What follows belongs to an exercise in optimizing a design on an open flow for small area; a production flow would make more cautious choices. Where RTL was checked, it was by simulation tests only, not by an equivalence proof against the original. Some runs may be left out. An edit can pass the tests and still lose a function that they never use. The RTL of runs 4 to 9 was laid out without a check of its function.

**design/flow/flow/run.sh**
```bash
#!/bin/bash
# Layout flow: the standard flow (standard.sh) with these changes to how the layout is built:
#  - synthesis is standard.sh's own, except that ABC maps the logic with an area-oriented
#    script (flow/abc_area_nf.script) instead of ORFS's abc_speed.script; the flip-flops,
#    their names and cell types come out as in the standard synthesis;
#  - the port buffers that buffer_ports inserts use the smallest buffer cell (buf_1);
#  - clock tree synthesis runs without dummy loads.
# Output: synth.log (synthesis), standard.log (the rest of the flow); ORFS's logs under orfs/logs.
set -euo pipefail
work=$(pwd)
rm -rf "$work/orfs_scripts"
cp -r "$FLOW_HOME/scripts" "$work/orfs_scripts"
cp "$work/flow/abc_area_nf.script" "$work/orfs_scripts/abc_speed.script"
SCRIPTS_DIR="$work/orfs_scripts" bash standard.sh synth > synth.log 2>&1
export BUFFER_PORTS_ARGS="-buffer_cell sky130_fd_sc_hd__buf_1"
export CTS_ARGS="-sink_clustering_enable -repair_clock_nets -dont_use_dummy_load -buf_list {sky130_fd_sc_hd__clkbuf_4 sky130_fd_sc_hd__clkbuf_8}"
bash standard.sh > standard.log 2>&1
```
**design/flow/standard.sh**
```bash
#!/bin/bash
# synth_recipe.tcl (not shown) runs the flow's synth.tcl, then flattens the netlist and writes it again
# the make line also repeats each setting of config.mk as NAME=value (left out here)
make -C /OpenROAD-flow-scripts/flow DESIGN_CONFIG=/design/flow/config.mk WORK_HOME=/design/flow/orfs CLKGATE_MAP_FILE= SYNTH_SCRIPT=/design/flow/synth_recipe.tcl "${@:-finish}"
```
**design/flow/design.v**
```verilog
module MemCheckerInc #(parameter W = 32) (
  input  [W-1:0] a,
  input          ci,
  output [W-1:0] s
);
  wire [W:0] c;
  assign c[0] = ci;
  genvar i;
  generate
    for (i = 0; i < W; i = i + 1) begin : g
      assign s[i] = a[i] ^ c[i];
      assign c[i+1] = c[i] & a[i];
    end
  endgenerate
endmodule
module MemCheckerIncF #(parameter W = 32) (
  input  [W-1:0] a,
  input          ci,
  output [W-1:0] s
);
  localparam integer NB = W / 4;
  wire [NB:0] cb;
  assign cb[0] = ci;
  genvar b, i;
  generate
    for (b = 0; b < NB; b = b + 1) begin : g_blk
      assign cb[b+1] = cb[b] & (&a[4 * b +: 4]);
      wire [4:0] c;
      assign c[0] = cb[b];
      for (i = 0; i < 4; i = i + 1) begin : g_bit
        assign s[4 * b + i] = a[4 * b + i] ^ c[i];
        assign c[i+1] = c[i] & a[4 * b + i];
      end
    end
  endgenerate
endmodule
module MemCheckerDec #(parameter W = 26) (
  input  [W-1:0] a,
  output [W-1:0] s
);
  wire [W:0] b;
  assign b[0] = 1'b1;
  genvar i;
  generate
    for (i = 0; i < W; i = i + 1) begin : g
      assign s[i] = a[i] ^ b[i];
      assign b[i+1] = b[i] & ~a[i];
    end
  endgenerate
endmodule
module MemCheckerWrPat #(parameter W = 26) (
  input  [2:0]   mode,
  input  [W-1:0] n,
  output [511:0] pat
);
  wire m1 = mode == 3'd1;
  wire m2 = mode == 3'd2;
  wire m3 = mode == 3'd3;
  wire m4 = mode == 3'd4;
  wire m5 = mode == 3'd5;
  wire m6 = mode == 3'd6;
  wire m7 = mode == 3'd7;
  wire walk = m2 | m3;
  wire G = m1 | m3 | (m4 & ~n[0]);
  wire [7:0] phi;
  wire [15:0] plo;
  wire [3:0] dl;
  genvar i, c, l;
  generate
    for (i = 0; i < 8; i = i + 1) begin : g_phi
      assign phi[i] = ~walk | (n[6:4] == i);
    end
    for (i = 0; i < 16; i = i + 1) begin : g_plo
      assign plo[i] = ~walk | (n[3:0] == i);
    end
    for (i = 0; i < 4; i = i + 1) begin : g_dl
      assign dl[i] = n[8:7] == i;
    end
  endgenerate
  wire [3:0] bU  = ({4{m2}} & ~dl) | ({4{m3}} & dl);
  wire [3:0] bA5 = bU | ({4{m5}} & 4'b0101);
  wire [3:0] bB5 = bU | ({4{m5}} & 4'b0011);
  wire [3:0] bA6 = bU | ({4{m6}} & 4'b0101);
  wire [3:0] bB6 = bU | ({4{m6}} & 4'b0011);
  wire [3:0] bA7 = bU | ({4{m7}} & 4'b0101);
  wire [3:0] bB7 = bU | ({4{m7}} & 4'b0011);
  wire [7:0] phm2 = phi & {8{m2}};
  wire [31:0] bUh;
  generate
    for (i = 0; i < 32; i = i + 1) begin : g_buh
      assign bUh[i] = phi[i / 4] & bU[i % 4];
    end
  endgenerate
  generate
    for (c = 0; c < 128; c = c + 1) begin : g_col
      localparam integer B5 = c % 8;
      localparam integer B6 = c % 32;
      wire v5, v6, v7;
      if (B5 < 4) begin : g5c
        assign v5 = ((c >> (3 + B5)) & 1) ? m5 : 1'b0;
      end else if (B5 < 6) begin : g5m
        assign v5 = m5;
      end else begin : g5n
        assign v5 = m5 & n[B5 - 6];
      end
      if (B6 < 2) begin : g6c
        assign v6 = ((c >> (5 + B6)) & 1) ? m6 : 1'b0;
      end else if (B6 < 4) begin : g6m
        assign v6 = m6;
      end else if (B6 - 4 < W) begin : g6n
        assign v6 = m6 & n[B6 - 4];
      end else begin : g6z
        assign v6 = 1'b0;
      end
      if (c < 2) begin : g7m
        assign v7 = m7;
      end else if (c - 2 < W) begin : g7n
        assign v7 = m7 & n[c - 2];
      end else begin : g7z
        assign v7 = 1'b0;
      end
      wire g = ~((phm2[c / 16] & plo[c % 16]) | G | v5 | v6 | v7);
      if ((B5 == 4) || (B5 == 5) || (B6 == 2) || (B6 == 3) || (c < 2)) begin : g_mix
        wire a = phi[c / 16] & plo[c % 16];
        wire [3:0] b = (B5 == 4) ? bA5 : (B5 == 5) ? bB5 : (B6 == 2) ? bA6 : (B6 == 3) ? bB6 :
                       (c == 0) ? bA7 : bB7;
        for (l = 0; l < 4; l = l + 1) begin : g_lane
          assign pat[128 * l + c] = ~((a & b[l]) | g);
        end
      end else begin : g_uni
        for (l = 0; l < 4; l = l + 1) begin : g_lane
          assign pat[128 * l + c] = ~((plo[c % 16] & bUh[4 * (c / 16) + l]) | g);
        end
      end
    end
  endgenerate
endmodule
module MemCheckerRdChk #(parameter W = 32) (
  input  [2:0]   mode,
  input  [W-1:0] n,
  input  [511:0] rd,
  output         match
);
  wire [127:0] A1, A0, MA, MB;    
  wire [3:0] R1, R0;              
  genvar c, i, l;
  generate
    for (c = 0; c < 128; c = c + 1) begin : g_col
      assign A1[c] = rd[c] & rd[128 + c] & rd[256 + c] & rd[384 + c];
      assign A0[c] = ~(rd[c] | rd[128 + c] | rd[256 + c] | rd[384 + c]);
      assign MA[c] = ~rd[c] & rd[128 + c] & ~rd[256 + c] & rd[384 + c];
      assign MB[c] = ~rd[c] & ~rd[128 + c] & rd[256 + c] & rd[384 + c];
    end
    for (l = 0; l < 4; l = l + 1) begin : g_row
      assign R1[l] = &rd[128 * l +: 128];
      assign R0[l] = ~|rd[128 * l +: 128];
    end
  endgenerate
  wire [7:0] T1, T0;
  wire [15:0] S1, S0;
  generate
    for (i = 0; i < 8; i = i + 1) begin : g_blk
      assign T1[i] = &A1[16 * i +: 16];
      assign T0[i] = &A0[16 * i +: 16];
    end
    for (i = 0; i < 16; i = i + 1) begin : g_str
      assign S1[i] = A1[i] & A1[16 + i] & A1[32 + i] & A1[48 + i] & A1[64 + i] & A1[80 + i] & A1[96 + i] & A1[112 + i];
      assign S0[i] = A0[i] & A0[16 + i] & A0[32 + i] & A0[48 + i] & A0[64 + i] & A0[80 + i] & A0[96 + i] & A0[112 + i];
    end
  endgenerate
  wire [7:0] dhi;
  wire [15:0] dlo;
  wire [3:0] dl;
  generate
    for (i = 0; i < 8; i = i + 1) begin : g_dhi
      assign dhi[i] = n[6:4] == i;
    end
    for (i = 0; i < 16; i = i + 1) begin : g_dlo
      assign dlo[i] = n[3:0] == i;
    end
    for (i = 0; i < 4; i = i + 1) begin : g_dl
      assign dl[i] = n[8:7] == i;
    end
  endgenerate
  wire match0 = &T0;
  wire match1 = &T1;
  wire match2 = (&(T0 | dhi)) & (&(S0 | dlo)) & (&(R0 ^ dl));
  wire match3 = (&(T1 | dhi)) & (&(S1 | dlo)) & (&(R1 ^ dl));
  wire match4 = n[0] ? match0 : match1;
  wire [127:0] leaf5;
  wire [1:0] grp5;
  generate
    for (c = 0; c < 128; c = c + 1) begin : g_l5
      localparam integer B5 = c % 8;
      if (B5 < 4) begin : gc
        assign leaf5[c] = ((c >> (3 + B5)) & 1) ? A1[c] : A0[c];
      end else if (B5 == 4) begin : ga
        assign leaf5[c] = MA[c];
      end else if (B5 == 5) begin : gb
        assign leaf5[c] = MB[c];
      end else begin : gn
        assign leaf5[c] = 1'b1;
      end
    end
    for (i = 0; i < 2; i = i + 1) begin : g_g5
      wire all1 = A1[6 + i] & A1[14 + i] & A1[22 + i] & A1[30 + i] & A1[38 + i] & A1[46 + i] & A1[54 + i] & A1[62 + i] &
                  A1[70 + i] & A1[78 + i] & A1[86 + i] & A1[94 + i] & A1[102 + i] & A1[110 + i] & A1[118 + i] & A1[126 + i];
      wire all0 = A0[6 + i] & A0[14 + i] & A0[22 + i] & A0[30 + i] & A0[38 + i] & A0[46 + i] & A0[54 + i] & A0[62 + i] &
                  A0[70 + i] & A0[78 + i] & A0[86 + i] & A0[94 + i] & A0[102 + i] & A0[110 + i] & A0[118 + i] & A0[126 + i];
      assign grp5[i] = n[i] ? all1 : all0;
    end
  endgenerate
  wire match5 = (&leaf5) & (&grp5);
  wire [31:0] grp6;
  generate
    for (i = 0; i < 32; i = i + 1) begin : g_g6
      wire all1 = A1[i] & A1[32 + i] & A1[64 + i] & A1[96 + i];
      wire all0 = A0[i] & A0[32 + i] & A0[64 + i] & A0[96 + i];
      if (i == 0) begin : g0
        assign grp6[i] = A0[0] & A1[32] & A0[64] & A1[96];
      end else if (i == 1) begin : g1
        assign grp6[i] = A0[1] & A0[33] & A1[65] & A1[97];
      end else if (i == 2) begin : g2
        assign grp6[i] = MA[2] & MA[34] & MA[66] & MA[98];
      end else if (i == 3) begin : g3
        assign grp6[i] = MB[3] & MB[35] & MB[67] & MB[99];
      end else if (i - 4 < W) begin : gn
        assign grp6[i] = n[i - 4] ? all1 : all0;
      end else begin : gz
        assign grp6[i] = all0;
      end
    end
  endgenerate
  wire match6 = &grp6;
  wire [127:0] leaf7;
  generate
    for (c = 0; c < 128; c = c + 1) begin : g_l7
      if (c == 0) begin : ga
        assign leaf7[c] = MA[0];
      end else if (c == 1) begin : gb
        assign leaf7[c] = MB[1];
      end else if (c - 2 < W) begin : gn
        assign leaf7[c] = n[c - 2] ? A1[c] : A0[c];
      end else begin : gz
        assign leaf7[c] = A0[c];
      end
    end
  endgenerate
  wire match7 = &leaf7;
  reg m;
  always @(*) begin
    case (mode)
      3'd0: m = match0;
      3'd1: m = match1;
      3'd2: m = match2;
      3'd3: m = match3;
      3'd4: m = match4;
      3'd5: m = match5;
      3'd6: m = match6;
      default: m = match7;
    endcase
  end
  assign match = m;
endmodule
module MemChecker(
  input          clock,
  input          reset,
  output [31:0]  io_mem_address,
  output [63:0]  io_mem_byteenable,
  output         io_mem_read,
  input  [511:0] io_mem_readdata,
  input  [1:0]   io_mem_response,
  output         io_mem_write,
  output [511:0] io_mem_writedata,
  input          io_mem_waitrequest,
  input          io_mem_readdatavalid,
  input          io_mem_writeresponsevalid,
  output [7:0]   io_mem_burstcount,
  output         io_ctrl_AW_ready,
  input          io_ctrl_AW_valid,
  input  [7:0]   io_ctrl_AW_bits_addr,
  input  [2:0]   io_ctrl_AW_bits_prot,
  output         io_ctrl_W_ready,
  input          io_ctrl_W_valid,
  input  [31:0]  io_ctrl_W_bits_wdata,
  input  [3:0]   io_ctrl_W_bits_wstrb,
  input          io_ctrl_B_ready,
  output         io_ctrl_B_valid,
  output [1:0]   io_ctrl_B_bits,
  output         io_ctrl_AR_ready,
  input          io_ctrl_AR_valid,
  input  [7:0]   io_ctrl_AR_bits_addr,
  input  [2:0]   io_ctrl_AR_bits_prot,
  input          io_ctrl_R_ready,
  output         io_ctrl_R_valid,
  output [31:0]  io_ctrl_R_bits_rdata,
  output [1:0]   io_ctrl_R_bits_rresp
);
  reg         reset_d;     
  always @(posedge clock) reset_d <= reset;
  reg  [1:0]  state_wr;    
  reg         wr_en;
  reg  [5:0]  wr_addr;
  reg  [31:0] wr_data;
  reg  [1:0]  state_rd;    
  reg  [5:0]  rd_addr;
  reg  [31:0] rd_data;
  wire wr_s0 = state_wr == 2'd0;
  wire wr_s1 = state_wr == 2'd1;
  wire wr_s2 = state_wr == 2'd2;
  wire wr_s3 = state_wr == 2'd3;
  wire aw_rdy = wr_s0 | wr_s2;
  wire w_rdy  = wr_s0 | wr_s1;
  always @(posedge clock) begin
    if (reset) begin
      state_wr <= 2'd0;
    end else begin
      case (state_wr)
        2'd0: state_wr <= io_ctrl_AW_valid ? (io_ctrl_W_valid ? 2'd3 : 2'd1) : (io_ctrl_W_valid ? 2'd2 : 2'd0);
        2'd1: if (io_ctrl_W_valid) state_wr <= 2'd3;
        2'd2: if (io_ctrl_AW_valid) state_wr <= 2'd3;
        default: if (io_ctrl_B_ready) state_wr <= 2'd0;
      endcase
    end
    wr_en <= (wr_s0 & io_ctrl_AW_valid & io_ctrl_W_valid) | (wr_s1 & io_ctrl_W_valid) | (wr_s2 & io_ctrl_AW_valid);
    if (aw_rdy) wr_addr <= io_ctrl_AW_bits_addr[7:2];
    if (w_rdy) wr_data <= io_ctrl_W_bits_wdata;
    if (reset) begin
      state_rd <= 2'd0;
    end else begin
      case (state_rd)
        2'd0: if (io_ctrl_AR_valid) state_rd <= 2'd1;
        2'd1: state_rd <= 2'd2;
        default: if (io_ctrl_R_ready) state_rd <= 2'd0;
      endcase
    end
    if (state_rd == 2'd0) rd_addr <= io_ctrl_AR_bits_addr[7:2];
  end
  assign io_ctrl_AW_ready = aw_rdy;
  assign io_ctrl_W_ready = w_rdy;
  assign io_ctrl_B_valid = wr_s3;
  assign io_ctrl_B_bits = 2'd0;
  assign io_ctrl_AR_ready = state_rd == 2'd0;
  assign io_ctrl_R_valid = state_rd == 2'd2;
  assign io_ctrl_R_bits_rdata = rd_data;
  assign io_ctrl_R_bits_rresp = 2'd0;
  reg        ctrl_dir;
  reg  [2:0] ctrl_mode;
  reg        rd_status, wr_status;
  reg        rd_start, wr_start;
  reg [63:0] rd_base, wr_base;
  reg [31:0] rd_len, wr_len;
  wire we_ctrl   = wr_en & (wr_addr == 6'h04);
  wire we_rstat  = wr_en & (wr_addr == 6'h08);
  wire we_rctrl  = wr_en & (wr_addr == 6'h09);
  wire we_radlo  = wr_en & (wr_addr == 6'h0a);
  wire we_radhi  = wr_en & (wr_addr == 6'h0b);
  wire we_rlen   = wr_en & (wr_addr == 6'h0c);
  wire we_wstat  = wr_en & (wr_addr == 6'h18);
  wire we_wctrl  = wr_en & (wr_addr == 6'h19);
  wire we_wadlo  = wr_en & (wr_addr == 6'h1a);
  wire we_wadhi  = wr_en & (wr_addr == 6'h1b);
  wire we_wlen   = wr_en & (wr_addr == 6'h1c);
  wire r_done, w_done;
  wire [31:0] wd = wr_data & {32{~reset}};
  always @(posedge clock) begin
    if (we_ctrl | reset) begin
      ctrl_dir <= wd[0];
      ctrl_mode <= wd[10:8];
    end
    if (we_radlo | reset) rd_base[31:0] <= wd;
    if (we_radhi | reset) rd_base[63:32] <= wd;
    if (we_rlen | reset) rd_len <= wd;
    if (we_wadlo | reset) wr_base[31:0] <= wd;
    if (we_wadhi | reset) wr_base[63:32] <= wd;
    if (we_wlen | reset) wr_len <= wd;
    if (reset) begin
      rd_status <= 1'b0;
      wr_status <= 1'b0;
      rd_start <= 1'b0;
      wr_start <= 1'b0;
    end else begin
      rd_status <= (rd_status & ~(we_rstat & wr_data[0])) | r_done;
      wr_status <= (wr_status & ~(we_wstat & wr_data[0])) | w_done;
      rd_start <= we_rctrl & wr_data[0];
      wr_start <= we_wctrl & wr_data[0];
    end
  end
  reg  [1:0]  w_state;     
  reg  [31:0] w_addr;
  reg  [25:0] w_len;       
  reg  [25:0] w_n;         
  reg         w_prev, w_en, w_en_d, w_init_d, w_incr_d;
  reg  [31:0] w_sresp, w_sdur;
  wire w_busy = w_state != 2'd0;
  wire w_init = (w_state == 2'd0) & wr_start;
  wire w_acc  = w_busy & ~io_mem_waitrequest;
  wire [25:0] w_n_inc;
  wire w_eqhi = w_n[25:6] == w_len[25:6];
  wire w_last = w_n_inc == w_len;
  wire w_eob  = w_last | (&w_n[5:0]);
  wire [19:0] w_page_inc;
  MemCheckerInc #(.W(20)) u_wpage (.a(w_addr[31:12]), .ci(1'b1), .s(w_page_inc));
  MemCheckerInc #(.W(26)) u_wn (.a(w_n), .ci(w_acc), .s(w_n_inc));
  wire [31:0] w_sresp_inc, w_sdur_inc;
  MemCheckerInc #(.W(32)) u_wresp (.a(w_sresp), .ci(w_incr_d), .s(w_sresp_inc));
  MemCheckerInc #(.W(32)) u_wdur (.a(w_sdur), .ci(w_en_d), .s(w_sdur_inc));
  assign w_done = w_prev & ~w_busy;
  always @(posedge clock) begin
    if (reset) begin
      w_state <= 2'd0;
    end else begin
      case (w_state)
        2'd0: if (wr_start) w_state <= 2'd1;
        2'd1: if (~io_mem_waitrequest) w_state <= w_last ? 2'd0 : 2'd2;
        default: if (~io_mem_waitrequest & w_eob) w_state <= w_last ? 2'd0 : 2'd1;
      endcase
    end
    if (w_init) w_addr <= wr_base[31:0];
    else if ((w_state == 2'd2) & ~io_mem_waitrequest & w_eob & ~w_last) w_addr[31:12] <= w_page_inc;
    if (w_init) w_len <= wr_len[31:6];
    w_n <= w_init ? 26'd0 : w_n_inc;
    w_prev <= w_busy;
    if (reset) w_en <= 1'b0;
    else w_en <= w_init | (~w_done & w_en);
    w_en_d <= w_en;
    w_init_d <= w_init;
    w_incr_d <= w_busy & io_mem_writeresponsevalid & (io_mem_response == 2'd0);
    if (reset_d | w_init_d) w_sresp <= 32'd0;
    else w_sresp <= w_sresp_inc;
    if (reset_d | (~w_en_d & w_init_d)) w_sdur <= 32'd0;
    else w_sdur <= w_sdur_inc;
  end
  wire [7:0] w_bc = w_eqhi ? {2'd0, w_len[5:0]} : 8'd64;
  reg  [1:0]  r_state;
  reg  [31:0] r_addr;
  reg  [25:0] r_rem;
  reg  [5:0]  r_cyc;
  reg         r_prev, r_en, r_en_d, r_incr_d;
  reg  [31:0] r_sresp, r_sdur;
  reg  [2:0]  mode_q;
  reg         c_init_d1, c_init_d2, c_inc_d1, c_inc_d2, c_ok, c_ok_d;
  reg  [31:0] s_tot, s_ok;
  wire r_busy = r_state != 2'd0;
  wire r_init = (r_state == 2'd0) & rd_start;
  wire r_inc  = r_busy & io_mem_readdatavalid;
  wire r_beat = (r_state == 2'd2) & io_mem_readdatavalid;
  wire r_eob  = r_cyc == 6'd0;
  wire [25:0] r_rem_dec;
  MemCheckerDec #(.W(26)) u_rdec (.a(r_init ? rd_len[31:6] : r_rem), .s(r_rem_dec));
  wire [19:0] r_page_inc;
  MemCheckerInc #(.W(20)) u_rpage (.a(r_addr[31:12]), .ci(1'b1), .s(r_page_inc));
  wire [5:0] r_cyc_dec;
  MemCheckerDec #(.W(6)) u_rcyc (.a(r_cyc), .s(r_cyc_dec));
  wire [6:0] r_cyc_p1;
  MemCheckerInc #(.W(7)) u_rbc (.a({1'b0, r_cyc}), .ci(1'b1), .s(r_cyc_p1));
  wire [31:0] r_sresp_inc, r_sdur_inc;
  MemCheckerInc #(.W(32)) u_rresp (.a(r_sresp), .ci(r_incr_d), .s(r_sresp_inc));
  MemCheckerInc #(.W(32)) u_rdur (.a(r_sdur), .ci(r_en_d), .s(r_sdur_inc));
  wire [5:0]  r_cyc_new = r_rem_dec[5:0] | {6{|r_rem_dec[25:6]}};
  assign r_done = r_prev & ~r_busy;
  always @(posedge clock) begin
    if (reset) begin
      r_state <= 2'd0;
    end else begin
      case (r_state)
        2'd0: if (rd_start) r_state <= 2'd1;
        2'd1: if (~io_mem_waitrequest) r_state <= r_eob ? 2'd0 : 2'd2;
        default: if (r_beat & r_eob) r_state <= (r_rem == 26'd0) ? 2'd0 : 2'd1;
      endcase
    end
    if (r_init) r_addr <= rd_base[31:0];
    else if (r_beat & r_eob) r_addr[31:12] <= r_page_inc;
    if (r_init | r_beat) r_rem <= r_rem_dec;
    if (r_init | (r_beat & r_eob)) r_cyc <= r_cyc_new;
    else if (r_beat) r_cyc <= r_cyc_dec;
    r_prev <= r_busy;
    if (reset) r_en <= 1'b0;
    else r_en <= r_init | (~r_done & r_en);
    r_en_d <= r_en;
    r_incr_d <= r_inc & (io_mem_response == 2'd0);
    if (reset_d | c_init_d1) r_sresp <= 32'd0;
    else r_sresp <= r_sresp_inc;
    if (reset_d | (~r_en_d & c_init_d1)) r_sdur <= 32'd0;
    else r_sdur <= r_sdur_inc;
  end
  wire [31:0] s_tot_inc, s_ok_inc, n_r_inc;
  MemCheckerIncF #(.W(32)) u_tot (.a(s_tot), .ci(c_inc_d2), .s(s_tot_inc));
  MemCheckerInc #(.W(32)) u_ok (.a(s_ok), .ci(c_ok_d), .s(s_ok_inc));
  wire [31:0] tot_now = (reset_d | c_init_d2) ? 32'd0 : s_tot_inc;
  MemCheckerIncF #(.W(32)) u_nr (.a(tot_now), .ci(c_inc_d1), .s(n_r_inc));
  wire [31:0] n_r = c_init_d1 ? 32'd0 : n_r_inc;
  wire r_match;
  MemCheckerRdChk #(.W(32)) u_rchk (.mode(mode_q), .n(n_r), .rd(io_mem_readdata), .match(r_match));
  always @(posedge clock) begin
    mode_q <= ctrl_mode;
    c_init_d1 <= r_init;
    c_init_d2 <= c_init_d1;
    c_inc_d1 <= r_inc;
    c_inc_d2 <= c_inc_d1;
    c_ok <= r_inc & r_match;
    c_ok_d <= c_ok;
    s_tot <= tot_now;
    if (reset_d | c_init_d2) s_ok <= 32'd0;
    else s_ok <= s_ok_inc;
  end
  MemCheckerWrPat #(.W(26)) u_wpat (.mode(mode_q), .n(w_n), .pat(io_mem_writedata));
  wire w_cmd = w_state == 2'd1;
  wire r_cmd = r_state == 2'd1;
  assign io_mem_address = ctrl_dir ? (w_cmd ? w_addr : 32'd0) : (r_cmd ? r_addr : 32'd0);
  assign io_mem_burstcount = ctrl_dir ? (w_cmd ? w_bc : 8'd0) : (r_cmd ? {1'b0, r_cyc_p1} : 8'd0);
  assign io_mem_byteenable = 64'hffffffffffffffff;
  assign io_mem_read = r_cmd;
  assign io_mem_write = w_busy;
  always @(posedge clock) begin
    if (state_rd == 2'd1) begin
      case (rd_addr)
        6'h00: rd_data <= 32'h3e3c8ec8;
        6'h01: rd_data <= 32'h00010003;
        6'h02: rd_data <= 32'h00004040;
        6'h04: rd_data <= {21'd0, ctrl_mode, 7'd0, ctrl_dir};
        6'h08: rd_data <= {31'd0, rd_status};
        6'h0a: rd_data <= rd_base[31:0];
        6'h0b: rd_data <= rd_base[63:32];
        6'h0c: rd_data <= rd_len;
        6'h0d: rd_data <= r_sresp;
        6'h0e: rd_data <= r_sdur;
        6'h18: rd_data <= {31'd0, wr_status};
        6'h1a: rd_data <= wr_base[31:0];
        6'h1b: rd_data <= wr_base[63:32];
        6'h1c: rd_data <= wr_len;
        6'h1d: rd_data <= w_sresp;
        6'h1e: rd_data <= w_sdur;
        6'h28: rd_data <= s_tot;
        6'h29: rd_data <= s_ok;
        default: rd_data <= 32'd0;
      endcase
    end
  end
endmodule
```
**design/flow/flow/abc_area_nf.script**
```
&get -n
&st
&dch
&nf -a
&put
```
**design/flow/config.mk**
```make
export PLATFORM = sky130hd
export DESIGN_NAME = MemChecker
export DESIGN_NICKNAME = MemChecker
export VERILOG_FILES = /design/flow/design.v
export SDC_FILE = /design/flow/constraint.sdc
export NUM_CORES = 8
export LEC_CHECK = 0
export ABC_AREA = 0
export CAP_MARGIN = 30
export CORE_AREA = 3 3 422 422
export DIE_AREA = 0 0 425 425
export PLACE_DENSITY = 0.75
export SLEW_MARGIN = 30
```
**design/flow/constraint.sdc**
```tcl
create_clock -name core_clock -period 10.0 [get_ports {clock}]
set_input_delay 2.0000 -clock core_clock [delete_from_list [all_inputs] [get_ports {clock}]]
set_output_delay 2.0000 -clock core_clock [all_outputs]
set_load 0.01 [all_outputs]
```
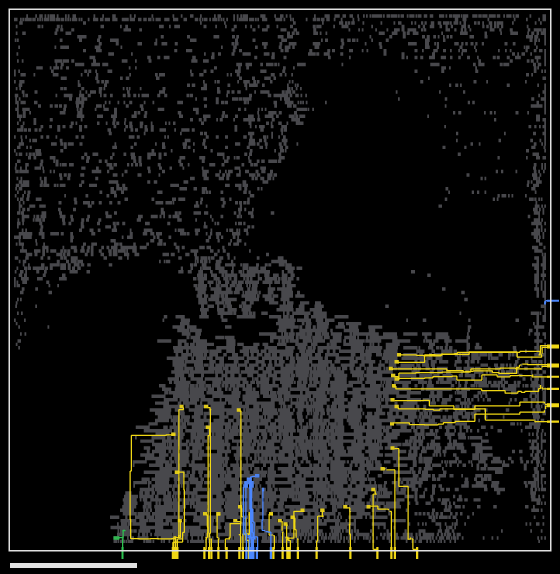
run_1/port_nets.png
Scale bar: 100 um.
| color | port | bits | direction | end cells | buffers | wire |
|---|---|---|---|---|---|---|
| blue | `io_mem_burstcount` | 8 | output | 8 | 7 | 406 um |
| yellow | `io_mem_address` | 32 | output | 32 | 32 | 2590 um |
| green | `io_ctrl_B_valid` | 1 | output | 1 | 1 | 19.9 um |

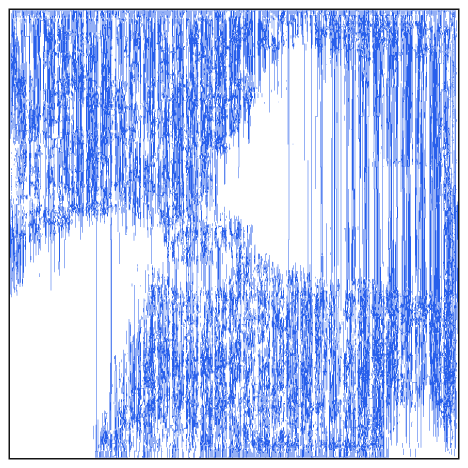
run_1/met2.png
main direction: vertical
share of all routed wire: 45%
wire length on this layer: 145 mm
longest straight run: 269 um
nets with wire on the layer: 5654

==> results by group, run 1 <==
Outcome
  • Status: finished clean

Clock tree
  • Post-cts gate resize count: 0
  • Post-CTS Hold Fix Bufs: 0
  • Worst-Skew Late Latency: 0.72 ns
  • CTS tree: done
  • CTS Sinks: 644
  • H-tree depth: 3
  • Num CTS Buffers: 99

Timing
  • Slew @ Worst Pin: 1.18 ns
  • Setup TNS after final layout: 0 ns
  • Minimum clock period after layout: 8.53 ns
  • Final Cycle Share: 85.3%
  • Post-route worst setup slack: 1.47 ns
  • RSZ-0062 raised after global routing: false
  • Hold Vio Cnt, Final: 0
  • Final setup viols: 0
  • Peak Freq: 117 MHz
  • Slew Viols, Final: 0
  • Worst hold slack: approximately 0.33 ns
  • Slew margin rel.: 20.5%

Place
  • Port bufs: 1157
  • Post-Place Cells: 7628
  • Placement Setup Slack: 0.898 ns
  • Placed Area: 48100 sq um
  • Post-DP HPWL: ~270000 um

Route
  • DR pass1 iterations: 7
  • WL met2: 145000 um
  • Starting DRT DRC Count: just under 7000
  • Top routing layer in use: met5
  • Met3 WL: approximately 32000 um
  • Final wirelength: 321000 um
  • Wire per inst: between 40 and 50 um
  • Residual DRC: 0

Layout
  • Clk tree area frac: between 2 and 3%
  • Layout cells sized above 1: 7.72%
  • Final nets: 6290
  • Cell type taking the most area: multi-input gates
  • Multi-input gate share of total cell area: 45.3%
  • Post-route cell area: 49700 sq um
  • Layout buffer count excluding clock buffers: 1340
  • Biggest regs: rd_base x64, wr_base x64
  • Area of the multi-input gates: 22500 sq um
  • Multi-In Gates: 3266
  • Layout non-clock buf frac: 11.6%
  • Seq. cell area: 16800 sq um
  • Non-Filler Instances: 7774
  • Fin util: 28.5%
  • Inverter count: 56
  • # fillers: 18700
  • Seq/total area: 33.9%

Min path
  • Type of the tightest min-delay check: register to register

Logic synthesis
  • Simple-gate share of the synthesized area: between 20 and 30%
  • Unique cell type count in the Yosys netlist: 61
  • Ys async rst share: 0%
  • Mapped Area: 39000 sq um
  • Largest family of logic cells by synthesized area: simple AND/OR/NAND/NOR gates
  • Post-synth top area share: 30.4%
  • Synth area leaders: edfxtp_1, dfxtp_1, ha_1
  • Post-synth EDFFs: 394
  • Synth Area in Adders: between 9 and 10%
  • Seq/Total Area, Yosys: 43.2%
  • Yosys reg bits: roughly 640
  • Synth Area in Compound Gates: 16.2%
  • Post-synthesis mux area share: 1.76%
  • Avg Cell Area, Syn: between 9 and 10 sq um

Global routing
  • Met3 track demand over resource: 8.34%
  • GR Util met2: a little over half
  • GRT met1 Usage: a little under two fifths
  • Initial antenna violation count: 77
  • Largest net degree at the start of global routing: 71
  • Layer with the highest usage: met2
  • Vias in the first global route: approximately 44000
  • Total global routing overflow: 0
  • First-pass GRT wire length: 411000 um

Setup path
  • CP Class: input pin to register
  • Critical path launch point type: input pin
  • Critical path endpoint category: register
  • Delay-heaviest family, CP: adder cells
  • Critical path buffer and inverter count: 2
  • Most common cell on crit path: ha_1
  • Slowest stage delay, CP: 0.31 ns

Flow run
  • Max Cap Viol: 0

Floorplanning
  • Core ar.: 174000 sq um
  • Die ar.: 181000 sq um
  • # Taps: 2325
  • Die height: 425 um
  • Num rows: 153
  • Chip width: 425 um
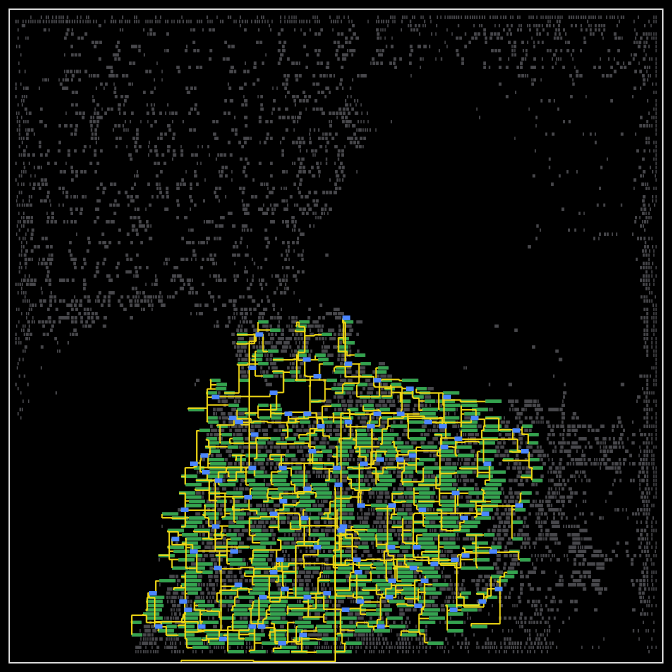
run_1/clock_map.png
[blue] cells driving clock nets | count: 99
[yellow] clock wires | length: 7520 um
[green] flip-flops | count: 644
routed clock nets: 100

run 1: cells in the final DEF (no fill, tap or decap), drive strengths merged, types with 143 or more instances in the layout:
master and n:
nand2 272, ha 301, nor2 143, a21oi 494, and2 220, dfxtp 250, buf 1338, a31oi 179
edfxtp 394, nand4 378, nor4 378
run 1: final timing paths:
kind | start | end | slack (ns) | cells after the start
hold reg to reg | c_ok$_DFF_P_ | c_ok_d$_DFF_P_ | 0.33 | 0
setup / recovery | io_mem_waitrequest | w_addr[29]$_DFFE_PP_ | 1.47 | 33
hold / removal | c_ok$_DFF_P_ | c_ok_d$_DFF_P_ | 0.33 | 0
setup reg to reg | r_state[0]$_SDFFE_PP0P_ | r_cyc[0]$_DFFE_PP_ | 2.07 | 31
run 1: synthesized netlist by cell type (all sizes together), types with 29 or more instances:
master	instances
and2	220
clkinv	56
xor2	30
ha	301
a31oi	179
buf	69
nand2b	29
nor4	378
a21oi	494
dfxtp	250
nand3	66
nand2	272
a22o	41
edfxtp	394
and3	39
o21ai	49
nand4	378
nor2	143
or4	76
nor2b	51
nor3	53
a221oi	46
a222oi	91
xnor2	40
mux2i	46
run_1/metal_stack.png
Scale bar: 100 um.
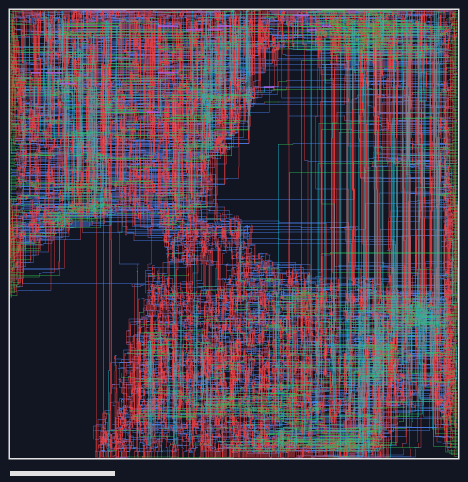

==> run 2, diff against run 1 <==
--- a/design/flow/config.mk
+++ b/design/flow/config.mk
@@ -9,5 +9,5 @@
 export CAP_MARGIN = 30
 export CORE_AREA = 3 3 422 422
 export DIE_AREA = 0 0 425 425
-export PLACE_DENSITY = 0.75
+export PLACE_DENSITY = 0.9
 export SLEW_MARGIN = 30
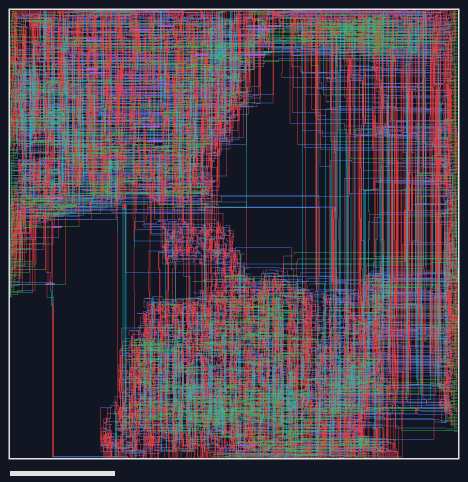
run_2/metal_stack.png
Scale bar: 100 um.
| color | layer | wire length |
|---|---|---|
| red | met2 | 148 mm |
| purple | met5 | 206 um |
| cyan | met4 | 29.6 mm |
| green | met3 | 36.2 mm |
| blue | met1 | 111 mm |

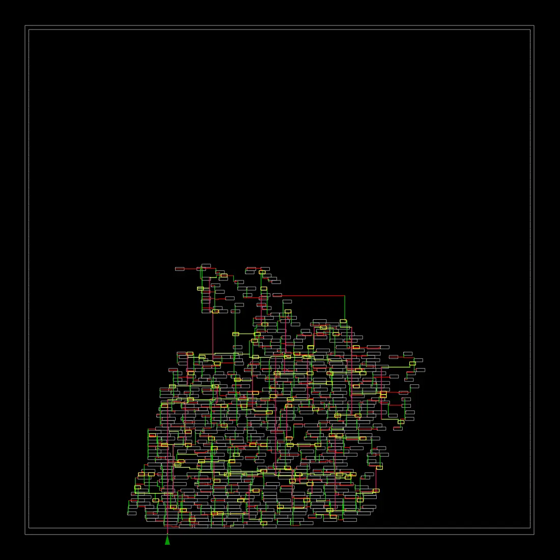
run_2/final_clocks.png
flip-flop and latch count: 644
CTS Sinks: 644
Worst-Skew Late Latency: 0.72 ns
clock buffer count: 98
Max Clock Skew: 0.0758 ns

==> results by group, run 2 <==
Setup path
  • R2R Setup Slk: 1.86 ns (was 2.07 ns)
  • Most common cell on crit path: ha_1 (unchanged)
  • Delay-heaviest family, CP: adder cells (unchanged)
  • CP Depth: 33 (unchanged)
  • Req. time, crit path: 10.32 ns (about the same)
  • R2R cell count: 32 (was 31)
  • CP Max Fanout: 20 (unchanged)
  • R2R Path Start: r_state[0]$_SDFFE_PP0P_ (unchanged)
  • Crit path to: w_addr[16]$_DFFE_PP_ (was w_addr[29]$_DFFE_PP_)
  • Critical path data arrival time: 8.85 ns (about the same)
  • Critical path endpoint category: register (unchanged)
  • Worst Setup SP: io_mem_waitrequest (unchanged)
  • Slowest stage delay, CP: 0.32 ns (was 0.31 ns)
  • Slowest-stage cell, CP: buf_4 (was nand4_1)
  • Critical path buffer and inverter count: 2 (unchanged)
  • Critical path launch point type: input pin (unchanged)
  • CP Class: input pin to register (unchanged)
  • Reg2reg end: r_cyc[5]$_DFFE_PP_ (was r_cyc[0]$_DFFE_PP_)

Route
  • Wire per inst: 41.7 um (was 41.3 um)
  • Routed Antenna Nets: 0 (unchanged)
  • DR pass1 iterations: 10 (was 7)
  • Vias: 48600 (was 47300)
  • Met3 WL: 36200 um (was 31800 um)
  • M1 WL: 111000 um (was 113000 um)
  • Final wirelength: 325000 um (was 321000 um)
  • Starting DRT DRC Count: 8535 (was 6931)
  • Routed vias/inst: 6.24 (was 6.08)
  • WL met2: 148000 um (was 145000 um)
  • Top routing layer in use: met5 (unchanged)
  • Residual DRC: 0 (unchanged)

Logic synthesis
  • Cell with the most instances after synthesis: a21oi_1 (unchanged)
  • Mapped Area: 39000 sq um (unchanged)
  • Yosys reg bits: 644 (unchanged)
  • Post-synth EDFFs: 394 (unchanged)
  • Synth Area in Compound Gates: 16.2% (unchanged)
  • Simple-gate share of the synthesized area: 25.6% (unchanged)
  • Cells after Synth: 3968 (unchanged)
  • XOR/XNOR Fraction of Synth Area: 1.57% (unchanged)
  • Synth top cells by count: a21oi_1, edfxtp_1, nand4_1, nor4_1, ha_1 (unchanged)
  • Seq/Total Area, Yosys: 43.2% (unchanged)
  • Post-synth top area share: 30.4% (unchanged)
  • Synth Area in Adders: 9.67% (unchanged)
  • Largest family of logic cells by synthesized area: simple AND/OR/NAND/NOR gates (unchanged)
  • Unique cell type count in the Yosys netlist: 61 (unchanged)
  • Post-synth top flop: edfxtp_1 (unchanged)
  • Avg Cell Area, Syn: 9.82 sq um (unchanged)
  • Synth area leaders: edfxtp_1, dfxtp_1, ha_1 (unchanged)
  • Ys async rst share: 0% (unchanged)
  • Ys Warns: 2 (unchanged)
  • Post-synthesis mux area share: 1.76% (unchanged)
  • Yosys top cell by area: edfxtp_1 (unchanged)

Layout
  • Synthesis-to-layout area growth: 27.7% (was 27.6%)
  • Post-route cell area: 49800 sq um (was 49700 sq um)
  • Commonest cells after routing, fill and taps aside: buf_1, a21oi_1, edfxtp_1 (unchanged)
  • Final nets: 6297 (was 6290)
  • Area of the multi-input gates: 22500 sq um (about the same)
  • Seq. cell area: 16800 sq um (unchanged)
  • Fin util: 28.6% (was 28.5%)
  • # fillers: 18300 (was 18700)
  • Layout cells sized above 1: 7.96% (was 7.72%)
  • Non-Filler Instances: 7789 (was 7774)
  • Commonest non-fill, non-tap cell in the layout: buf_1 (unchanged)
  • Biggest regs: rd_base x64, wr_base x64 (unchanged)

Place
  • Placer Congestion: 1.09 (was 1.06)
  • Post-DP HPWL: 267000 um (was 269000 um)
  • Placement Setup Slack: 0.879 ns (was 0.898 ns)
  • Post-Place Cells: 7632 (was 7628)
  • Placed Area: 48100 sq um (about the same)
  • Port bufs: 1157 (unchanged)

Timing
  • Final Cycle Share: 85.3% (about the same)
  • Slew Viols, Final: 0 (unchanged)
  • Hold Vio Cnt, Final: 0 (unchanged)
  • Post-route worst setup slack: 1.47 ns (about the same)
  • Minimum clock period after layout: 8.53 ns (about the same)
  • Peak Freq: 117 MHz (about the same)
  • Worst hold slack: 0.353 ns (was 0.331 ns)
  • Setup TNS after final layout: 0 ns (unchanged)
  • Slew @ Worst Pin: 1.26 ns (was 1.18 ns)
  • Final setup viols: 0 (unchanged)
  • RSZ-0062 raised after global routing: false (unchanged)
  • Slew margin rel.: 14.9% (was 20.5%)

Floorplanning
  • Die height: 425 um (unchanged)
  • Chip width: 425 um (unchanged)
  • Die ar.: 181000 sq um (unchanged)
  • Initial Util: 22.4% (unchanged)
  • Boundary pin count: 1241 (unchanged)
  • Num rows: 153 (unchanged)
  • Core ar.: 174000 sq um (unchanged)

Outcome
  • Status: finished clean (unchanged)

Global routing
  • GRT met1 Usage: 37.9% (was 38.3%)
  • Vias in the first global route: 45000 (was 44100)
  • Total GRT Usage: 33.9% (was 33.6%)
  • Total global routing overflow: 0 (unchanged)
  • Met3 track demand over resource: 10.0% (was 8.34%)
  • First-pass GRT wire length: 416000 um (was 411000 um)
  • GR Util met2: 55.0% (was 53.9%)
  • Layer with the highest usage: met2 (unchanged)
  • Initial antenna violation count: 90 (was 77)
  • Largest net degree at the start of global routing: 71 (unchanged)

Clock tree
  • H-tree depth: 3 (unchanged)
  • Post-cts gate resize count: 0 (unchanged)
  • Post-CTS Hold Fix Bufs: 0 (unchanged)
  • CTS root buf: clkbuf_8 (unchanged)
  • Num CTS Buffers: 98 (was 99)
  • Setup Fix Bufs, Post-CTS: 0 (unchanged)
  • CTS clk-pin slew, worst paths: 0.06 ns (about the same)
  • Longest Clk Path Bufs: 3 (unchanged)
  • CTS tree: done (unchanged)

Min path
  • Hold path depth: 0 (unchanged)
  • Type of the tightest min-delay check: register to register (unchanged)

Flow run
  • Max Cap Viol: 0 (unchanged)
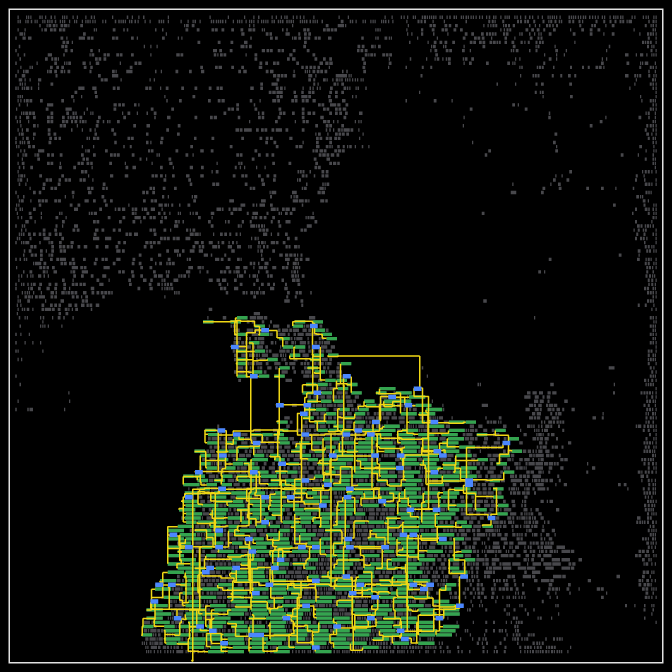
run_2/clock_map.png

run 2: cell count changes in the layout (fill, tap and decap cells not counted), sizes merged:
cell	change
buf	+6
clkbuf	+1
clkinv	-1
diode	+8
inv	+1
run 2: worst min-delay path by stage:
| stage | from | end | slack [ns] |
|---|---|---|---|
| CTS | w_en$_SDFF_PP0_ | w_en_d$_DFF_P_ | 0.36 |
| floorplan | c_ok$_DFF_P_ | c_ok_d$_DFF_P_ | 0.31 |
| global placement | r_en$_SDFF_PP0_ | r_en_d$_DFF_P_ | 0.34 |
| detailed placement | w_en$_SDFF_PP0_ | w_en_d$_DFF_P_ | 0.35 |
| global route | w_en$_SDFF_PP0_ | w_en_d$_DFF_P_ | 0.36 |
| finish | w_en$_SDFF_PP0_ | w_en_d$_DFF_P_ | 0.35 |
run 2: area by class of cell:
class,count,area share (%)
Antenna cell,52,0.262
Sequential cell,644,33.8
Multi-Input combinational cell,3266,45.3
Clock buffer,98,2.71
Timing Repair Buffer,1348,11.6
Tap cell,2325,5.85
Inverter,56,0.422
run_2/met2.png
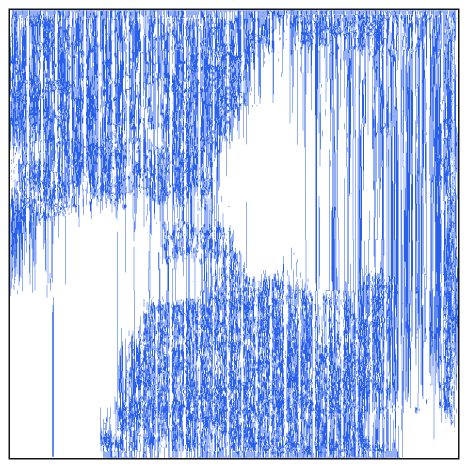

==> run 3, diff against run 2 <==
--- a/design/flow/config.mk
+++ b/design/flow/config.mk
@@ -6,8 +6,8 @@
 export NUM_CORES = 8
 export LEC_CHECK = 0
 export ABC_AREA = 0
-export CAP_MARGIN = 30
+export CAP_MARGIN = 20
 export CORE_AREA = 3 3 422 422
 export DIE_AREA = 0 0 425 425
-export PLACE_DENSITY = 0.9
-export SLEW_MARGIN = 30
+export PLACE_DENSITY = 0.75
+export SLEW_MARGIN = 20
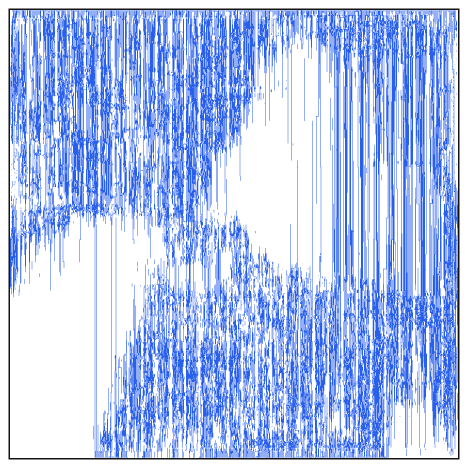
run_3/met2.png
nets with wire on the layer: 5654
longest straight run: 321 um
main direction: vertical
wire length on this layer: 145 mm

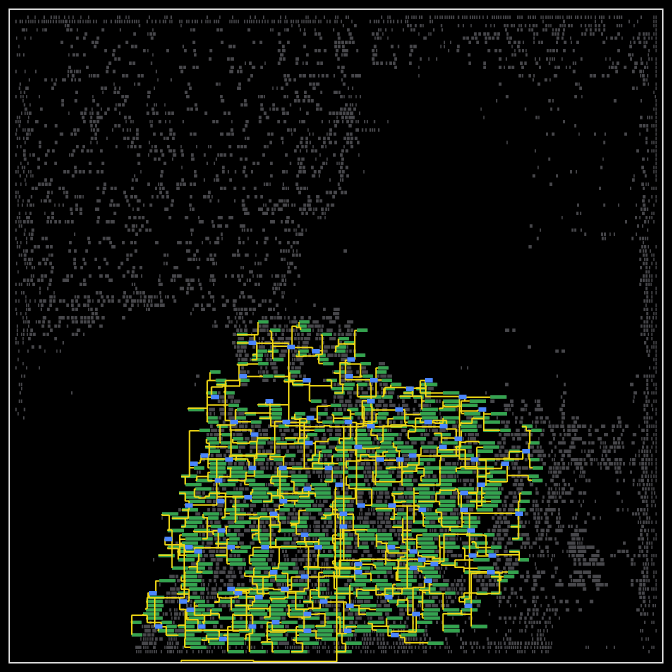
run_3/clock_map.png
[yellow] clock wires | length: 7550 um
[blue] cells driving clock nets | count: 100
[green] flip-flops | count: 644
flops lie: bottom middle
routed clock nets: 101

==> results by group, run 3 <==
Layout
  • Synthesis-to-layout area growth: 26.9% (was 27.7%)
  • Layout cells sized above 1: 7.19% (was 7.96%)
  • Final nets: 6283 (was 6297)
  • Area of the multi-input gates: 22300 sq um (was 22500 sq um)
  • Seq. cell area: 16800 sq um (unchanged)
  • Non-Filler Instances: 7775 (was 7789)
  • Biggest regs: rd_base x64, wr_base x64 (unchanged)
  • # fillers: 18700 (was 18300)
  • Fin util: 28.4% (was 28.6%)
  • Commonest cells after routing, fill and taps aside: buf_1, a21oi_1, edfxtp_1 (unchanged)
  • Commonest non-fill, non-tap cell in the layout: buf_1 (unchanged)
  • Post-route cell area: 49400 sq um (was 49800 sq um)

Floorplanning
  • Boundary pin count: 1241 (unchanged)
  • Num rows: 153 (unchanged)
  • Die ar.: 181000 sq um (unchanged)
  • Initial Util: 22.4% (unchanged)
  • Chip width: 425 um (unchanged)
  • Die height: 425 um (unchanged)
  • Core ar.: 174000 sq um (unchanged)

Route
  • WL met2: 145000 um (was 148000 um)
  • M1 WL: 112000 um (was 111000 um)
  • Met3 WL: 32500 um (was 36200 um)
  • Starting DRT DRC Count: 7065 (was 8535)
  • Vias: 47400 (was 48600)
  • Routed Antenna Nets: 0 (unchanged)
  • Residual DRC: 0 (unchanged)
  • Routed vias/inst: 6.10 (was 6.24)
  • Wire per inst: 41.2 um (was 41.7 um)
  • Top routing layer in use: met5 (unchanged)
  • Final wirelength: 320000 um (was 325000 um)
  • DR pass1 iterations: 10 (unchanged)

Logic synthesis
  • Yosys reg bits: 644 (unchanged)
  • XOR/XNOR Fraction of Synth Area: 1.57% (unchanged)
  • Synth Area in Adders: 9.67% (unchanged)
  • Seq/Total Area, Yosys: 43.2% (unchanged)
  • Post-synthesis mux area share: 1.76% (unchanged)
  • Post-synth top area share: 30.4% (unchanged)
  • Synth area leaders: edfxtp_1, dfxtp_1, ha_1 (unchanged)
  • Cells after Synth: 3968 (unchanged)
  • Mapped Area: 39000 sq um (unchanged)
  • Unique cell type count in the Yosys netlist: 61 (unchanged)
  • Synth top cells by count: a21oi_1, edfxtp_1, nand4_1, nor4_1, ha_1 (unchanged)
  • Synth Area in Compound Gates: 16.2% (unchanged)
  • Post-synth top flop: edfxtp_1 (unchanged)
  • Largest family of logic cells by synthesized area: simple AND/OR/NAND/NOR gates (unchanged)
  • Cell with the most instances after synthesis: a21oi_1 (unchanged)
  • Ys Warns: 2 (unchanged)
  • Ys async rst share: 0% (unchanged)
  • Simple-gate share of the synthesized area: 25.6% (unchanged)
  • Yosys top cell by area: edfxtp_1 (unchanged)
  • Post-synth EDFFs: 394 (unchanged)
  • Avg Cell Area, Syn: 9.82 sq um (unchanged)

Place
  • Placement Setup Slack: 0.958 ns (was 0.879 ns)
  • Port bufs: 1157 (unchanged)
  • Post-Place Cells: 7623 (was 7632)
  • Post-DP HPWL: 269000 um (was 267000 um)
  • Placed Area: 47900 sq um (was 48100 sq um)
  • Placer Congestion: 1.06 (was 1.09)

Min path
  • Type of the tightest min-delay check: register to register (unchanged)

Setup path
  • CP Class: input pin to register (unchanged)
  • CP Depth: 33 (unchanged)
  • Slowest stage delay, CP: 0.31 ns (was 0.32 ns)
  • Reg2reg end: r_cyc[0]$_DFFE_PP_ (was r_cyc[5]$_DFFE_PP_)
  • Critical path buffer and inverter count: 2 (unchanged)
  • CP Max Fanout: 20 (unchanged)
  • Worst Setup SP: io_mem_waitrequest (unchanged)
  • Slowest-stage cell, CP: nand4_1 (was buf_4)
  • Delay-heaviest family, CP: adder cells (unchanged)
  • Critical path data arrival time: 8.78 ns (was 8.85 ns)
  • Crit path to: w_addr[26]$_DFFE_PP_ (was w_addr[16]$_DFFE_PP_)
  • Critical path endpoint category: register (unchanged)
  • R2R Setup Slk: 2.04 ns (was 1.86 ns)
  • R2R cell count: 31 (was 32)
  • Critical path launch point type: input pin (unchanged)
  • R2R Path Start: r_state[0]$_SDFFE_PP0P_ (unchanged)
  • Req. time, crit path: 10.32 ns (about the same)
  • Most common cell on crit path: ha_1 (unchanged)

Clock tree
  • Setup Fix Bufs, Post-CTS: 0 (unchanged)
  • H-tree depth: 3 (unchanged)
  • Post-CTS Hold Fix Bufs: 0 (unchanged)
  • CTS clk-pin slew, worst paths: 0.05 ns (was 0.06 ns)
  • Longest Clk Path Bufs: 3 (unchanged)
  • Post-cts gate resize count: 0 (unchanged)
  • CTS Sinks: 644 (unchanged)
  • CTS root buf: clkbuf_8 (unchanged)
  • CTS tree: done (unchanged)

Global routing
  • Initial antenna violation count: 85 (was 90)
  • GRT met1 Usage: 37.7% (was 37.9%)
  • Total GRT Usage: 33.5% (was 33.9%)
  • Met3 track demand over resource: 9.43% (was 10.0%)
  • Total global routing overflow: 0 (unchanged)
  • Vias in the first global route: 44000 (was 45000)
  • Largest net degree at the start of global routing: 71 (unchanged)
  • Layer with the highest usage: met2 (unchanged)
  • First-pass GRT wire length: 410000 um (was 416000 um)
  • GR Util met2: 53.7% (was 55.0%)

Timing
  • Final setup viols: 0 (unchanged)
  • Slew @ Worst Pin: 1.39 ns (was 1.26 ns)
  • Minimum clock period after layout: 8.46 ns (was 8.53 ns)
  • Setup TNS after final layout: 0 ns (unchanged)
  • Worst hold slack: 0.328 ns (was 0.353 ns)
  • Post-route worst setup slack: 1.54 ns (was 1.47 ns)
  • Hold Vio Cnt, Final: 0 (unchanged)
  • Slew Viols, Final: 0 (unchanged)
  • Final Cycle Share: 84.6% (was 85.3%)
  • RSZ-0062 raised after global routing: false (unchanged)
  • Peak Freq: 118 MHz (was 117 MHz)
  • Slew margin rel.: 6.21% (was 14.9%)

Outcome
  • Status: finished clean (unchanged)

Flow run
  • Max Cap Viol: 0 (unchanged)
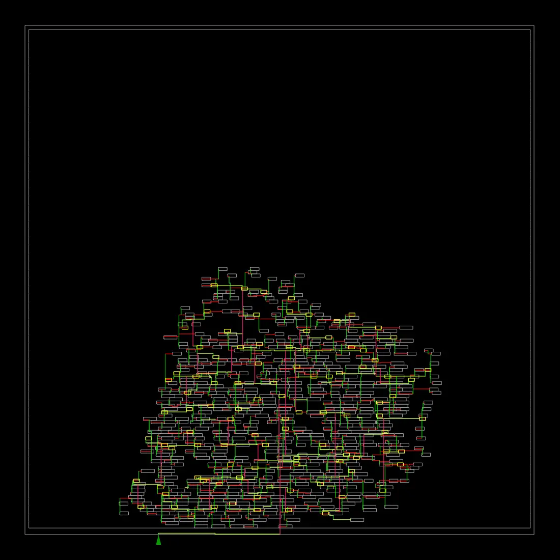
run_3/final_clocks.png
Max Clock Skew: 0.0874 ns
Worst-Skew Late Latency: 0.73 ns
Num CTS Buffers: 100
clock buffer count: 100

-- run 3: cell counts after synthesis --
No cell type changed its count.
-- run 3: layout make-up --
| class | instances | share of cell area [%] |
|---|---|---|
| clock buffers | 100 | 2.78 |
| multi-input cells | 3266 | 45.1 |
| diodes | 52 | 0.263 |
| flip-flops and latches | 644 | 34.1 |
| repair buffers | 1332 | 11.5 |
| inverters | 56 | 0.425 |
| well taps | 2325 | 5.88 |
-- run 3: how the worst min path moves through the flow --
stage                      start              to  slack (ns)  cells after the start
detailed placement  c_ok$_DFF_P_  c_ok_d$_DFF_P_        0.32                      0
global route        c_ok$_DFF_P_  c_ok_d$_DFF_P_        0.34                      0
finish              c_ok$_DFF_P_  c_ok_d$_DFF_P_        0.33                      0
CTS                 c_ok$_DFF_P_  c_ok_d$_DFF_P_        0.33                      0
global placement    c_ok$_DFF_P_  c_ok_d$_DFF_P_        0.32                      0
floorplan           c_ok$_DFF_P_  c_ok_d$_DFF_P_        0.31                      0
run_3/port_nets.png
Scale bar: 100 um.
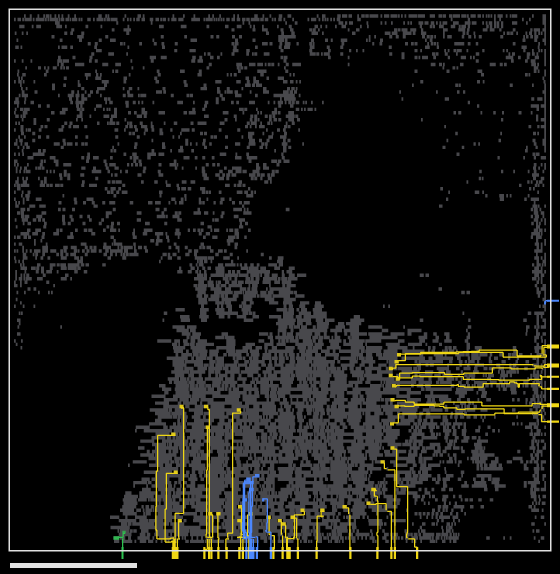

==> run 4, diff against run 3 <==
--- a/design/flow/design.v
+++ b/design/flow/design.v
@@ -84,13 +84,6 @@
   wire [3:0] bB6 = bU | ({4{m6}} & 4'b0011);
   wire [3:0] bA7 = bU | ({4{m7}} & 4'b0101);
   wire [3:0] bB7 = bU | ({4{m7}} & 4'b0011);
-  wire [7:0] phm2 = phi & {8{m2}};
-  wire [31:0] bUh;
-  generate
-    for (i = 0; i < 32; i = i + 1) begin : g_buh
-      assign bUh[i] = phi[i / 4] & bU[i % 4];
-    end
-  endgenerate
   generate
     for (c = 0; c < 128; c = c + 1) begin : g_col
       localparam integer B5 = c % 8;
@@ -119,18 +112,12 @@
       end else begin : g7z
         assign v7 = 1'b0;
       end
-      wire g = ~((phm2[c / 16] & plo[c % 16]) | G | v5 | v6 | v7);
-      if ((B5 == 4) || (B5 == 5) || (B6 == 2) || (B6 == 3) || (c < 2)) begin : g_mix
-        wire a = phi[c / 16] & plo[c % 16];
-        wire [3:0] b = (B5 == 4) ? bA5 : (B5 == 5) ? bB5 : (B6 == 2) ? bA6 : (B6 == 3) ? bB6 :
-                       (c == 0) ? bA7 : bB7;
-        for (l = 0; l < 4; l = l + 1) begin : g_lane
-          assign pat[128 * l + c] = ~((a & b[l]) | g);
-        end
-      end else begin : g_uni
-        for (l = 0; l < 4; l = l + 1) begin : g_lane
-          assign pat[128 * l + c] = ~((plo[c % 16] & bUh[4 * (c / 16) + l]) | g);
-        end
+      wire a = phi[c / 16] & plo[c % 16];
+      wire g = ~((m2 & a) | G | v5 | v6 | v7);
+      wire [3:0] b = (B5 == 4) ? bA5 : (B5 == 5) ? bB5 : (B6 == 2) ? bA6 : (B6 == 3) ? bB6 :
+                     (c == 0) ? bA7 : (c == 1) ? bB7 : bU;
+      for (l = 0; l < 4; l = l + 1) begin : g_lane
+        assign pat[128 * l + c] = ~((a & b[l]) | g);
       end
     end
   endgenerate
--- a/design/flow/config.mk
+++ b/design/flow/config.mk
@@ -6,8 +6,7 @@
 export NUM_CORES = 8
 export LEC_CHECK = 0
 export ABC_AREA = 0
-export CAP_MARGIN = 20
+export CAP_MARGIN = 10
 export CORE_AREA = 3 3 422 422
 export DIE_AREA = 0 0 425 425
-export PLACE_DENSITY = 0.75
-export SLEW_MARGIN = 20
+export SLEW_MARGIN = 10
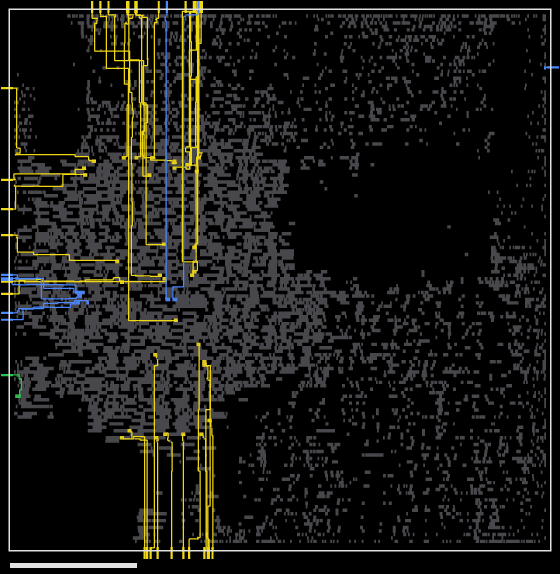
run_4/port_nets.png
Scale bar: 100 um.
boundary pin count: 1241
port bufs: 1157

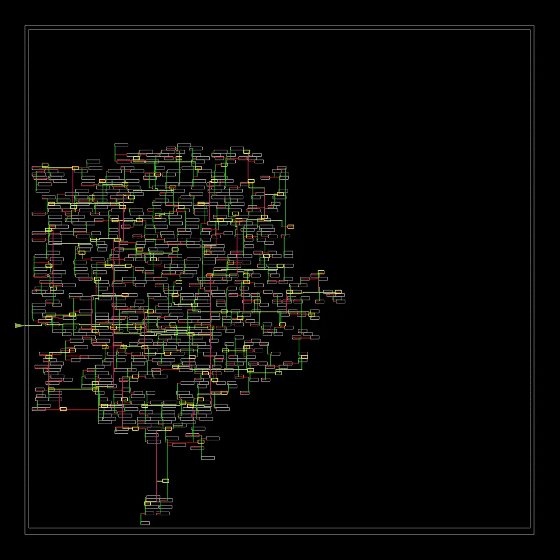
run_4/final_clocks.png
clock buffer count: 103
Num CTS Buffers: 103
Max Clock Skew: 0.108 ns

==> results by group, run 4 <==
Outcome
  • Status: finished with violations (was finished clean)
  • Layout violations: capacitance limit, slew limit

Timing
  • Post-route worst setup slack: 1.33 ns (was 1.54 ns)
  • Setup TNS after final layout: 0 ns (unchanged)
  • Final Cycle Share: 86.7% (was 84.6%)
  • Hold Vio Cnt, Final: 0 (unchanged)
  • Slew margin rel.: -2.93% (was 6.21%)
  • Minimum clock period after layout: 8.67 ns (was 8.46 ns)
  • Slew @ Worst Pin: 1.54 ns (was 1.39 ns)
  • Worst hold slack: 0.303 ns (was 0.328 ns)
  • RSZ-0062 raised after global routing: false (unchanged)
  • Slew Viols, Final: 5 (was 0)
  • Peak Freq: 115 MHz (was 118 MHz)
  • Final setup viols: 0 (unchanged)

Logic synthesis
  • Cell with the most instances after synthesis: a31oi_1 (was a21oi_1)
  • Unique cell type count in the Yosys netlist: 58 (was 61)
  • Avg Cell Area, Syn: 9.98 sq um (was 9.82 sq um)
  • Mapped Area: 39400 sq um (was 39000 sq um)
  • Seq/Total Area, Yosys: 42.7% (was 43.2%)
  • Cells after Synth: 3948 (was 3968)
  • Post-synth top area share: 30.0% (was 30.4%)
  • Post-synth top flop: edfxtp_1 (unchanged)
  • Ys Warns: 2 (unchanged)
  • Yosys top cell by area: edfxtp_1 (unchanged)
  • Yosys reg bits: 644 (unchanged)
  • Post-synth EDFFs: 394 (unchanged)
  • Synth top cells by count: a31oi_1, nand4_1, nor4_1 (was a21oi_1, edfxtp_1, nand4_1, nor4_1, ha_1)
  • Ys async rst share: 0% (unchanged)
  • Synth area leaders: edfxtp_1, dfxtp_1, ha_1 (unchanged)

Place
  • Placed Area: 48500 sq um (was 47900 sq um)
  • Placement Setup Slack: 0.734 ns (was 0.958 ns)
  • Post-DP HPWL: 266000 um (was 269000 um)
  • Placer Congestion: 1.07 (was 1.06)
  • Post-Place Cells: 7615 (was 7623)

Layout
  • Non-Filler Instances: 7750 (was 7775)
  • Biggest regs: rd_base x64, wr_base x64 (unchanged)
  • Final nets: 6278 (was 6283)
  • Commonest non-fill, non-tap cell in the layout: buf_1 (unchanged)
  • Commonest cells after routing, fill and taps aside: buf_1, a31oi_1, nand4_1 (was buf_1, a21oi_1, edfxtp_1)
  • Synthesis-to-layout area growth: 26.9% (about the same)
  • Layout cells sized above 1: 7.31% (was 7.19%)
  • Fin util: 28.7% (was 28.4%)
  • Post-route cell area: 50000 sq um (was 49400 sq um)

Global routing
  • First-pass GRT wire length: 413000 um (was 410000 um)
  • Initial antenna violation count: 86 (was 85)
  • Total GRT Usage: 33.5% (about the same)
  • Total global routing overflow: 0 (unchanged)
  • Largest net degree at the start of global routing: 87 (was 71)
  • Vias in the first global route: 44400 (was 44000)

Min path
  • Type of the tightest min-delay check: register to register (unchanged)
  • Hold path depth: 0 (unchanged)
  • WHS Endpoint: c_inc_d2$_DFF_P_ (was c_ok_d$_DFF_P_)
  • Worst hold start: c_inc_d1$_DFF_P_ (was c_ok$_DFF_P_)

Setup path
  • Most common cell on crit path: ha_1 (unchanged)
  • Slowest-stage cell, CP: ha_1 (was nand4_1)
  • Reg2reg end: w_addr[30]$_DFFE_PP_ (was r_cyc[0]$_DFFE_PP_)
  • Crit path to: w_addr[30]$_DFFE_PP_ (was w_addr[26]$_DFFE_PP_)
  • CP Depth: 34 (was 33)
  • R2R Path Start: w_state[0]$_SDFFE_PP0P_ (was r_state[0]$_SDFFE_PP0P_)
  • CP Class: input pin to register (unchanged)
  • Critical path launch point type: input pin (unchanged)
  • Req. time, crit path: 10.38 ns (was 10.32 ns)
  • Slowest stage delay, CP: 0.32 ns (was 0.31 ns)
  • Delay-heaviest family, CP: adder cells (unchanged)
  • Critical path endpoint category: register (unchanged)
  • R2R Setup Slk: 1.90 ns (was 2.04 ns)
  • R2R cell count: 34 (was 31)
  • Worst Setup SP: io_mem_waitrequest (unchanged)
  • Critical path data arrival time: 9.05 ns (was 8.78 ns)
  • CP Max Fanout: 15 (was 20)
  • Critical path buffer and inverter count: 2 (unchanged)

Route
  • Routed Antenna Nets: 0 (unchanged)
  • Routed vias/inst: 6.22 (was 6.10)
  • Final wirelength: 321000 um (was 320000 um)
  • Residual DRC: 0 (unchanged)
  • Starting DRT DRC Count: 7300 (was 7065)
  • Wire per inst: 41.4 um (was 41.2 um)
  • Vias: 48200 (was 47400)
  • DR pass1 iterations: 9 (was 10)

Clock tree
  • CTS tree: done (unchanged)
  • Post-CTS Hold Fix Bufs: 0 (unchanged)
  • Post-cts gate resize count: 0 (unchanged)
  • Longest Clk Path Bufs: 3 (unchanged)
  • CTS clk-pin slew, worst paths: 0.06 ns (was 0.05 ns)
  • H-tree depth: 3 (unchanged)
  • Setup Fix Bufs, Post-CTS: 0 (unchanged)
  • CTS Sinks: 644 (unchanged)
  • CTS root buf: clkbuf_8 (unchanged)

Floorplanning
  • Die height: 425 um (unchanged)
  • Initial Util: 22.6% (was 22.4%)
  • Num rows: 153 (unchanged)
  • Core ar.: 174000 sq um (unchanged)
  • Chip width: 425 um (unchanged)
  • Die ar.: 181000 sq um (unchanged)

Flow run
  • Max Cap Viol: 1 (was 0)
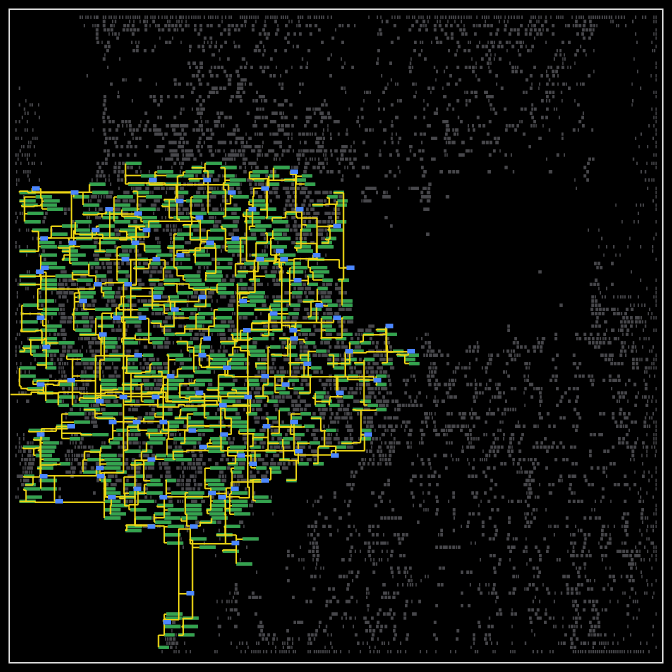
run_4/clock_map.png
Worst-Skew Late Latency: 0.74 ns

[run 4: cell families after synthesis]
group / count (synthesis) / synth area share [%]
AO/OA/AOI/OAI: 1026 / 17.6
XOR/XNOR: 75 / 1.67
flip-flops: 644 / 42.7
adder cells (fa/ha/maj): 301 / 9.55
other: 2 / 0.0191
multiplexers: 57 / 1.51
AND/OR/NAND/NOR: 1720 / 25.1
buffers and inverters: 123 / 1.83
[run 4: per-layer routing]
metal / GRT usage (%) / share of wire, % / wire length [um] / vias up
li1: - / - / - / 19400
met1: 44.0 / 41 / 131000 / 24300
met2: 50.2 / 43 / 137000 / 3622
met3: 10.5 / 11 / 35900 / 740
met4: 14.6 / 5.2 / 16600 / 18
met5: 0.672 / 0.11 / 355 / -
[run 4: layout make-up]
class / count / area (sq um)
fillers: 18900 / 124000
multi-input cells: 3248 / 22800
flip-flops and latches: 644 / 16800
repair buffers: 1344 / 5750
well taps: 2325 / 2910
clock buffers: 103 / 1420
inverters: 54 / 203
diodes: 32 / 80.1
run_4/metal_stack.png
Scale bar: 100 um.
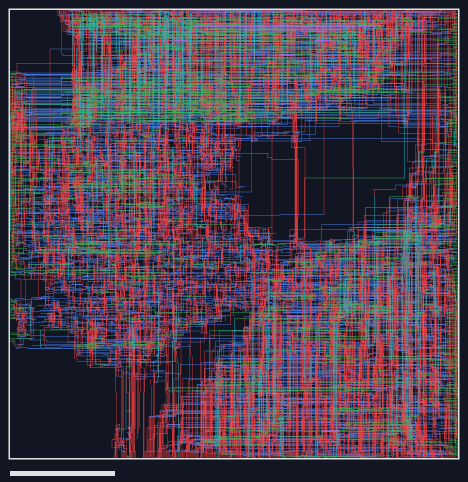

==> run 5, diff against run 4 <==
==> design/flow/config.mk (replaced) <==
export PLATFORM = sky130hd
export DESIGN_NAME = MemChecker
export DESIGN_NICKNAME = MemChecker
export VERILOG_FILES = /design/flow/design.v
export SDC_FILE = /design/flow/constraint.sdc
export NUM_CORES = 8
export LEC_CHECK = 0
export ABC_AREA = 0
export CAP_MARGIN = 30
export CORE_AREA = 3 3 647 197
export DIE_AREA = 0 0 650 200
export SLEW_MARGIN = 30
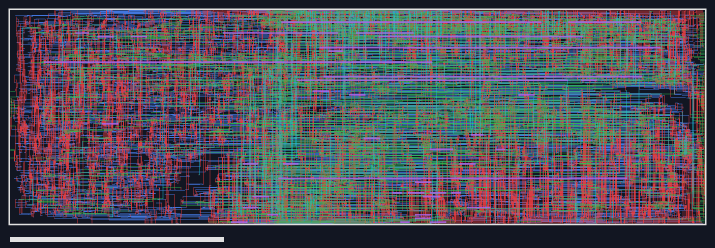
run_5/metal_stack.png
Scale bar: 200 um.
| color | layer | wire length |
|---|---|---|
| red | met2 | 110 mm |
| purple | met5 | 2610 um |
| blue | met1 | 138 mm |
| green | met3 | 63.2 mm |
| cyan | met4 | 10100 um |

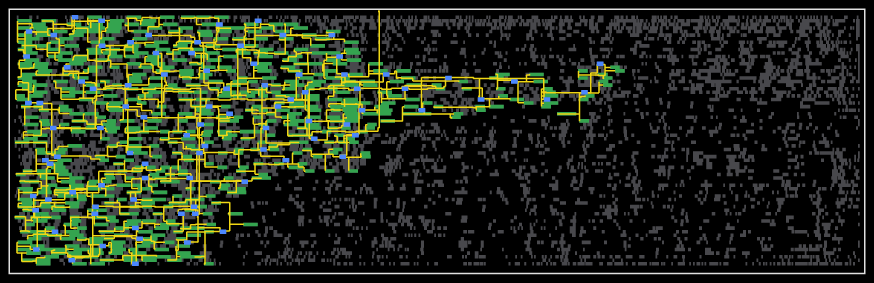
run_5/clock_map.png
[green] flip-flops | count: 644
[yellow] clock wires | length: 8420 um
[blue] cells driving clock nets | count: 90
routed clock nets: 91

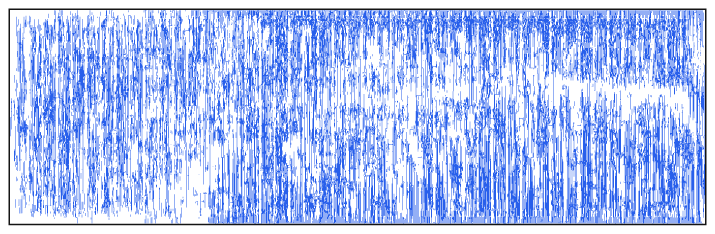
run_5/met2.png
wire length on this layer: 110 mm
longest straight run: 110 um
nets with wire on the layer: 5677

==> results by group, run 5 <==
Route
  • Wire per inst: 45.4 um (was 41.4 um)
  • Met3 WL: 63200 um (was 35900 um)
  • Vias: 50100 (was 48200)
  • WL met2: 110000 um (was 137000 um)
  • Routed Antenna Nets: 0 (unchanged)
  • Final wirelength: 323000 um (was 321000 um)
  • Starting DRT DRC Count: 10400 (was 7300)
  • DR pass1 iterations: 13 (was 9)
  • Top routing layer in use: met5 (unchanged)

Timing
  • Post-route worst setup slack: 0.884 ns (was 1.33 ns)
  • RSZ-0062 raised after global routing: false (unchanged)
  • Max Clock Skew: 0.134 ns (was 0.108 ns)
  • Minimum clock period after layout: 9.12 ns (was 8.67 ns)
  • Final Cycle Share: 91.2% (was 86.7%)
  • Setup TNS after final layout: 0 ns (unchanged)
  • Peak Freq: 110 MHz (was 115 MHz)
  • Worst hold slack: 0.355 ns (was 0.303 ns)
  • Slew margin rel.: 15.3% (was -2.93%)
  • Final setup viols: 0 (unchanged)
  • Slew @ Worst Pin: 1.27 ns (was 1.54 ns)
  • Hold Vio Cnt, Final: 0 (unchanged)

Setup path
  • R2R cell count: 34 (unchanged)
  • R2R Path Start: w_state[0]$_SDFFE_PP0P_ (unchanged)
  • Crit path to: w_addr[29]$_DFFE_PP_ (was w_addr[30]$_DFFE_PP_)
  • CP Max Fanout: 20 (was 15)
  • R2R Setup Slk: 1.62 ns (was 1.90 ns)
  • Req. time, crit path: 10.34 ns (was 10.38 ns)
  • CP Class: input pin to register (unchanged)
  • Critical path data arrival time: 9.46 ns (was 9.05 ns)
  • Critical path launch point type: input pin (unchanged)
  • Worst Setup SP: io_mem_waitrequest (unchanged)
  • Critical path buffer and inverter count: 2 (unchanged)
  • Delay-heaviest family, CP: adder cells (unchanged)
  • Critical path endpoint category: register (unchanged)
  • Slowest-stage cell, CP: nand2_1 (was ha_1)

Logic synthesis
  • Synth Area in Adders: 9.55% (unchanged)
  • XOR/XNOR Fraction of Synth Area: 1.67% (unchanged)
  • Post-synth EDFFs: 394 (unchanged)
  • Post-synth top flop: edfxtp_1 (unchanged)
  • Seq/Total Area, Yosys: 42.7% (unchanged)
  • Mapped Area: 39400 sq um (unchanged)
  • Simple-gate share of the synthesized area: 25.1% (unchanged)
  • Post-synthesis mux area share: 1.51% (unchanged)
  • Largest family of logic cells by synthesized area: simple AND/OR/NAND/NOR gates (unchanged)
  • Ys Warns: 2 (unchanged)
  • Yosys top cell by area: edfxtp_1 (unchanged)
  • Yosys reg bits: 644 (unchanged)
  • Unique cell type count in the Yosys netlist: 58 (unchanged)
  • Ys async rst share: 0% (unchanged)
  • Cells after Synth: 3948 (unchanged)
  • Synth area leaders: edfxtp_1, dfxtp_1, ha_1 (unchanged)
  • Cell with the most instances after synthesis: a31oi_1 (unchanged)
  • Avg Cell Area, Syn: 9.98 sq um (unchanged)
  • Synth top cells by count: a31oi_1, nand4_1, nor4_1 (unchanged)

Layout
  • Synthesis-to-layout area growth: 26.4% (was 26.9%)
  • Post-route cell area: 49800 sq um (was 50000 sq um)
  • Commonest non-fill, non-tap cell in the layout: buf_1 (unchanged)
  • Layout cells sized above 1: 8.14% (was 7.31%)
  • Fin util: 40.6% (was 28.7%)
  • Final nets: 6256 (was 6278)
  • Non-Filler Instances: 7129 (was 7750)
  • Biggest regs: rd_base x64, wr_base x64 (unchanged)

Clock tree
  • CTS tree: done (unchanged)
  • H-tree depth: 3 (unchanged)
  • CTS clk-pin slew, worst paths: 0.07 ns (was 0.06 ns)
  • Worst-Skew Late Latency: 0.77 ns (was 0.74 ns)
  • Num CTS Buffers: 90 (was 103)
  • CTS Sinks: 644 (unchanged)
  • CTS root buf: clkbuf_8 (unchanged)
  • Post-cts gate resize count: 0 (unchanged)
  • Setup Fix Bufs, Post-CTS: 0 (unchanged)
  • Longest Clk Path Bufs: 3 (unchanged)

Place
  • Post-Place Cells: 6935 (was 7615)
  • Placer Congestion: 1.20 (was 1.07)
  • Placement Setup Slack: 0.514 ns (was 0.734 ns)
  • Post-DP HPWL: 270000 um (was 266000 um)

Floorplanning
  • Chip width: 650 um (was 425 um)
  • Die height: 200 um (was 425 um)
  • Die ar.: 130000 sq um (was 181000 sq um)
  • Boundary pin count: 1241 (unchanged)
  • Core ar.: 123000 sq um (was 174000 sq um)
  • Num rows: 70 (was 153)

Global routing
  • Vias in the first global route: 43300 (was 44400)
  • Largest net degree at the start of global routing: 133 (was 87)
  • GR Util met2: 54.3% (was 50.2%)
  • Layer with the highest usage: met1 (was met2)
  • Total global routing overflow: 0 (unchanged)

Outcome
  • Status: finished clean (was finished with violations)
-- run 5: cell counts after synthesis --
No cell type changed its count.
-- run 5: area by class of cell --
| cell class | count | area, sq um |
|---|---|---|
| Clock buffer | 90 | 1240 |
| Sequential cell | 644 | 16800 |
| Tap cell | 1656 | 2070 |
| Multi-Input combinational cell | 3248 | 23500 |
| Fill cell | 12500 | 72700 |
| Inverter | 54 | 203 |
| Antenna cell | 102 | 255 |
| Timing Repair Buffer | 1335 | 5730 |
-- run 5: worst min-delay path by stage --
stage	startpoint	endpoint	slack (ns)	cells after the start
after CTS	r_en$_SDFF_PP0_	r_en_d$_DFF_P_	0.36	0
after global routing	w_en$_SDFF_PP0_	w_en_d$_DFF_P_	0.36	0
after global placement	w_en$_SDFF_PP0_	w_en_d$_DFF_P_	0.34	0
final	r_en$_SDFF_PP0_	r_en_d$_DFF_P_	0.35	0
after detailed placement	r_en$_SDFF_PP0_	r_en_d$_DFF_P_	0.34	0
after floorplan	c_ok$_DFF_P_	c_ok_d$_DFF_P_	0.31	0
run_5/port_nets.png
Scale bar: 200 um.
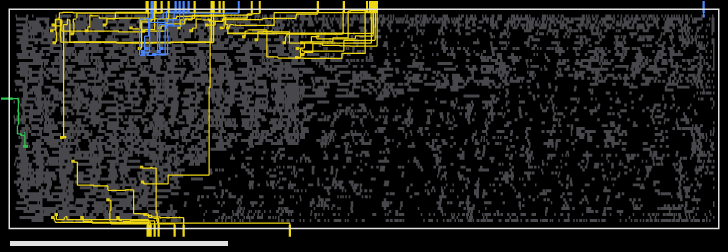

==> run 6, diff against run 5 <==
--- a/design/flow/design.v
+++ b/design/flow/design.v
@@ -383,8 +383,8 @@
   wire w_init = (w_state == 2'd0) & wr_start;
   wire w_acc  = w_busy & ~io_mem_waitrequest;
   wire [25:0] w_n_inc;
-  wire w_eqhi = w_n[25:6] == w_len[25:6];
-  wire w_last = w_n_inc == w_len;
+  wire w_eqhi = w_n_inc[25:6] == w_len[25:6];
+  wire w_last = w_eqhi & (w_n_inc[5:0] == w_len[5:0]);
   wire w_eob  = w_last | (&w_n[5:0]);
   wire [19:0] w_page_inc;
   MemCheckerInc #(.W(20)) u_wpage (.a(w_addr[31:12]), .ci(1'b1), .s(w_page_inc));
--- a/design/flow/config.mk
+++ b/design/flow/config.mk
@@ -7,6 +7,6 @@
 export LEC_CHECK = 0
 export ABC_AREA = 0
 export CAP_MARGIN = 30
-export CORE_AREA = 3 3 647 197
-export DIE_AREA = 0 0 650 200
+export CORE_AREA = 3 3 422 422
+export DIE_AREA = 0 0 425 425
 export SLEW_MARGIN = 30
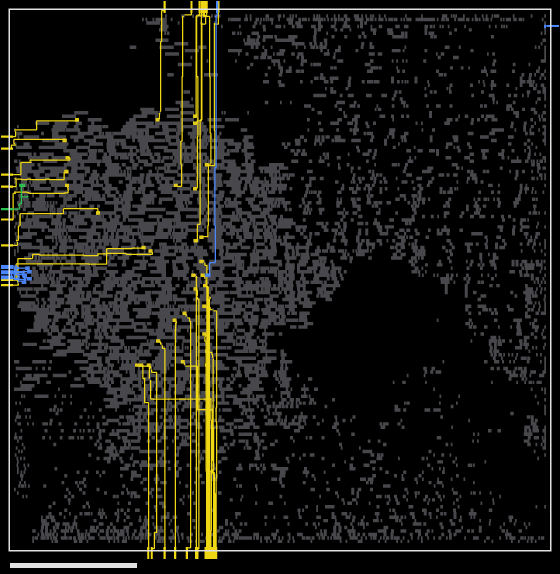
run_6/port_nets.png
Scale bar: 100 um.

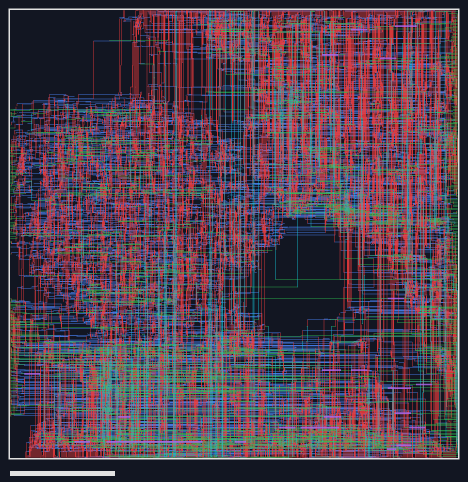
run_6/metal_stack.png
Scale bar: 100 um.
vias: 46900
final wirelength: 325000 um
wire per inst: 42.0 um

==> results by group, run 6 <==
Setup path
  • Slowest stage delay, CP: 0.24 ns (was 0.38 ns)
  • R2R cell count: 33 (was 34)
  • Slowest-stage cell, CP: nor4_1 (was nand2_1)
  • R2R Path Start: r_state[1]$_SDFFE_PP0P_ (was w_state[0]$_SDFFE_PP0P_)
  • Critical path endpoint category: output pin (was register)
  • Worst Setup SP: io_mem_waitrequest (unchanged)
  • Critical path launch point type: input pin (unchanged)
  • CP Max Fanout: 8 (was 20)
  • Critical path data arrival time: 7.78 ns (was 9.46 ns)
  • Reg2reg end: r_cyc[0]$_DFFE_PP_ (was w_addr[28]$_DFFE_PP_)
  • R2R Setup Slk: 2.35 ns (was 1.62 ns)
  • Req. time, crit path: 8.00 ns (was 10.34 ns)

Timing
  • Worst hold slack: 0.345 ns (was 0.355 ns)
  • Slew margin rel.: 17.9% (was 15.3%)
  • Max Clock Skew: 0.102 ns (was 0.134 ns)
  • Final Cycle Share: 97.8% (was 91.2%)
  • Final setup viols: 0 (unchanged)
  • Slew @ Worst Pin: 1.23 ns (was 1.27 ns)
  • Post-route worst setup slack: 0.222 ns (was 0.884 ns)

Route
  • Routed Antenna Nets: 0 (unchanged)
  • Starting DRT DRC Count: 6469 (was 10400)
  • Residual DRC: 0 (unchanged)
  • Routed vias/inst: 6.05 (was 7.03)

Logic synthesis
  • XOR/XNOR Fraction of Synth Area: 1.19% (was 1.67%)
  • Largest family of logic cells by synthesized area: simple AND/OR/NAND/NOR gates (unchanged)
  • Post-synth EDFFs: 394 (unchanged)
  • Cell with the most instances after synthesis: a31oi_1 (unchanged)
  • Synth top cells by count: a31oi_1, nand4_1, nor4_1 (unchanged)
  • Avg Cell Area, Syn: 9.93 sq um (was 9.98 sq um)
  • Ys async rst share: 0% (unchanged)
  • Post-synth top area share: 30.2% (was 30.0%)
  • Yosys reg bits: 644 (unchanged)
  • Post-synth top flop: edfxtp_1 (unchanged)
  • Simple-gate share of the synthesized area: 25.8% (was 25.1%)

Layout
  • # fillers: 18800 (was 12500)
  • Non-Filler Instances: 7740 (was 7129)
  • Seq/total area: 33.4% (was 33.8%)
  • Multi-input gate share of total cell area: 46.2% (was 47.1%)
  • Fin util: 28.9% (was 40.6%)
  • Layout buffer count excluding clock buffers: 1320 (was 1335)
  • Biggest regs: rd_base x64, wr_base x64 (unchanged)
  • Multi-In Gates: 3245 (was 3248)
  • Layout cells sized above 1: 8.68% (was 8.14%)
  • Flip-flop and latch count: 644 (unchanged)
  • Diode count: 55 (was 102)
  • Synthesis-to-layout area growth: 28.7% (was 26.4%)
  • Clk tree area frac: 2.76% (was 2.49%)
  • Area of the multi-input gates: 23300 sq um (was 23500 sq um)
  • Commonest non-fill, non-tap cell in the layout: buf_1 (unchanged)
  • Final nets: 6245 (was 6256)
  • Post-route cell area: 50400 sq um (was 49800 sq um)
  • Inverter count: 50 (was 54)
  • Clock buffer count: 101 (was 90)
  • Layout non-clock buf frac: 11.2% (was 11.5%)

Place
  • Post-Place Cells: 7585 (was 6935)
  • Port bufs: 1157 (unchanged)
  • Placer Congestion: 1.07 (was 1.20)

Clock tree
  • Post-CTS Hold Fix Bufs: 0 (unchanged)
  • CTS clk-pin slew, worst paths: 0.06 ns (was 0.07 ns)
  • Worst-Skew Late Latency: 0.74 ns (was 0.77 ns)
  • Setup Fix Bufs, Post-CTS: 0 (unchanged)
  • CTS Sinks: 644 (unchanged)
  • H-tree depth: 3 (unchanged)
  • Num CTS Buffers: 101 (was 90)

Global routing
  • Total global routing overflow: 0 (unchanged)
  • Vias in the first global route: 43600 (was 43300)
  • First-pass GRT wire length: 418000 um (was 409000 um)
  • Total GRT Usage: 34.1% (was 47.0%)

Floorplanning
  • Num rows: 153 (was 70)
  • # Taps: 2325 (was 1656)
  • Boundary pin count: 1241 (unchanged)

Outcome
  • Status: finished clean (unchanged)
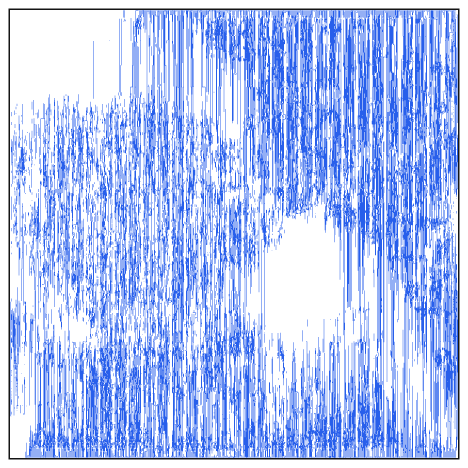
run_6/met2.png
share of all routed wire: 45%
nets with wire on the layer: 5566
longest straight run: 241 um
wire length on this layer: 146 mm

==> run 6: repair_timing <==
item,in CTS,in global routing
setup endpoints to repair,7,7
pin swaps,5,4
gates resized for setup,42,9
==> run 6: critical path, delay by kind of cell <==
family	cells	cell delay, ns
adders and majority gates	25	4.37
and+or+nand+nor	6	0.82
buffers and inverters	3	0.45
xor gates and xnor gates	1	0.14
==> run 6: how the worst min path moves through the flow <==
| stage | cells past startpoint | slack [ns] | endpoint | start |
|---|---|---|---|---|
| floorplan | 0 | 0.31 | c_ok_d$_DFF_P_ | c_ok$_DFF_P_ |
| global placement | 0 | 0.32 | c_ok_d$_DFF_P_ | c_ok$_DFF_P_ |
| detailed placement | 0 | 0.32 | c_ok_d$_DFF_P_ | c_ok$_DFF_P_ |
| CTS | 0 | 0.35 | c_ok_d$_DFF_P_ | c_ok$_DFF_P_ |
| global route | 0 | 0.36 | c_ok_d$_DFF_P_ | c_ok$_DFF_P_ |
| finish | 0 | 0.35 | c_ok_d$_DFF_P_ | c_ok$_DFF_P_ |
==> run 6: metal layers <==
metal  vias up  track usage [%]  wire (um)
met3       646             10.2      33000
met1     23700             41.9     126000
met4        42             18.3      20000
li1      19400                -          -
met5         -                0        384
met2      3097             53.5     146000
run_6/final_clocks.png
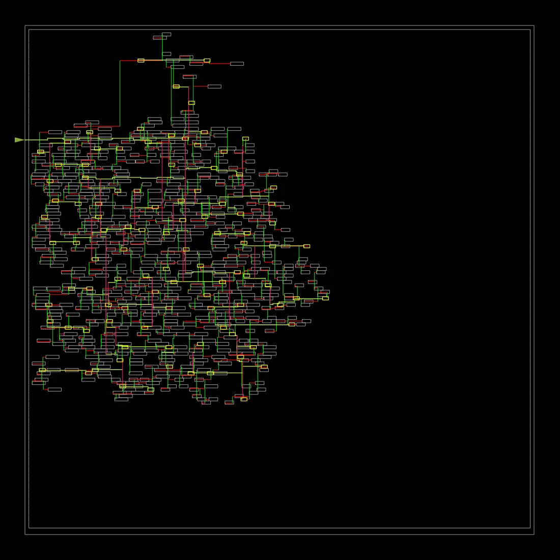

==> run 7, diff against run 6 <==
--- a/design/flow/design.v
+++ b/design/flow/design.v
@@ -13,27 +13,6 @@
     end
   endgenerate
 endmodule
-module MemCheckerIncF #(parameter W = 32) (
-  input  [W-1:0] a,
-  input          ci,
-  output [W-1:0] s
-);
-  localparam integer NB = W / 4;
-  wire [NB:0] cb;
-  assign cb[0] = ci;
-  genvar b, i;
-  generate
-    for (b = 0; b < NB; b = b + 1) begin : g_blk
-      assign cb[b+1] = cb[b] & (&a[4 * b +: 4]);
-      wire [4:0] c;
-      assign c[0] = cb[b];
-      for (i = 0; i < 4; i = i + 1) begin : g_bit
-        assign s[4 * b + i] = a[4 * b + i] ^ c[i];
-        assign c[i+1] = c[i] & a[4 * b + i];
-      end
-    end
-  endgenerate
-endmodule
 module MemCheckerDec #(parameter W = 26) (
   input  [W-1:0] a,
   output [W-1:0] s
@@ -472,10 +451,10 @@
     else r_sdur <= r_sdur_inc;
   end
   wire [31:0] s_tot_inc, s_ok_inc, n_r_inc;
-  MemCheckerIncF #(.W(32)) u_tot (.a(s_tot), .ci(c_inc_d2), .s(s_tot_inc));
+  MemCheckerInc #(.W(32)) u_tot (.a(s_tot), .ci(c_inc_d2), .s(s_tot_inc));
   MemCheckerInc #(.W(32)) u_ok (.a(s_ok), .ci(c_ok_d), .s(s_ok_inc));
   wire [31:0] tot_now = (reset_d | c_init_d2) ? 32'd0 : s_tot_inc;
-  MemCheckerIncF #(.W(32)) u_nr (.a(tot_now), .ci(c_inc_d1), .s(n_r_inc));
+  MemCheckerInc #(.W(32)) u_nr (.a(tot_now), .ci(c_inc_d1), .s(n_r_inc));
   wire [31:0] n_r = c_init_d1 ? 32'd0 : n_r_inc;
   wire r_match;
   MemCheckerRdChk #(.W(32)) u_rchk (.mode(mode_q), .n(n_r), .rd(io_mem_readdata), .match(r_match));
--- a/design/flow/flow/run.sh
+++ b/design/flow/flow/run.sh
@@ -13,5 +13,5 @@
 cp "$work/flow/abc_area_nf.script" "$work/orfs_scripts/abc_speed.script"
 SCRIPTS_DIR="$work/orfs_scripts" bash standard.sh synth > synth.log 2>&1
 export BUFFER_PORTS_ARGS="-buffer_cell sky130_fd_sc_hd__buf_1"
-export CTS_ARGS="-sink_clustering_enable -repair_clock_nets -dont_use_dummy_load -buf_list {sky130_fd_sc_hd__clkbuf_4 sky130_fd_sc_hd__clkbuf_8}"
+export CTS_ARGS="-sink_clustering_enable -repair_clock_nets -dont_use_dummy_load"
 bash standard.sh > standard.log 2>&1
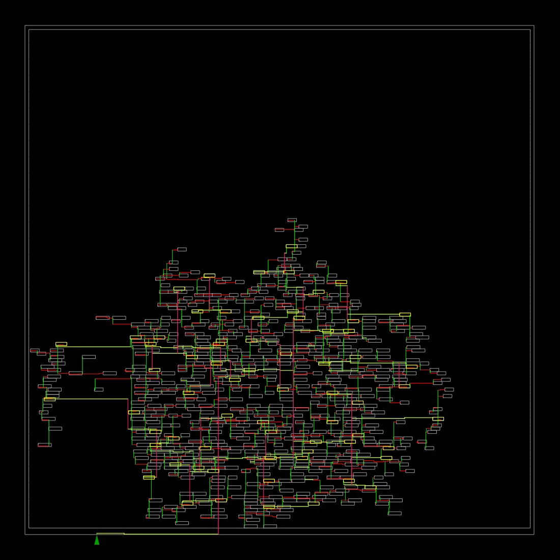
run_7/final_clocks.png
Worst-Skew Late Latency: 0.62 ns
Num CTS Buffers: 67
Max Clock Skew: 0.0688 ns
clock buffer count: 67

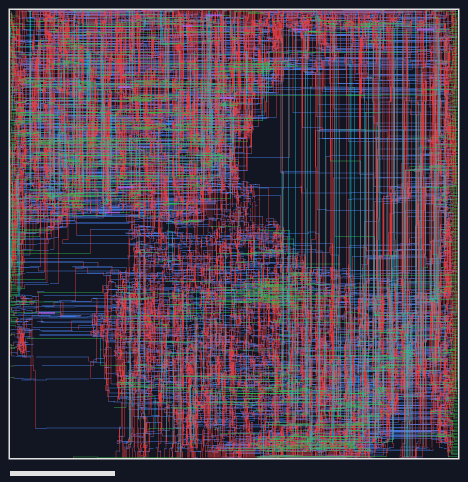
run_7/metal_stack.png
Scale bar: 100 um.
| color | layer | wire length |
|---|---|---|
| purple | met5 | 112 um |
| cyan | met4 | 26.8 mm |
| red | met2 | 145 mm |
| green | met3 | 26.6 mm |
| blue | met1 | 120 mm |

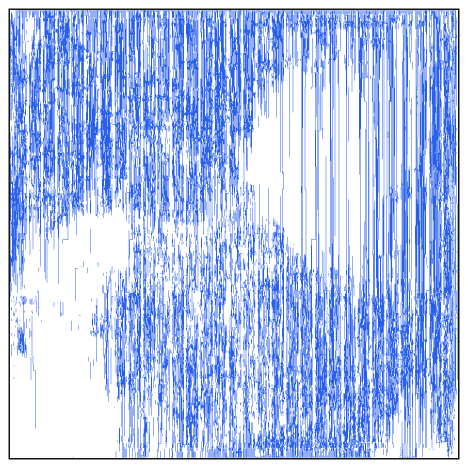
run_7/met2.png
final wirelength: 319000 um
vias: 46300
GR Util met2: 53.8%

==> results by group, run 7 <==
Floorplanning
  • Die ar.: 181000 sq um (unchanged)
  • Die height: 425 um (unchanged)
  • Boundary pin count: 1241 (unchanged)
  • Num rows: 153 (unchanged)
  • # Taps: 2325 (unchanged)
  • Core ar.: 174000 sq um (unchanged)

Layout
  • Final nets: 6167 (was 6245)
  • Commonest cells after routing, fill and taps aside: buf_1, a31oi_1, nand4_1 (unchanged)
  • Flip-flop and latch count: 644 (unchanged)
  • Non-Filler Instances: 7644 (was 7740)
  • Synthesis-to-layout area growth: 30.5% (was 28.7%)
  • Cell type taking the most area: multi-input gates (unchanged)
  • Seq/total area: 33.4% (about the same)
  • Biggest regs: rd_base x64, wr_base x64 (unchanged)
  • Area of the multi-input gates: 22900 sq um (was 23300 sq um)
  • Seq. cell area: 16800 sq um (unchanged)
  • Clk tree area frac: 3.32% (was 2.76%)
  • Layout cells sized above 1: 8.68% (about the same)

Setup path
  • R2R Path Start: reset_d$_DFF_P_ (was r_state[1]$_SDFFE_PP0P_)
  • Delay-heaviest family, CP: adder cells (unchanged)
  • Slowest-stage cell, CP: nor3_4 (was nor4_1)
  • Critical path endpoint category: output pin (unchanged)
  • Critical path buffer and inverter count: 3 (unchanged)
  • Critical path data arrival time: 7.77 ns (was 7.78 ns)
  • R2R cell count: 39 (was 33)
  • CP Max Fanout: 8 (unchanged)
  • R2R Setup Slk: 1.75 ns (was 2.35 ns)
  • Reg2reg end: c_ok$_DFF_P_ (was r_cyc[0]$_DFFE_PP_)
  • Slowest stage delay, CP: 0.23 ns (was 0.24 ns)
  • CP Class: input pin to output pin (unchanged)
  • Worst Setup SP: io_mem_waitrequest (unchanged)
  • Crit path to: io_mem_burstcount[4] (was io_mem_burstcount[5])
  • CP Depth: 34 (was 35)

Timing
  • Slew Viols, Final: 0 (unchanged)
  • RSZ-0062 raised after global routing: false
  • Peak Freq: 102 MHz (about the same)
  • Hold Vio Cnt, Final: 0 (unchanged)
  • Minimum clock period after layout: 9.77 ns (was 9.78 ns)
  • Post-route worst setup slack: 0.235 ns (was 0.222 ns)
  • Slew @ Worst Pin: 1.17 ns (was 1.23 ns)
  • Final Cycle Share: 97.7% (was 97.8%)
  • Setup TNS after final layout: 0 ns (unchanged)
  • Final setup viols: 0 (unchanged)

Logic synthesis
  • Post-synth top flop: edfxtp_1 (unchanged)
  • Synth area leaders: edfxtp_1, dfxtp_1, ha_1 (unchanged)
  • Largest family of logic cells by synthesized area: simple AND/OR/NAND/NOR gates (unchanged)
  • Unique cell type count in the Yosys netlist: 63 (was 56)
  • Seq/Total Area, Yosys: 43.5% (was 43.0%)
  • Simple-gate share of the synthesized area: 24.9% (was 25.8%)
  • Synth Area in Compound Gates: 17.8% (was 17.4%)
  • Post-synthesis mux area share: 0.728% (was 1.19%)
  • Ys Warns: 2 (unchanged)
  • Yosys top cell by area: edfxtp_1 (unchanged)
  • Post-synth EDFFs: 394 (unchanged)
  • Synth Area in Adders: 10.2% (was 9.63%)
  • Mapped Area: 38700 sq um (was 39100 sq um)
  • Cell with the most instances after synthesis: a31oi_1 (unchanged)
  • Synth top cells by count: a31oi_1, nand4_1, nor4_1 (unchanged)

Route
  • Routed Antenna Nets: 0 (unchanged)
  • M1 WL: 120000 um (was 126000 um)
  • Wire per inst: 41.7 um (was 42.0 um)
  • WL met2: 145000 um (was 146000 um)
  • DR pass1 iterations: 10 (was 8)
  • Top routing layer in use: met5 (unchanged)
  • Met3 WL: 26600 um (was 33000 um)

Flow run
  • Max Cap Viol: 0 (unchanged)

Place
  • Post-DP HPWL: 267000 um (was 270000 um)
  • Post-Place Cells: 7522 (was 7585)
  • Placer Congestion: 1.04 (was 1.07)

Global routing
  • Total GRT Usage: 33.4% (was 34.1%)
  • Initial antenna violation count: 71 (was 117)
  • Vias in the first global route: 43200 (was 43600)
  • GRT met1 Usage: 39.9% (was 41.9%)
  • Largest net degree at the start of global routing: 104 (was 82)
  • Total global routing overflow: 0 (unchanged)
  • First-pass GRT wire length: 408000 um (was 418000 um)

Clock tree
  • CTS tree: done (unchanged)
  • CTS clk-pin slew, worst paths: 0.06 ns (about the same)
  • CTS root buf: clkbuf_16 (was clkbuf_8)
  • Post-CTS Hold Fix Bufs: 0 (unchanged)
  • H-tree depth: 3 (unchanged)
  • Post-cts gate resize count: 36 (was 42)
  • Setup Fix Bufs, Post-CTS: 0 (unchanged)

Min path
  • Hold path depth: 0 (unchanged)
  • Type of the tightest min-delay check: register to register (unchanged)
  • WHS Endpoint: r_en_d$_DFF_P_ (was c_ok_d$_DFF_P_)
  • Worst hold start: r_en$_SDFF_PP0_ (was c_ok$_DFF_P_)

Outcome
  • Status: finished clean (unchanged)
run 7: changes by cell type in the layout (fill, tap and decap cells not counted), sizes merged, moves of 12 or more:
| cell | before | now |
|---|---|---|
| nor4bb | 21 | 4 |
| nand2b | 44 | 24 |
| ha | 301 | 315 |
| nand2 | 281 | 293 |
| clkbuf | 102 | 68 |
| nor2 | 135 | 97 |
| mux2i | 43 | 27 |
| a21oi | 116 | 132 |
| buf | 1319 | 1332 |
run 7: through the flow:
| stage | hold WS, ns | instance area (sq um) | utilization (%) |
|---|---|---|---|
| after global placement | 0.344 | 47800 | 27.4 |
| after detailed placement | 0.328 | 48200 | 27.7 |
| after global routing | 0.337 | 50400 | 28.9 |
| after floorplan | 0.310 | 38900 | - |
| final | 0.331 | 50400 | 29.0 |
| after CTS | 0.342 | 50000 | 28.7 |
run 7: worst register-to-register path, delay by kind of cell, from the launching register on:
kind / cells / cell delay (ns)
AOI/OAI and AO/OA: 3 / 0.61
buffers and inverters: 1 / 0.31
adders and majority gates: 29 / 5.23
and+or+nand+nor: 5 / 1.02
xor gates and xnor gates: 1 / 0.49
DFF: 1 / 0.53
run_7/clock_map.png
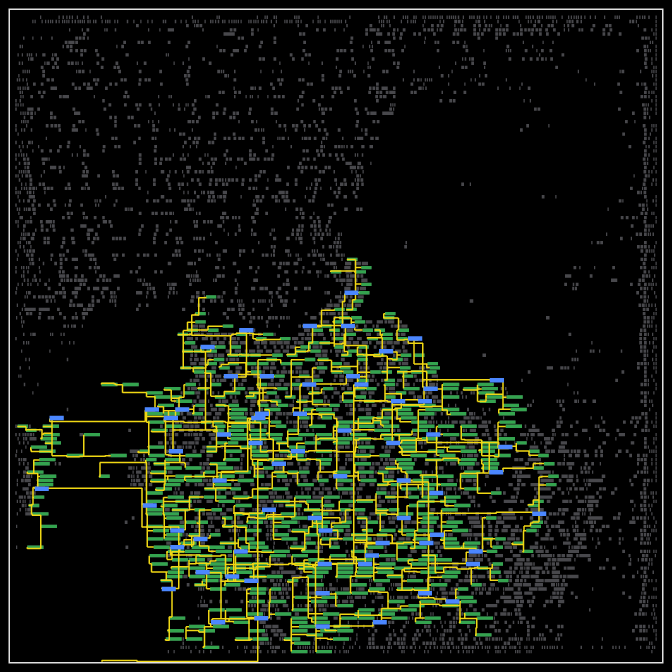

==> run 8, diff against run 7 <==
--- a/design/flow/design.v
+++ b/design/flow/design.v
@@ -354,19 +354,20 @@
   end
   reg  [1:0]  w_state;     
   reg  [31:0] w_addr;
-  reg  [25:0] w_len;       
+  reg  [25:0] w_rem;       
   reg  [25:0] w_n;         
   reg         w_prev, w_en, w_en_d, w_init_d, w_incr_d;
   reg  [31:0] w_sresp, w_sdur;
   wire w_busy = w_state != 2'd0;
   wire w_init = (w_state == 2'd0) & wr_start;
   wire w_acc  = w_busy & ~io_mem_waitrequest;
-  wire [25:0] w_n_inc;
-  wire w_eqhi = w_n_inc[25:6] == w_len[25:6];
-  wire w_last = w_eqhi & (w_n_inc[5:0] == w_len[5:0]);
+  wire w_last = w_rem == 26'd0;
   wire w_eob  = w_last | (&w_n[5:0]);
+  wire [25:0] w_rem_dec;
+  MemCheckerDec #(.W(26)) u_wdec (.a(w_init ? wr_len[31:6] : w_rem), .s(w_rem_dec));
   wire [19:0] w_page_inc;
   MemCheckerInc #(.W(20)) u_wpage (.a(w_addr[31:12]), .ci(1'b1), .s(w_page_inc));
+  wire [25:0] w_n_inc;
   MemCheckerInc #(.W(26)) u_wn (.a(w_n), .ci(w_acc), .s(w_n_inc));
   wire [31:0] w_sresp_inc, w_sdur_inc;
   MemCheckerInc #(.W(32)) u_wresp (.a(w_sresp), .ci(w_incr_d), .s(w_sresp_inc));
@@ -384,7 +385,7 @@
     end
     if (w_init) w_addr <= wr_base[31:0];
     else if ((w_state == 2'd2) & ~io_mem_waitrequest & w_eob & ~w_last) w_addr[31:12] <= w_page_inc;
-    if (w_init) w_len <= wr_len[31:6];
+    if (w_init | w_acc) w_rem <= w_rem_dec;
     w_n <= w_init ? 26'd0 : w_n_inc;
     w_prev <= w_busy;
     if (reset) w_en <= 1'b0;
@@ -397,7 +398,10 @@
     if (reset_d | (~w_en_d & w_init_d)) w_sdur <= 32'd0;
     else w_sdur <= w_sdur_inc;
   end
-  wire [7:0] w_bc = w_eqhi ? {2'd0, w_len[5:0]} : 8'd64;
+  wire w_ge63 = (|w_rem[25:6]) | (&w_rem[5:0]);
+  wire [6:0] w_rem_p1;
+  MemCheckerInc #(.W(7)) u_wbc (.a({1'b0, w_rem[5:0]}), .ci(1'b1), .s(w_rem_p1));
+  wire [7:0] w_bc = w_ge63 ? 8'd64 : {1'b0, w_rem_p1};
   reg  [1:0]  r_state;
   reg  [31:0] r_addr;
   reg  [25:0] r_rem;
==> design/flow/flow/run.sh (replaced) <==
#!/bin/bash
# Layout flow: the standard flow (standard.sh), with two changes to how the layout is built:
#  - the port buffers that buffer_ports inserts use the smallest buffer cell (buf_1) instead of
#    the cell buffer_ports picks by itself (clkdlybuf4s50_1);
#  - clock tree synthesis runs without dummy loads.
# Each tool's output goes to standard.log in the work folder; ORFS's own logs stay under orfs/logs.
set -euo pipefail
export BUFFER_PORTS_ARGS="-buffer_cell sky130_fd_sc_hd__buf_1"
export CTS_ARGS="-sink_clustering_enable -repair_clock_nets -dont_use_dummy_load"
bash standard.sh > standard.log 2>&1
--- a/design/flow/config.mk
+++ b/design/flow/config.mk
@@ -7,6 +7,6 @@
 export LEC_CHECK = 0
 export ABC_AREA = 0
 export CAP_MARGIN = 30
-export CORE_AREA = 3 3 422 422
-export DIE_AREA = 0 0 425 425
+export CORE_AREA = 3 3 647 197
+export DIE_AREA = 0 0 650 200
 export SLEW_MARGIN = 30
removed: design/flow/flow/abc_area_nf.script
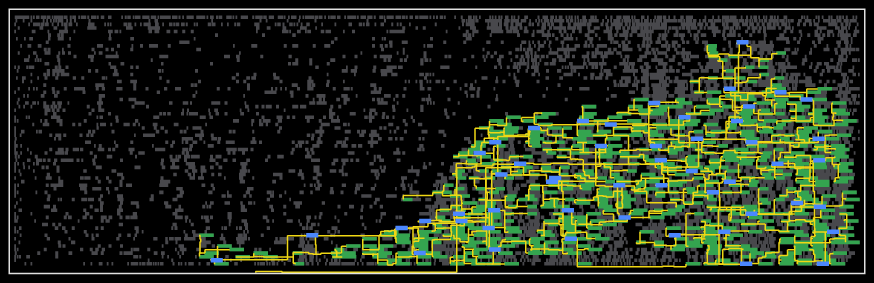
run_8/clock_map.png
[green] flip-flops | count: 644
[yellow] clock wires | length: 7640 um
[blue] cells driving clock nets | count: 51
routed clock nets: 52

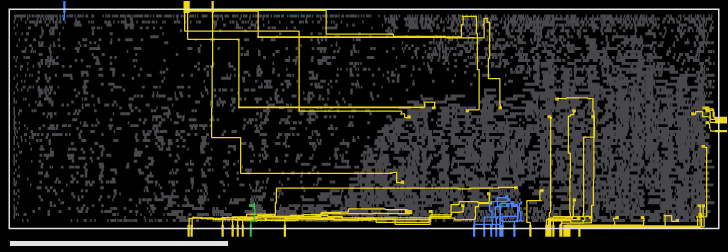
run_8/port_nets.png
Scale bar: 200 um.
| color | port | bits | direction | end cells | buffers | wire |
|---|---|---|---|---|---|---|
| green | `io_ctrl_B_valid` | 1 | output | 1 | 1 | 30.4 um |
| yellow | `io_mem_address` | 32 | output | 32 | 32 | 5210 um |
| blue | `io_mem_burstcount` | 8 | output | 8 | 7 | 320 um |

==> results by group, run 8 <==
Outcome
  • Status: finished clean (unchanged)

Flow run
  • Max Cap Viol: 0 (unchanged)

Global routing
  • Largest net degree at the start of global routing: 104 (unchanged)
  • Vias in the first global route: 45900 (was 43200)
  • Total global routing overflow: 0 (unchanged)
  • Total GRT Usage: 53.6% (was 33.4%)
  • Initial antenna violation count: 74 (was 71)
  • First-pass GRT wire length: 458000 um (was 408000 um)

Clock tree
  • Post-CTS Hold Fix Bufs: 0 (unchanged)
  • Longest Clk Path Bufs: 3 (unchanged)
  • CTS root buf: clkbuf_16 (unchanged)
  • CTS tree: done (unchanged)
  • Num CTS Buffers: 51 (was 67)
  • Worst-Skew Late Latency: 0.66 ns (was 0.62 ns)
  • H-tree depth: 2 (was 3)
  • CTS Sinks: 644 (unchanged)
  • Setup Fix Bufs, Post-CTS: 0 (unchanged)
  • CTS clk-pin slew, worst paths: 0.07 ns (was 0.06 ns)
  • Post-cts gate resize count: 0 (was 36)

Layout
  • Commonest cells after routing, fill and taps aside: buf_1, a31oi_1, edfxtp_1 (was buf_1, a31oi_1, nand4_1)
  • Biggest regs: rd_base x64, wr_base x64 (unchanged)
  • # fillers: 12200 (was 18700)
  • Commonest non-fill, non-tap cell in the layout: buf_1 (unchanged)
  • Fin util: 41.0% (was 29.0%)
  • Final nets: 6361 (was 6167)
  • Layout cells sized above 1: 7.70% (was 8.68%)
  • Area of the multi-input gates: 23500 sq um (was 22900 sq um)
  • Synthesis-to-layout area growth: 22.4% (was 30.5%)
  • Seq. cell area: 16800 sq um (unchanged)

Setup path
  • Delay-heaviest family, CP: adder cells (unchanged)
  • Worst Setup SP: reset_d$_DFF_P_ (was io_mem_waitrequest)
  • Slowest-stage cell, CP: a2111oi_0 (was nor3_4)
  • R2R Setup Slk: 1.15 ns (was 1.75 ns)
  • Most common cell on crit path: ha_1
  • R2R Path Start: reset_d$_DFF_P_ (unchanged)
  • Reg2reg end: c_ok$_DFF_P_ (unchanged)
  • R2R cell count: 37 (was 39)
  • Crit path to: c_ok$_DFF_P_ (was io_mem_burstcount[4])
  • CP Class: register to register (was input pin to output pin)
  • Req. time, crit path: 10.50 ns (was 8.00 ns)
  • Slowest stage delay, CP: 0.74 ns (was 0.23 ns)
  • CP Max Fanout: 26 (was 8)
  • Critical path endpoint category: register (was output pin)
  • Critical path launch point type: register (was input pin)
  • Critical path data arrival time: 9.35 ns (was 7.77 ns)
  • Critical path buffer and inverter count: 1 (was 3)
  • CP Depth: 37 (was 34)

Floorplanning
  • Boundary pin count: 1241 (unchanged)
  • Core ar.: 123000 sq um (was 174000 sq um)
  • Initial Util: 33.5% (was 22.2%)
  • Die height: 200 um (was 425 um)
  • Num rows: 70 (was 153)
  • Die ar.: 130000 sq um (was 181000 sq um)
  • Chip width: 650 um (was 425 um)

Logic synthesis
  • Synth top cells by count: a31oi_1, edfxtp_1, nor4_1 (was a31oi_1, nand4_1, nor4_1)
  • Cell with the most instances after synthesis: a31oi_1 (unchanged)
  • Cells after Synth: 4339 (was 3870)
  • XOR/XNOR Fraction of Synth Area: 0.363% (was 0.951%)
  • Unique cell type count in the Yosys netlist: 70 (was 63)
  • Mapped Area: 41100 sq um (was 38700 sq um)
  • Simple-gate share of the synthesized area: 22.9% (was 24.9%)
  • Avg Cell Area, Syn: 9.46 sq um (was 9.99 sq um)
  • Yosys reg bits: 644 (unchanged)
  • Ys Warns: 2 (unchanged)
  • Post-synth top area share: 28.8% (was 30.6%)
  • Ys async rst share: 0% (unchanged)
  • Post-synthesis mux area share: 2.30% (was 0.728%)
  • Synth area leaders: edfxtp_1, dfxtp_1, ha_1 (unchanged)
  • Post-synth EDFFs: 394 (unchanged)
  • Synth Area in Compound Gates: 17.9% (was 17.8%)
  • Largest family of logic cells by synthesized area: simple AND/OR/NAND/NOR gates (unchanged)
  • Post-synth top flop: edfxtp_1 (unchanged)
  • Synth Area in Adders: 10.5% (was 10.2%)
  • Yosys top cell by area: edfxtp_1 (unchanged)
  • Seq/Total Area, Yosys: 41.0% (was 43.5%)

Timing
  • Peak Freq: 113 MHz (was 102 MHz)
  • Minimum clock period after layout: 8.85 ns (was 9.77 ns)
  • Max Clock Skew: 0.0901 ns (was 0.0688 ns)
  • Slew Viols, Final: 0 (unchanged)
  • Final Cycle Share: 88.5% (was 97.7%)
  • Hold Vio Cnt, Final: 0 (unchanged)
  • Slew @ Worst Pin: 1.37 ns (was 1.17 ns)
  • Slew margin rel.: 8.18% (was 21.1%)
  • Post-route worst setup slack: 1.15 ns (was 0.235 ns)
  • Final setup viols: 0 (unchanged)
  • RSZ-0062 raised after global routing: false (unchanged)
  • Setup TNS after final layout: 0 ns (unchanged)
  • Worst hold slack: 0.322 ns (was 0.331 ns)

Route
  • Routed Antenna Nets: 0 (unchanged)
  • Met3 WL: 72700 um (was 26600 um)
  • Starting DRT DRC Count: 12000 (was 6348)
  • Wire per inst: 51.7 um (was 41.7 um)
  • DR pass1 iterations: 13 (was 10)
  • Routed vias/inst: 7.42 (was 6.05)
  • M1 WL: 141000 um (was 120000 um)
  • Residual DRC: 0 (unchanged)
  • Top routing layer in use: met5 (unchanged)
  • WL met2: 130000 um (was 145000 um)

Min path
  • WHS Endpoint: c_inc_d2$_DFF_P_ (was r_en_d$_DFF_P_)
  • Type of the tightest min-delay check: register to register (unchanged)
  • Hold path depth: 0 (unchanged)
  • Worst hold start: c_inc_d1$_DFF_P_ (was r_en$_SDFF_PP0_)

Place
  • Placement Setup Slack: 1.67 ns (was -0.774 ns)
  • Placer Congestion: 1.15 (was 1.04)
  • Port bufs: 1157 (unchanged)
  • Post-DP HPWL: 307000 um (was 267000 um)
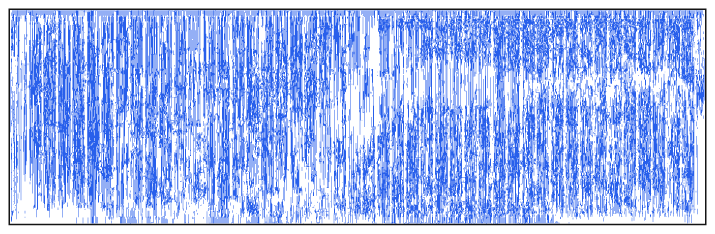
run_8/met2.png
vias: 53100
final wirelength: 371000 um
GR Util met2: 66.6%

run 8: cell count changes in the layout (fill, tap and decap cells not counted), sizes merged, moves of 23 or more:
cell	before	now
diode	51	74
nor4	411	379
a222oi	95	15
nand4	416	363
a21o	12	38
inv	1	93
mux2i	27	91
ha	315	345
a22o	36	66
nor2	97	138
o21ai	62	90
a221oi	25	80
clkinv	46	3
run 8: through the flow:
| step | instance area [sq um] | std cells |
|---|---|---|
| floorplan | 41300 | 4406 |
| global placement | 48200 | 7029 |
| detailed placement | 48600 | 7035 |
| CTS | 49800 | 7086 |
| global route | 50100 | 7101 |
| finish | 50200 | 7162 |
run 8: cell type report:
type | count | area share (%)
inverter | 96 | 0.717
multi-input combinational | 3285 | 46.8
antenna | 74 | 0.369
sequential | 644 | 33.5
tap | 1656 | 4.12
clock buffer | 51 | 2.54
timing repair buffer | 1356 | 11.9
run 8: routing by layer:
metal | vias to the layer above | global-route usage [%]
met2 | 5874 | 66.6
met4 | 61 | 25.7
li1 | 19600 | -
met1 | 26300 | 67.2
met5 | - | 10.4
met3 | 1316 | 37.8
run_8/metal_stack.png
Scale bar: 200 um.
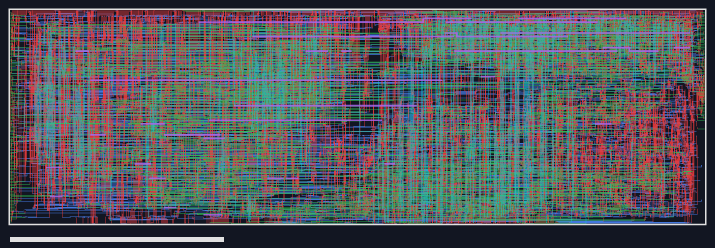

## Run 9: large edit since run 8, in outline
design/flow/design.v: 510 -> 494 lines; modules unchanged: 4
  MemChecker: edited, 280 -> 264 lines
==> design/flow/run.sh (new file) <==
#!/bin/bash
# synth_recipe.tcl (not shown) runs the flow's synth.tcl, then flattens the netlist and writes it again
# the make line also repeats each setting of config.mk as NAME=value (left out here)
make -C /OpenROAD-flow-scripts/flow DESIGN_CONFIG=/design/flow/config.mk WORK_HOME=/design/flow/orfs CLKGATE_MAP_FILE= SYNTH_SCRIPT=/design/flow/synth_recipe.tcl finish
--- a/design/flow/config.mk
+++ b/design/flow/config.mk
@@ -8,5 +8,5 @@
 export ABC_AREA = 0
 export CAP_MARGIN = 30
-export CORE_AREA = 3 3 647 197
-export DIE_AREA = 0 0 650 200
+export CORE_AREA = 3 3 422 422
+export DIE_AREA = 0 0 425 425
 export SLEW_MARGIN = 30
removed: design/flow/flow/run.sh
removed: design/flow/standard.sh
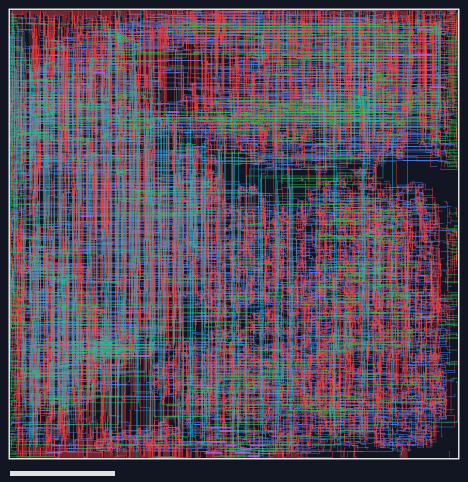
run_9/metal_stack.png
Scale bar: 100 um.
| color | layer | wire length |
|---|---|---|
| purple | met5 | 255 um |
| cyan | met4 | 46.8 mm |
| blue | met1 | 146 mm |
| green | met3 | 38.3 mm |
| red | met2 | 176 mm |

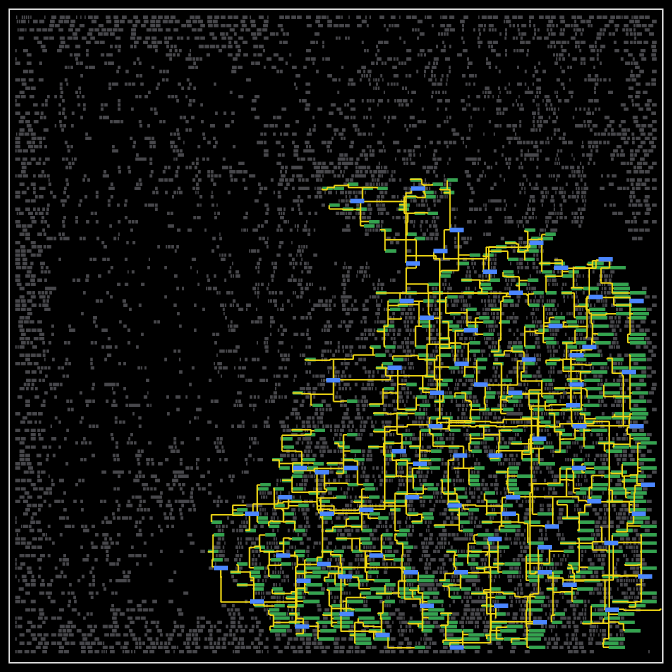
run_9/clock_map.png
[yellow] clock wires | length: 8980 um
[blue] cells driving clock nets | count: 75
[green] flip-flops | count: 644
routed clock nets: 76

==> results by group, run 9 <==
Outcome
  • Status: finished clean (unchanged)

Global routing
  • Met3 track demand over resource: 11.5% (was 37.8%)
  • First-pass GRT wire length: 523000 um (was 458000 um)
  • Total GRT Usage: 42.9% (was 53.6%)

Min path
  • Hold path depth: 0 (unchanged)
  • WHS Endpoint: c_inc_d2$_DFF_P_ (unchanged)

Timing
  • Hold Vio Cnt, Final: 0 (unchanged)
  • Final Cycle Share: 73.4% (was 88.5%)
  • Worst hold slack: 0.360 ns (was 0.322 ns)
  • Final setup viols: 0 (unchanged)
  • Peak Freq: 136 MHz (was 113 MHz)

Clock tree
  • Post-CTS Hold Fix Bufs: 0 (unchanged)
  • CTS tree: done (unchanged)
  • Setup Fix Bufs, Post-CTS: 0 (unchanged)
  • CTS root buf: clkbuf_16 (unchanged)

Setup path
  • CP Class: register to output pin (was register to register)
  • Worst Setup SP: mode_q[2]$_DFF_P_ (was reset_d$_DFF_P_)
  • CP Depth: 9 (was 37)
  • Crit path to: io_mem_writedata[177] (was c_ok$_DFF_P_)
  • R2R Setup Slk: 4.24 ns (was 1.15 ns)
  • Critical path endpoint category: output pin (was register)
  • Slowest stage delay, CP: 0.85 ns (was 0.74 ns)
  • Critical path data arrival time: 5.34 ns (was 9.35 ns)
  • CP Max Fanout: 28 (was 26)
  • Slowest-stage cell, CP: a31oi_1 (was a2111oi_0)

Route
  • Top routing layer in use: met5 (unchanged)
  • DR pass1 iterations: 6 (was 13)
  • Vias: 59300 (was 53100)
  • Residual DRC: 0 (unchanged)
  • WL met2: 176000 um (was 130000 um)
  • Wire per inst: 43.5 um (was 51.7 um)
  • Routed Antenna Nets: 0 (unchanged)
  • Starting DRT DRC Count: 8073 (was 12000)

Logic synthesis
  • Synth top cells by count: nand2_1, a21oi_1, nor2_1 (was a31oi_1, edfxtp_1, nor4_1)
  • Synth area leaders: dfxtp_1, edfxtp_1, a21oi_1 (was edfxtp_1, dfxtp_1, ha_1)
  • Post-synth top area share: 20.1% (was 28.8%)
  • Post-synth top flop: dfxtp_1 (was edfxtp_1)
  • Ys Warns: 2 (unchanged)
  • Avg Cell Area, Syn: 7.62 sq um (was 9.46 sq um)

Floorplanning
  • Chip width: 425 um (was 650 um)
  • Initial Util: 25.6% (was 33.5%)

Place
  • Post-Place Cells: 9180 (was 7035)
  • Placement Setup Slack: 3.02 ns (was 1.67 ns)
  • Placed Area: 60200 sq um (was 48600 sq um)
  • Port bufs: 1157 (unchanged)
  • Post-DP HPWL: 341000 um (was 307000 um)

Layout
  • Final nets: 7543 (was 6361)
  • Fin util: 36.1% (was 41.0%)
  • Biggest regs: rd_base x64, wr_base x64 (unchanged)
  • Post-route cell area: 63000 sq um (was 50200 sq um)
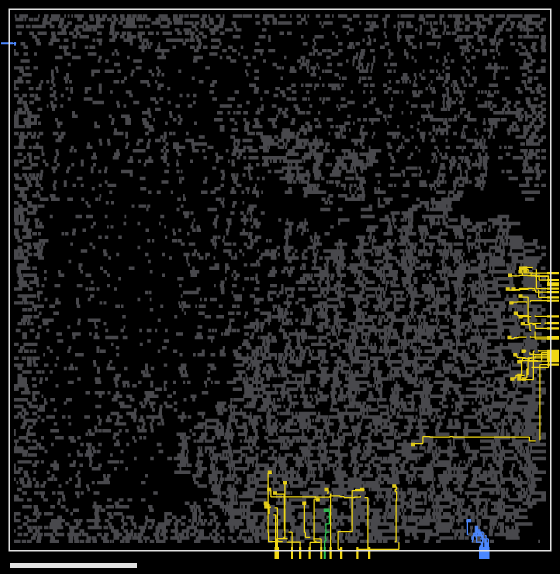
run_9/port_nets.png
Scale bar: 100 um.
| color | port | bits | direction | end cells | buffers | wire |
|---|---|---|---|---|---|---|
| yellow | `io_mem_address` | 32 | output | 32 | 32 | 1460 um |
| blue | `io_mem_burstcount` | 8 | output | 8 | 7 | 134 um |
| green | `io_ctrl_B_valid` | 1 | output | 1 | 1 | 38.3 um |

==> run 9: cell count changes after synthesis, moves of 196 or more <==
| cell | delta |
|---|---|
| dfxtp_1 | +196 |
| ha_1 | -319 |
| nand2_1 | +493 |
| and2_1 | -198 |
| nor2_1 | +313 |
| edfxtp_1 | -196 |
| a31oi_1 | -332 |
| a21oi_1 | +600 |
==> run 9: final cells by class <==
| type | count | area, sq um | area share, % |
|---|---|---|---|
| Timing Repair Buffer | 1390 | 13500 | 21.4 |
| Sequential cell | 644 | 14900 | 23.6 |
| Multi-Input combinational cell | 4750 | 28800 | 45.8 |
| Antenna cell | 55 | 138 | 0.219 |
| Tap cell | 2325 | 2910 | 4.62 |
| Clock buffer | 97 | 2080 | 3.30 |
| Clock inverter | 39 | 398 | 0.632 |
| Inverter | 74 | 280 | 0.445 |
==> run 9: logic make-up after synthesis <==
logic type / count (synthesis) / synth area share [%]
adder cells (fa/ha/maj): 26 / 0.731
multiplexers: 157 / 3.61
other: 2 / 0.0169
flip-flops: 644 / 33.4
AO/OA/AOI/OAI: 1526 / 21.0
XOR/XNOR: 217 / 4.27
AND/OR/NAND/NOR: 2755 / 32.0
buffers and inverters: 514 / 5.00

## separate check: timing with driven ports
Ports are ideal in the flow. The routed layouts listed here were re-timed in OpenROAD.
Step 1 assumes that a clkbuf_16 drives the clock port and a buf_2 every other input.
Step 2, shift: input delay + t, output delay - t, t = (earliest + latest rising clock arrival at the registers) / 2. This alone moves slack from input paths to output paths.
Three values: no drivers, after step 1, after step 2; two values: the first two.
| run | shift t [ns] | slack for setup (ns) | worst slew at a driven data input, ns |
|---|---|---|---|
| run 1 | 0.726 | 1.472 / 1.481 / 0.755 | 0.25 |
| run 2 | 0.737 | 1.466 / 1.451 / 0.714 | 0.26 |
| run 3 | 0.741 | 1.538 / 1.547 / 0.806 | 0.24 |
| run 4 | 0.727 | 1.328 / 1.349 / 0.622 | 0.17 |
| run 5 | 0.750 | 0.884 / 0.880 / 0.130 | 0.25 |
| run 6 | 0.747 | 0.222 / 0.167 / 0.167 | 0.30 |
| run 7 | 0.647 | 0.235 / 0.177 / 0.177 | 0.31 |
| run 8 | 0.671 | 1.149 / 1.149 / 1.149 | 0.17 |
| run 9 | 0.714 | 2.660 / 2.587 / 2.773 | 0.32 |
For run 5, which loses most, drivers alone change the setup slack by -0.004 ns; drivers and shift together by -0.754 ns.
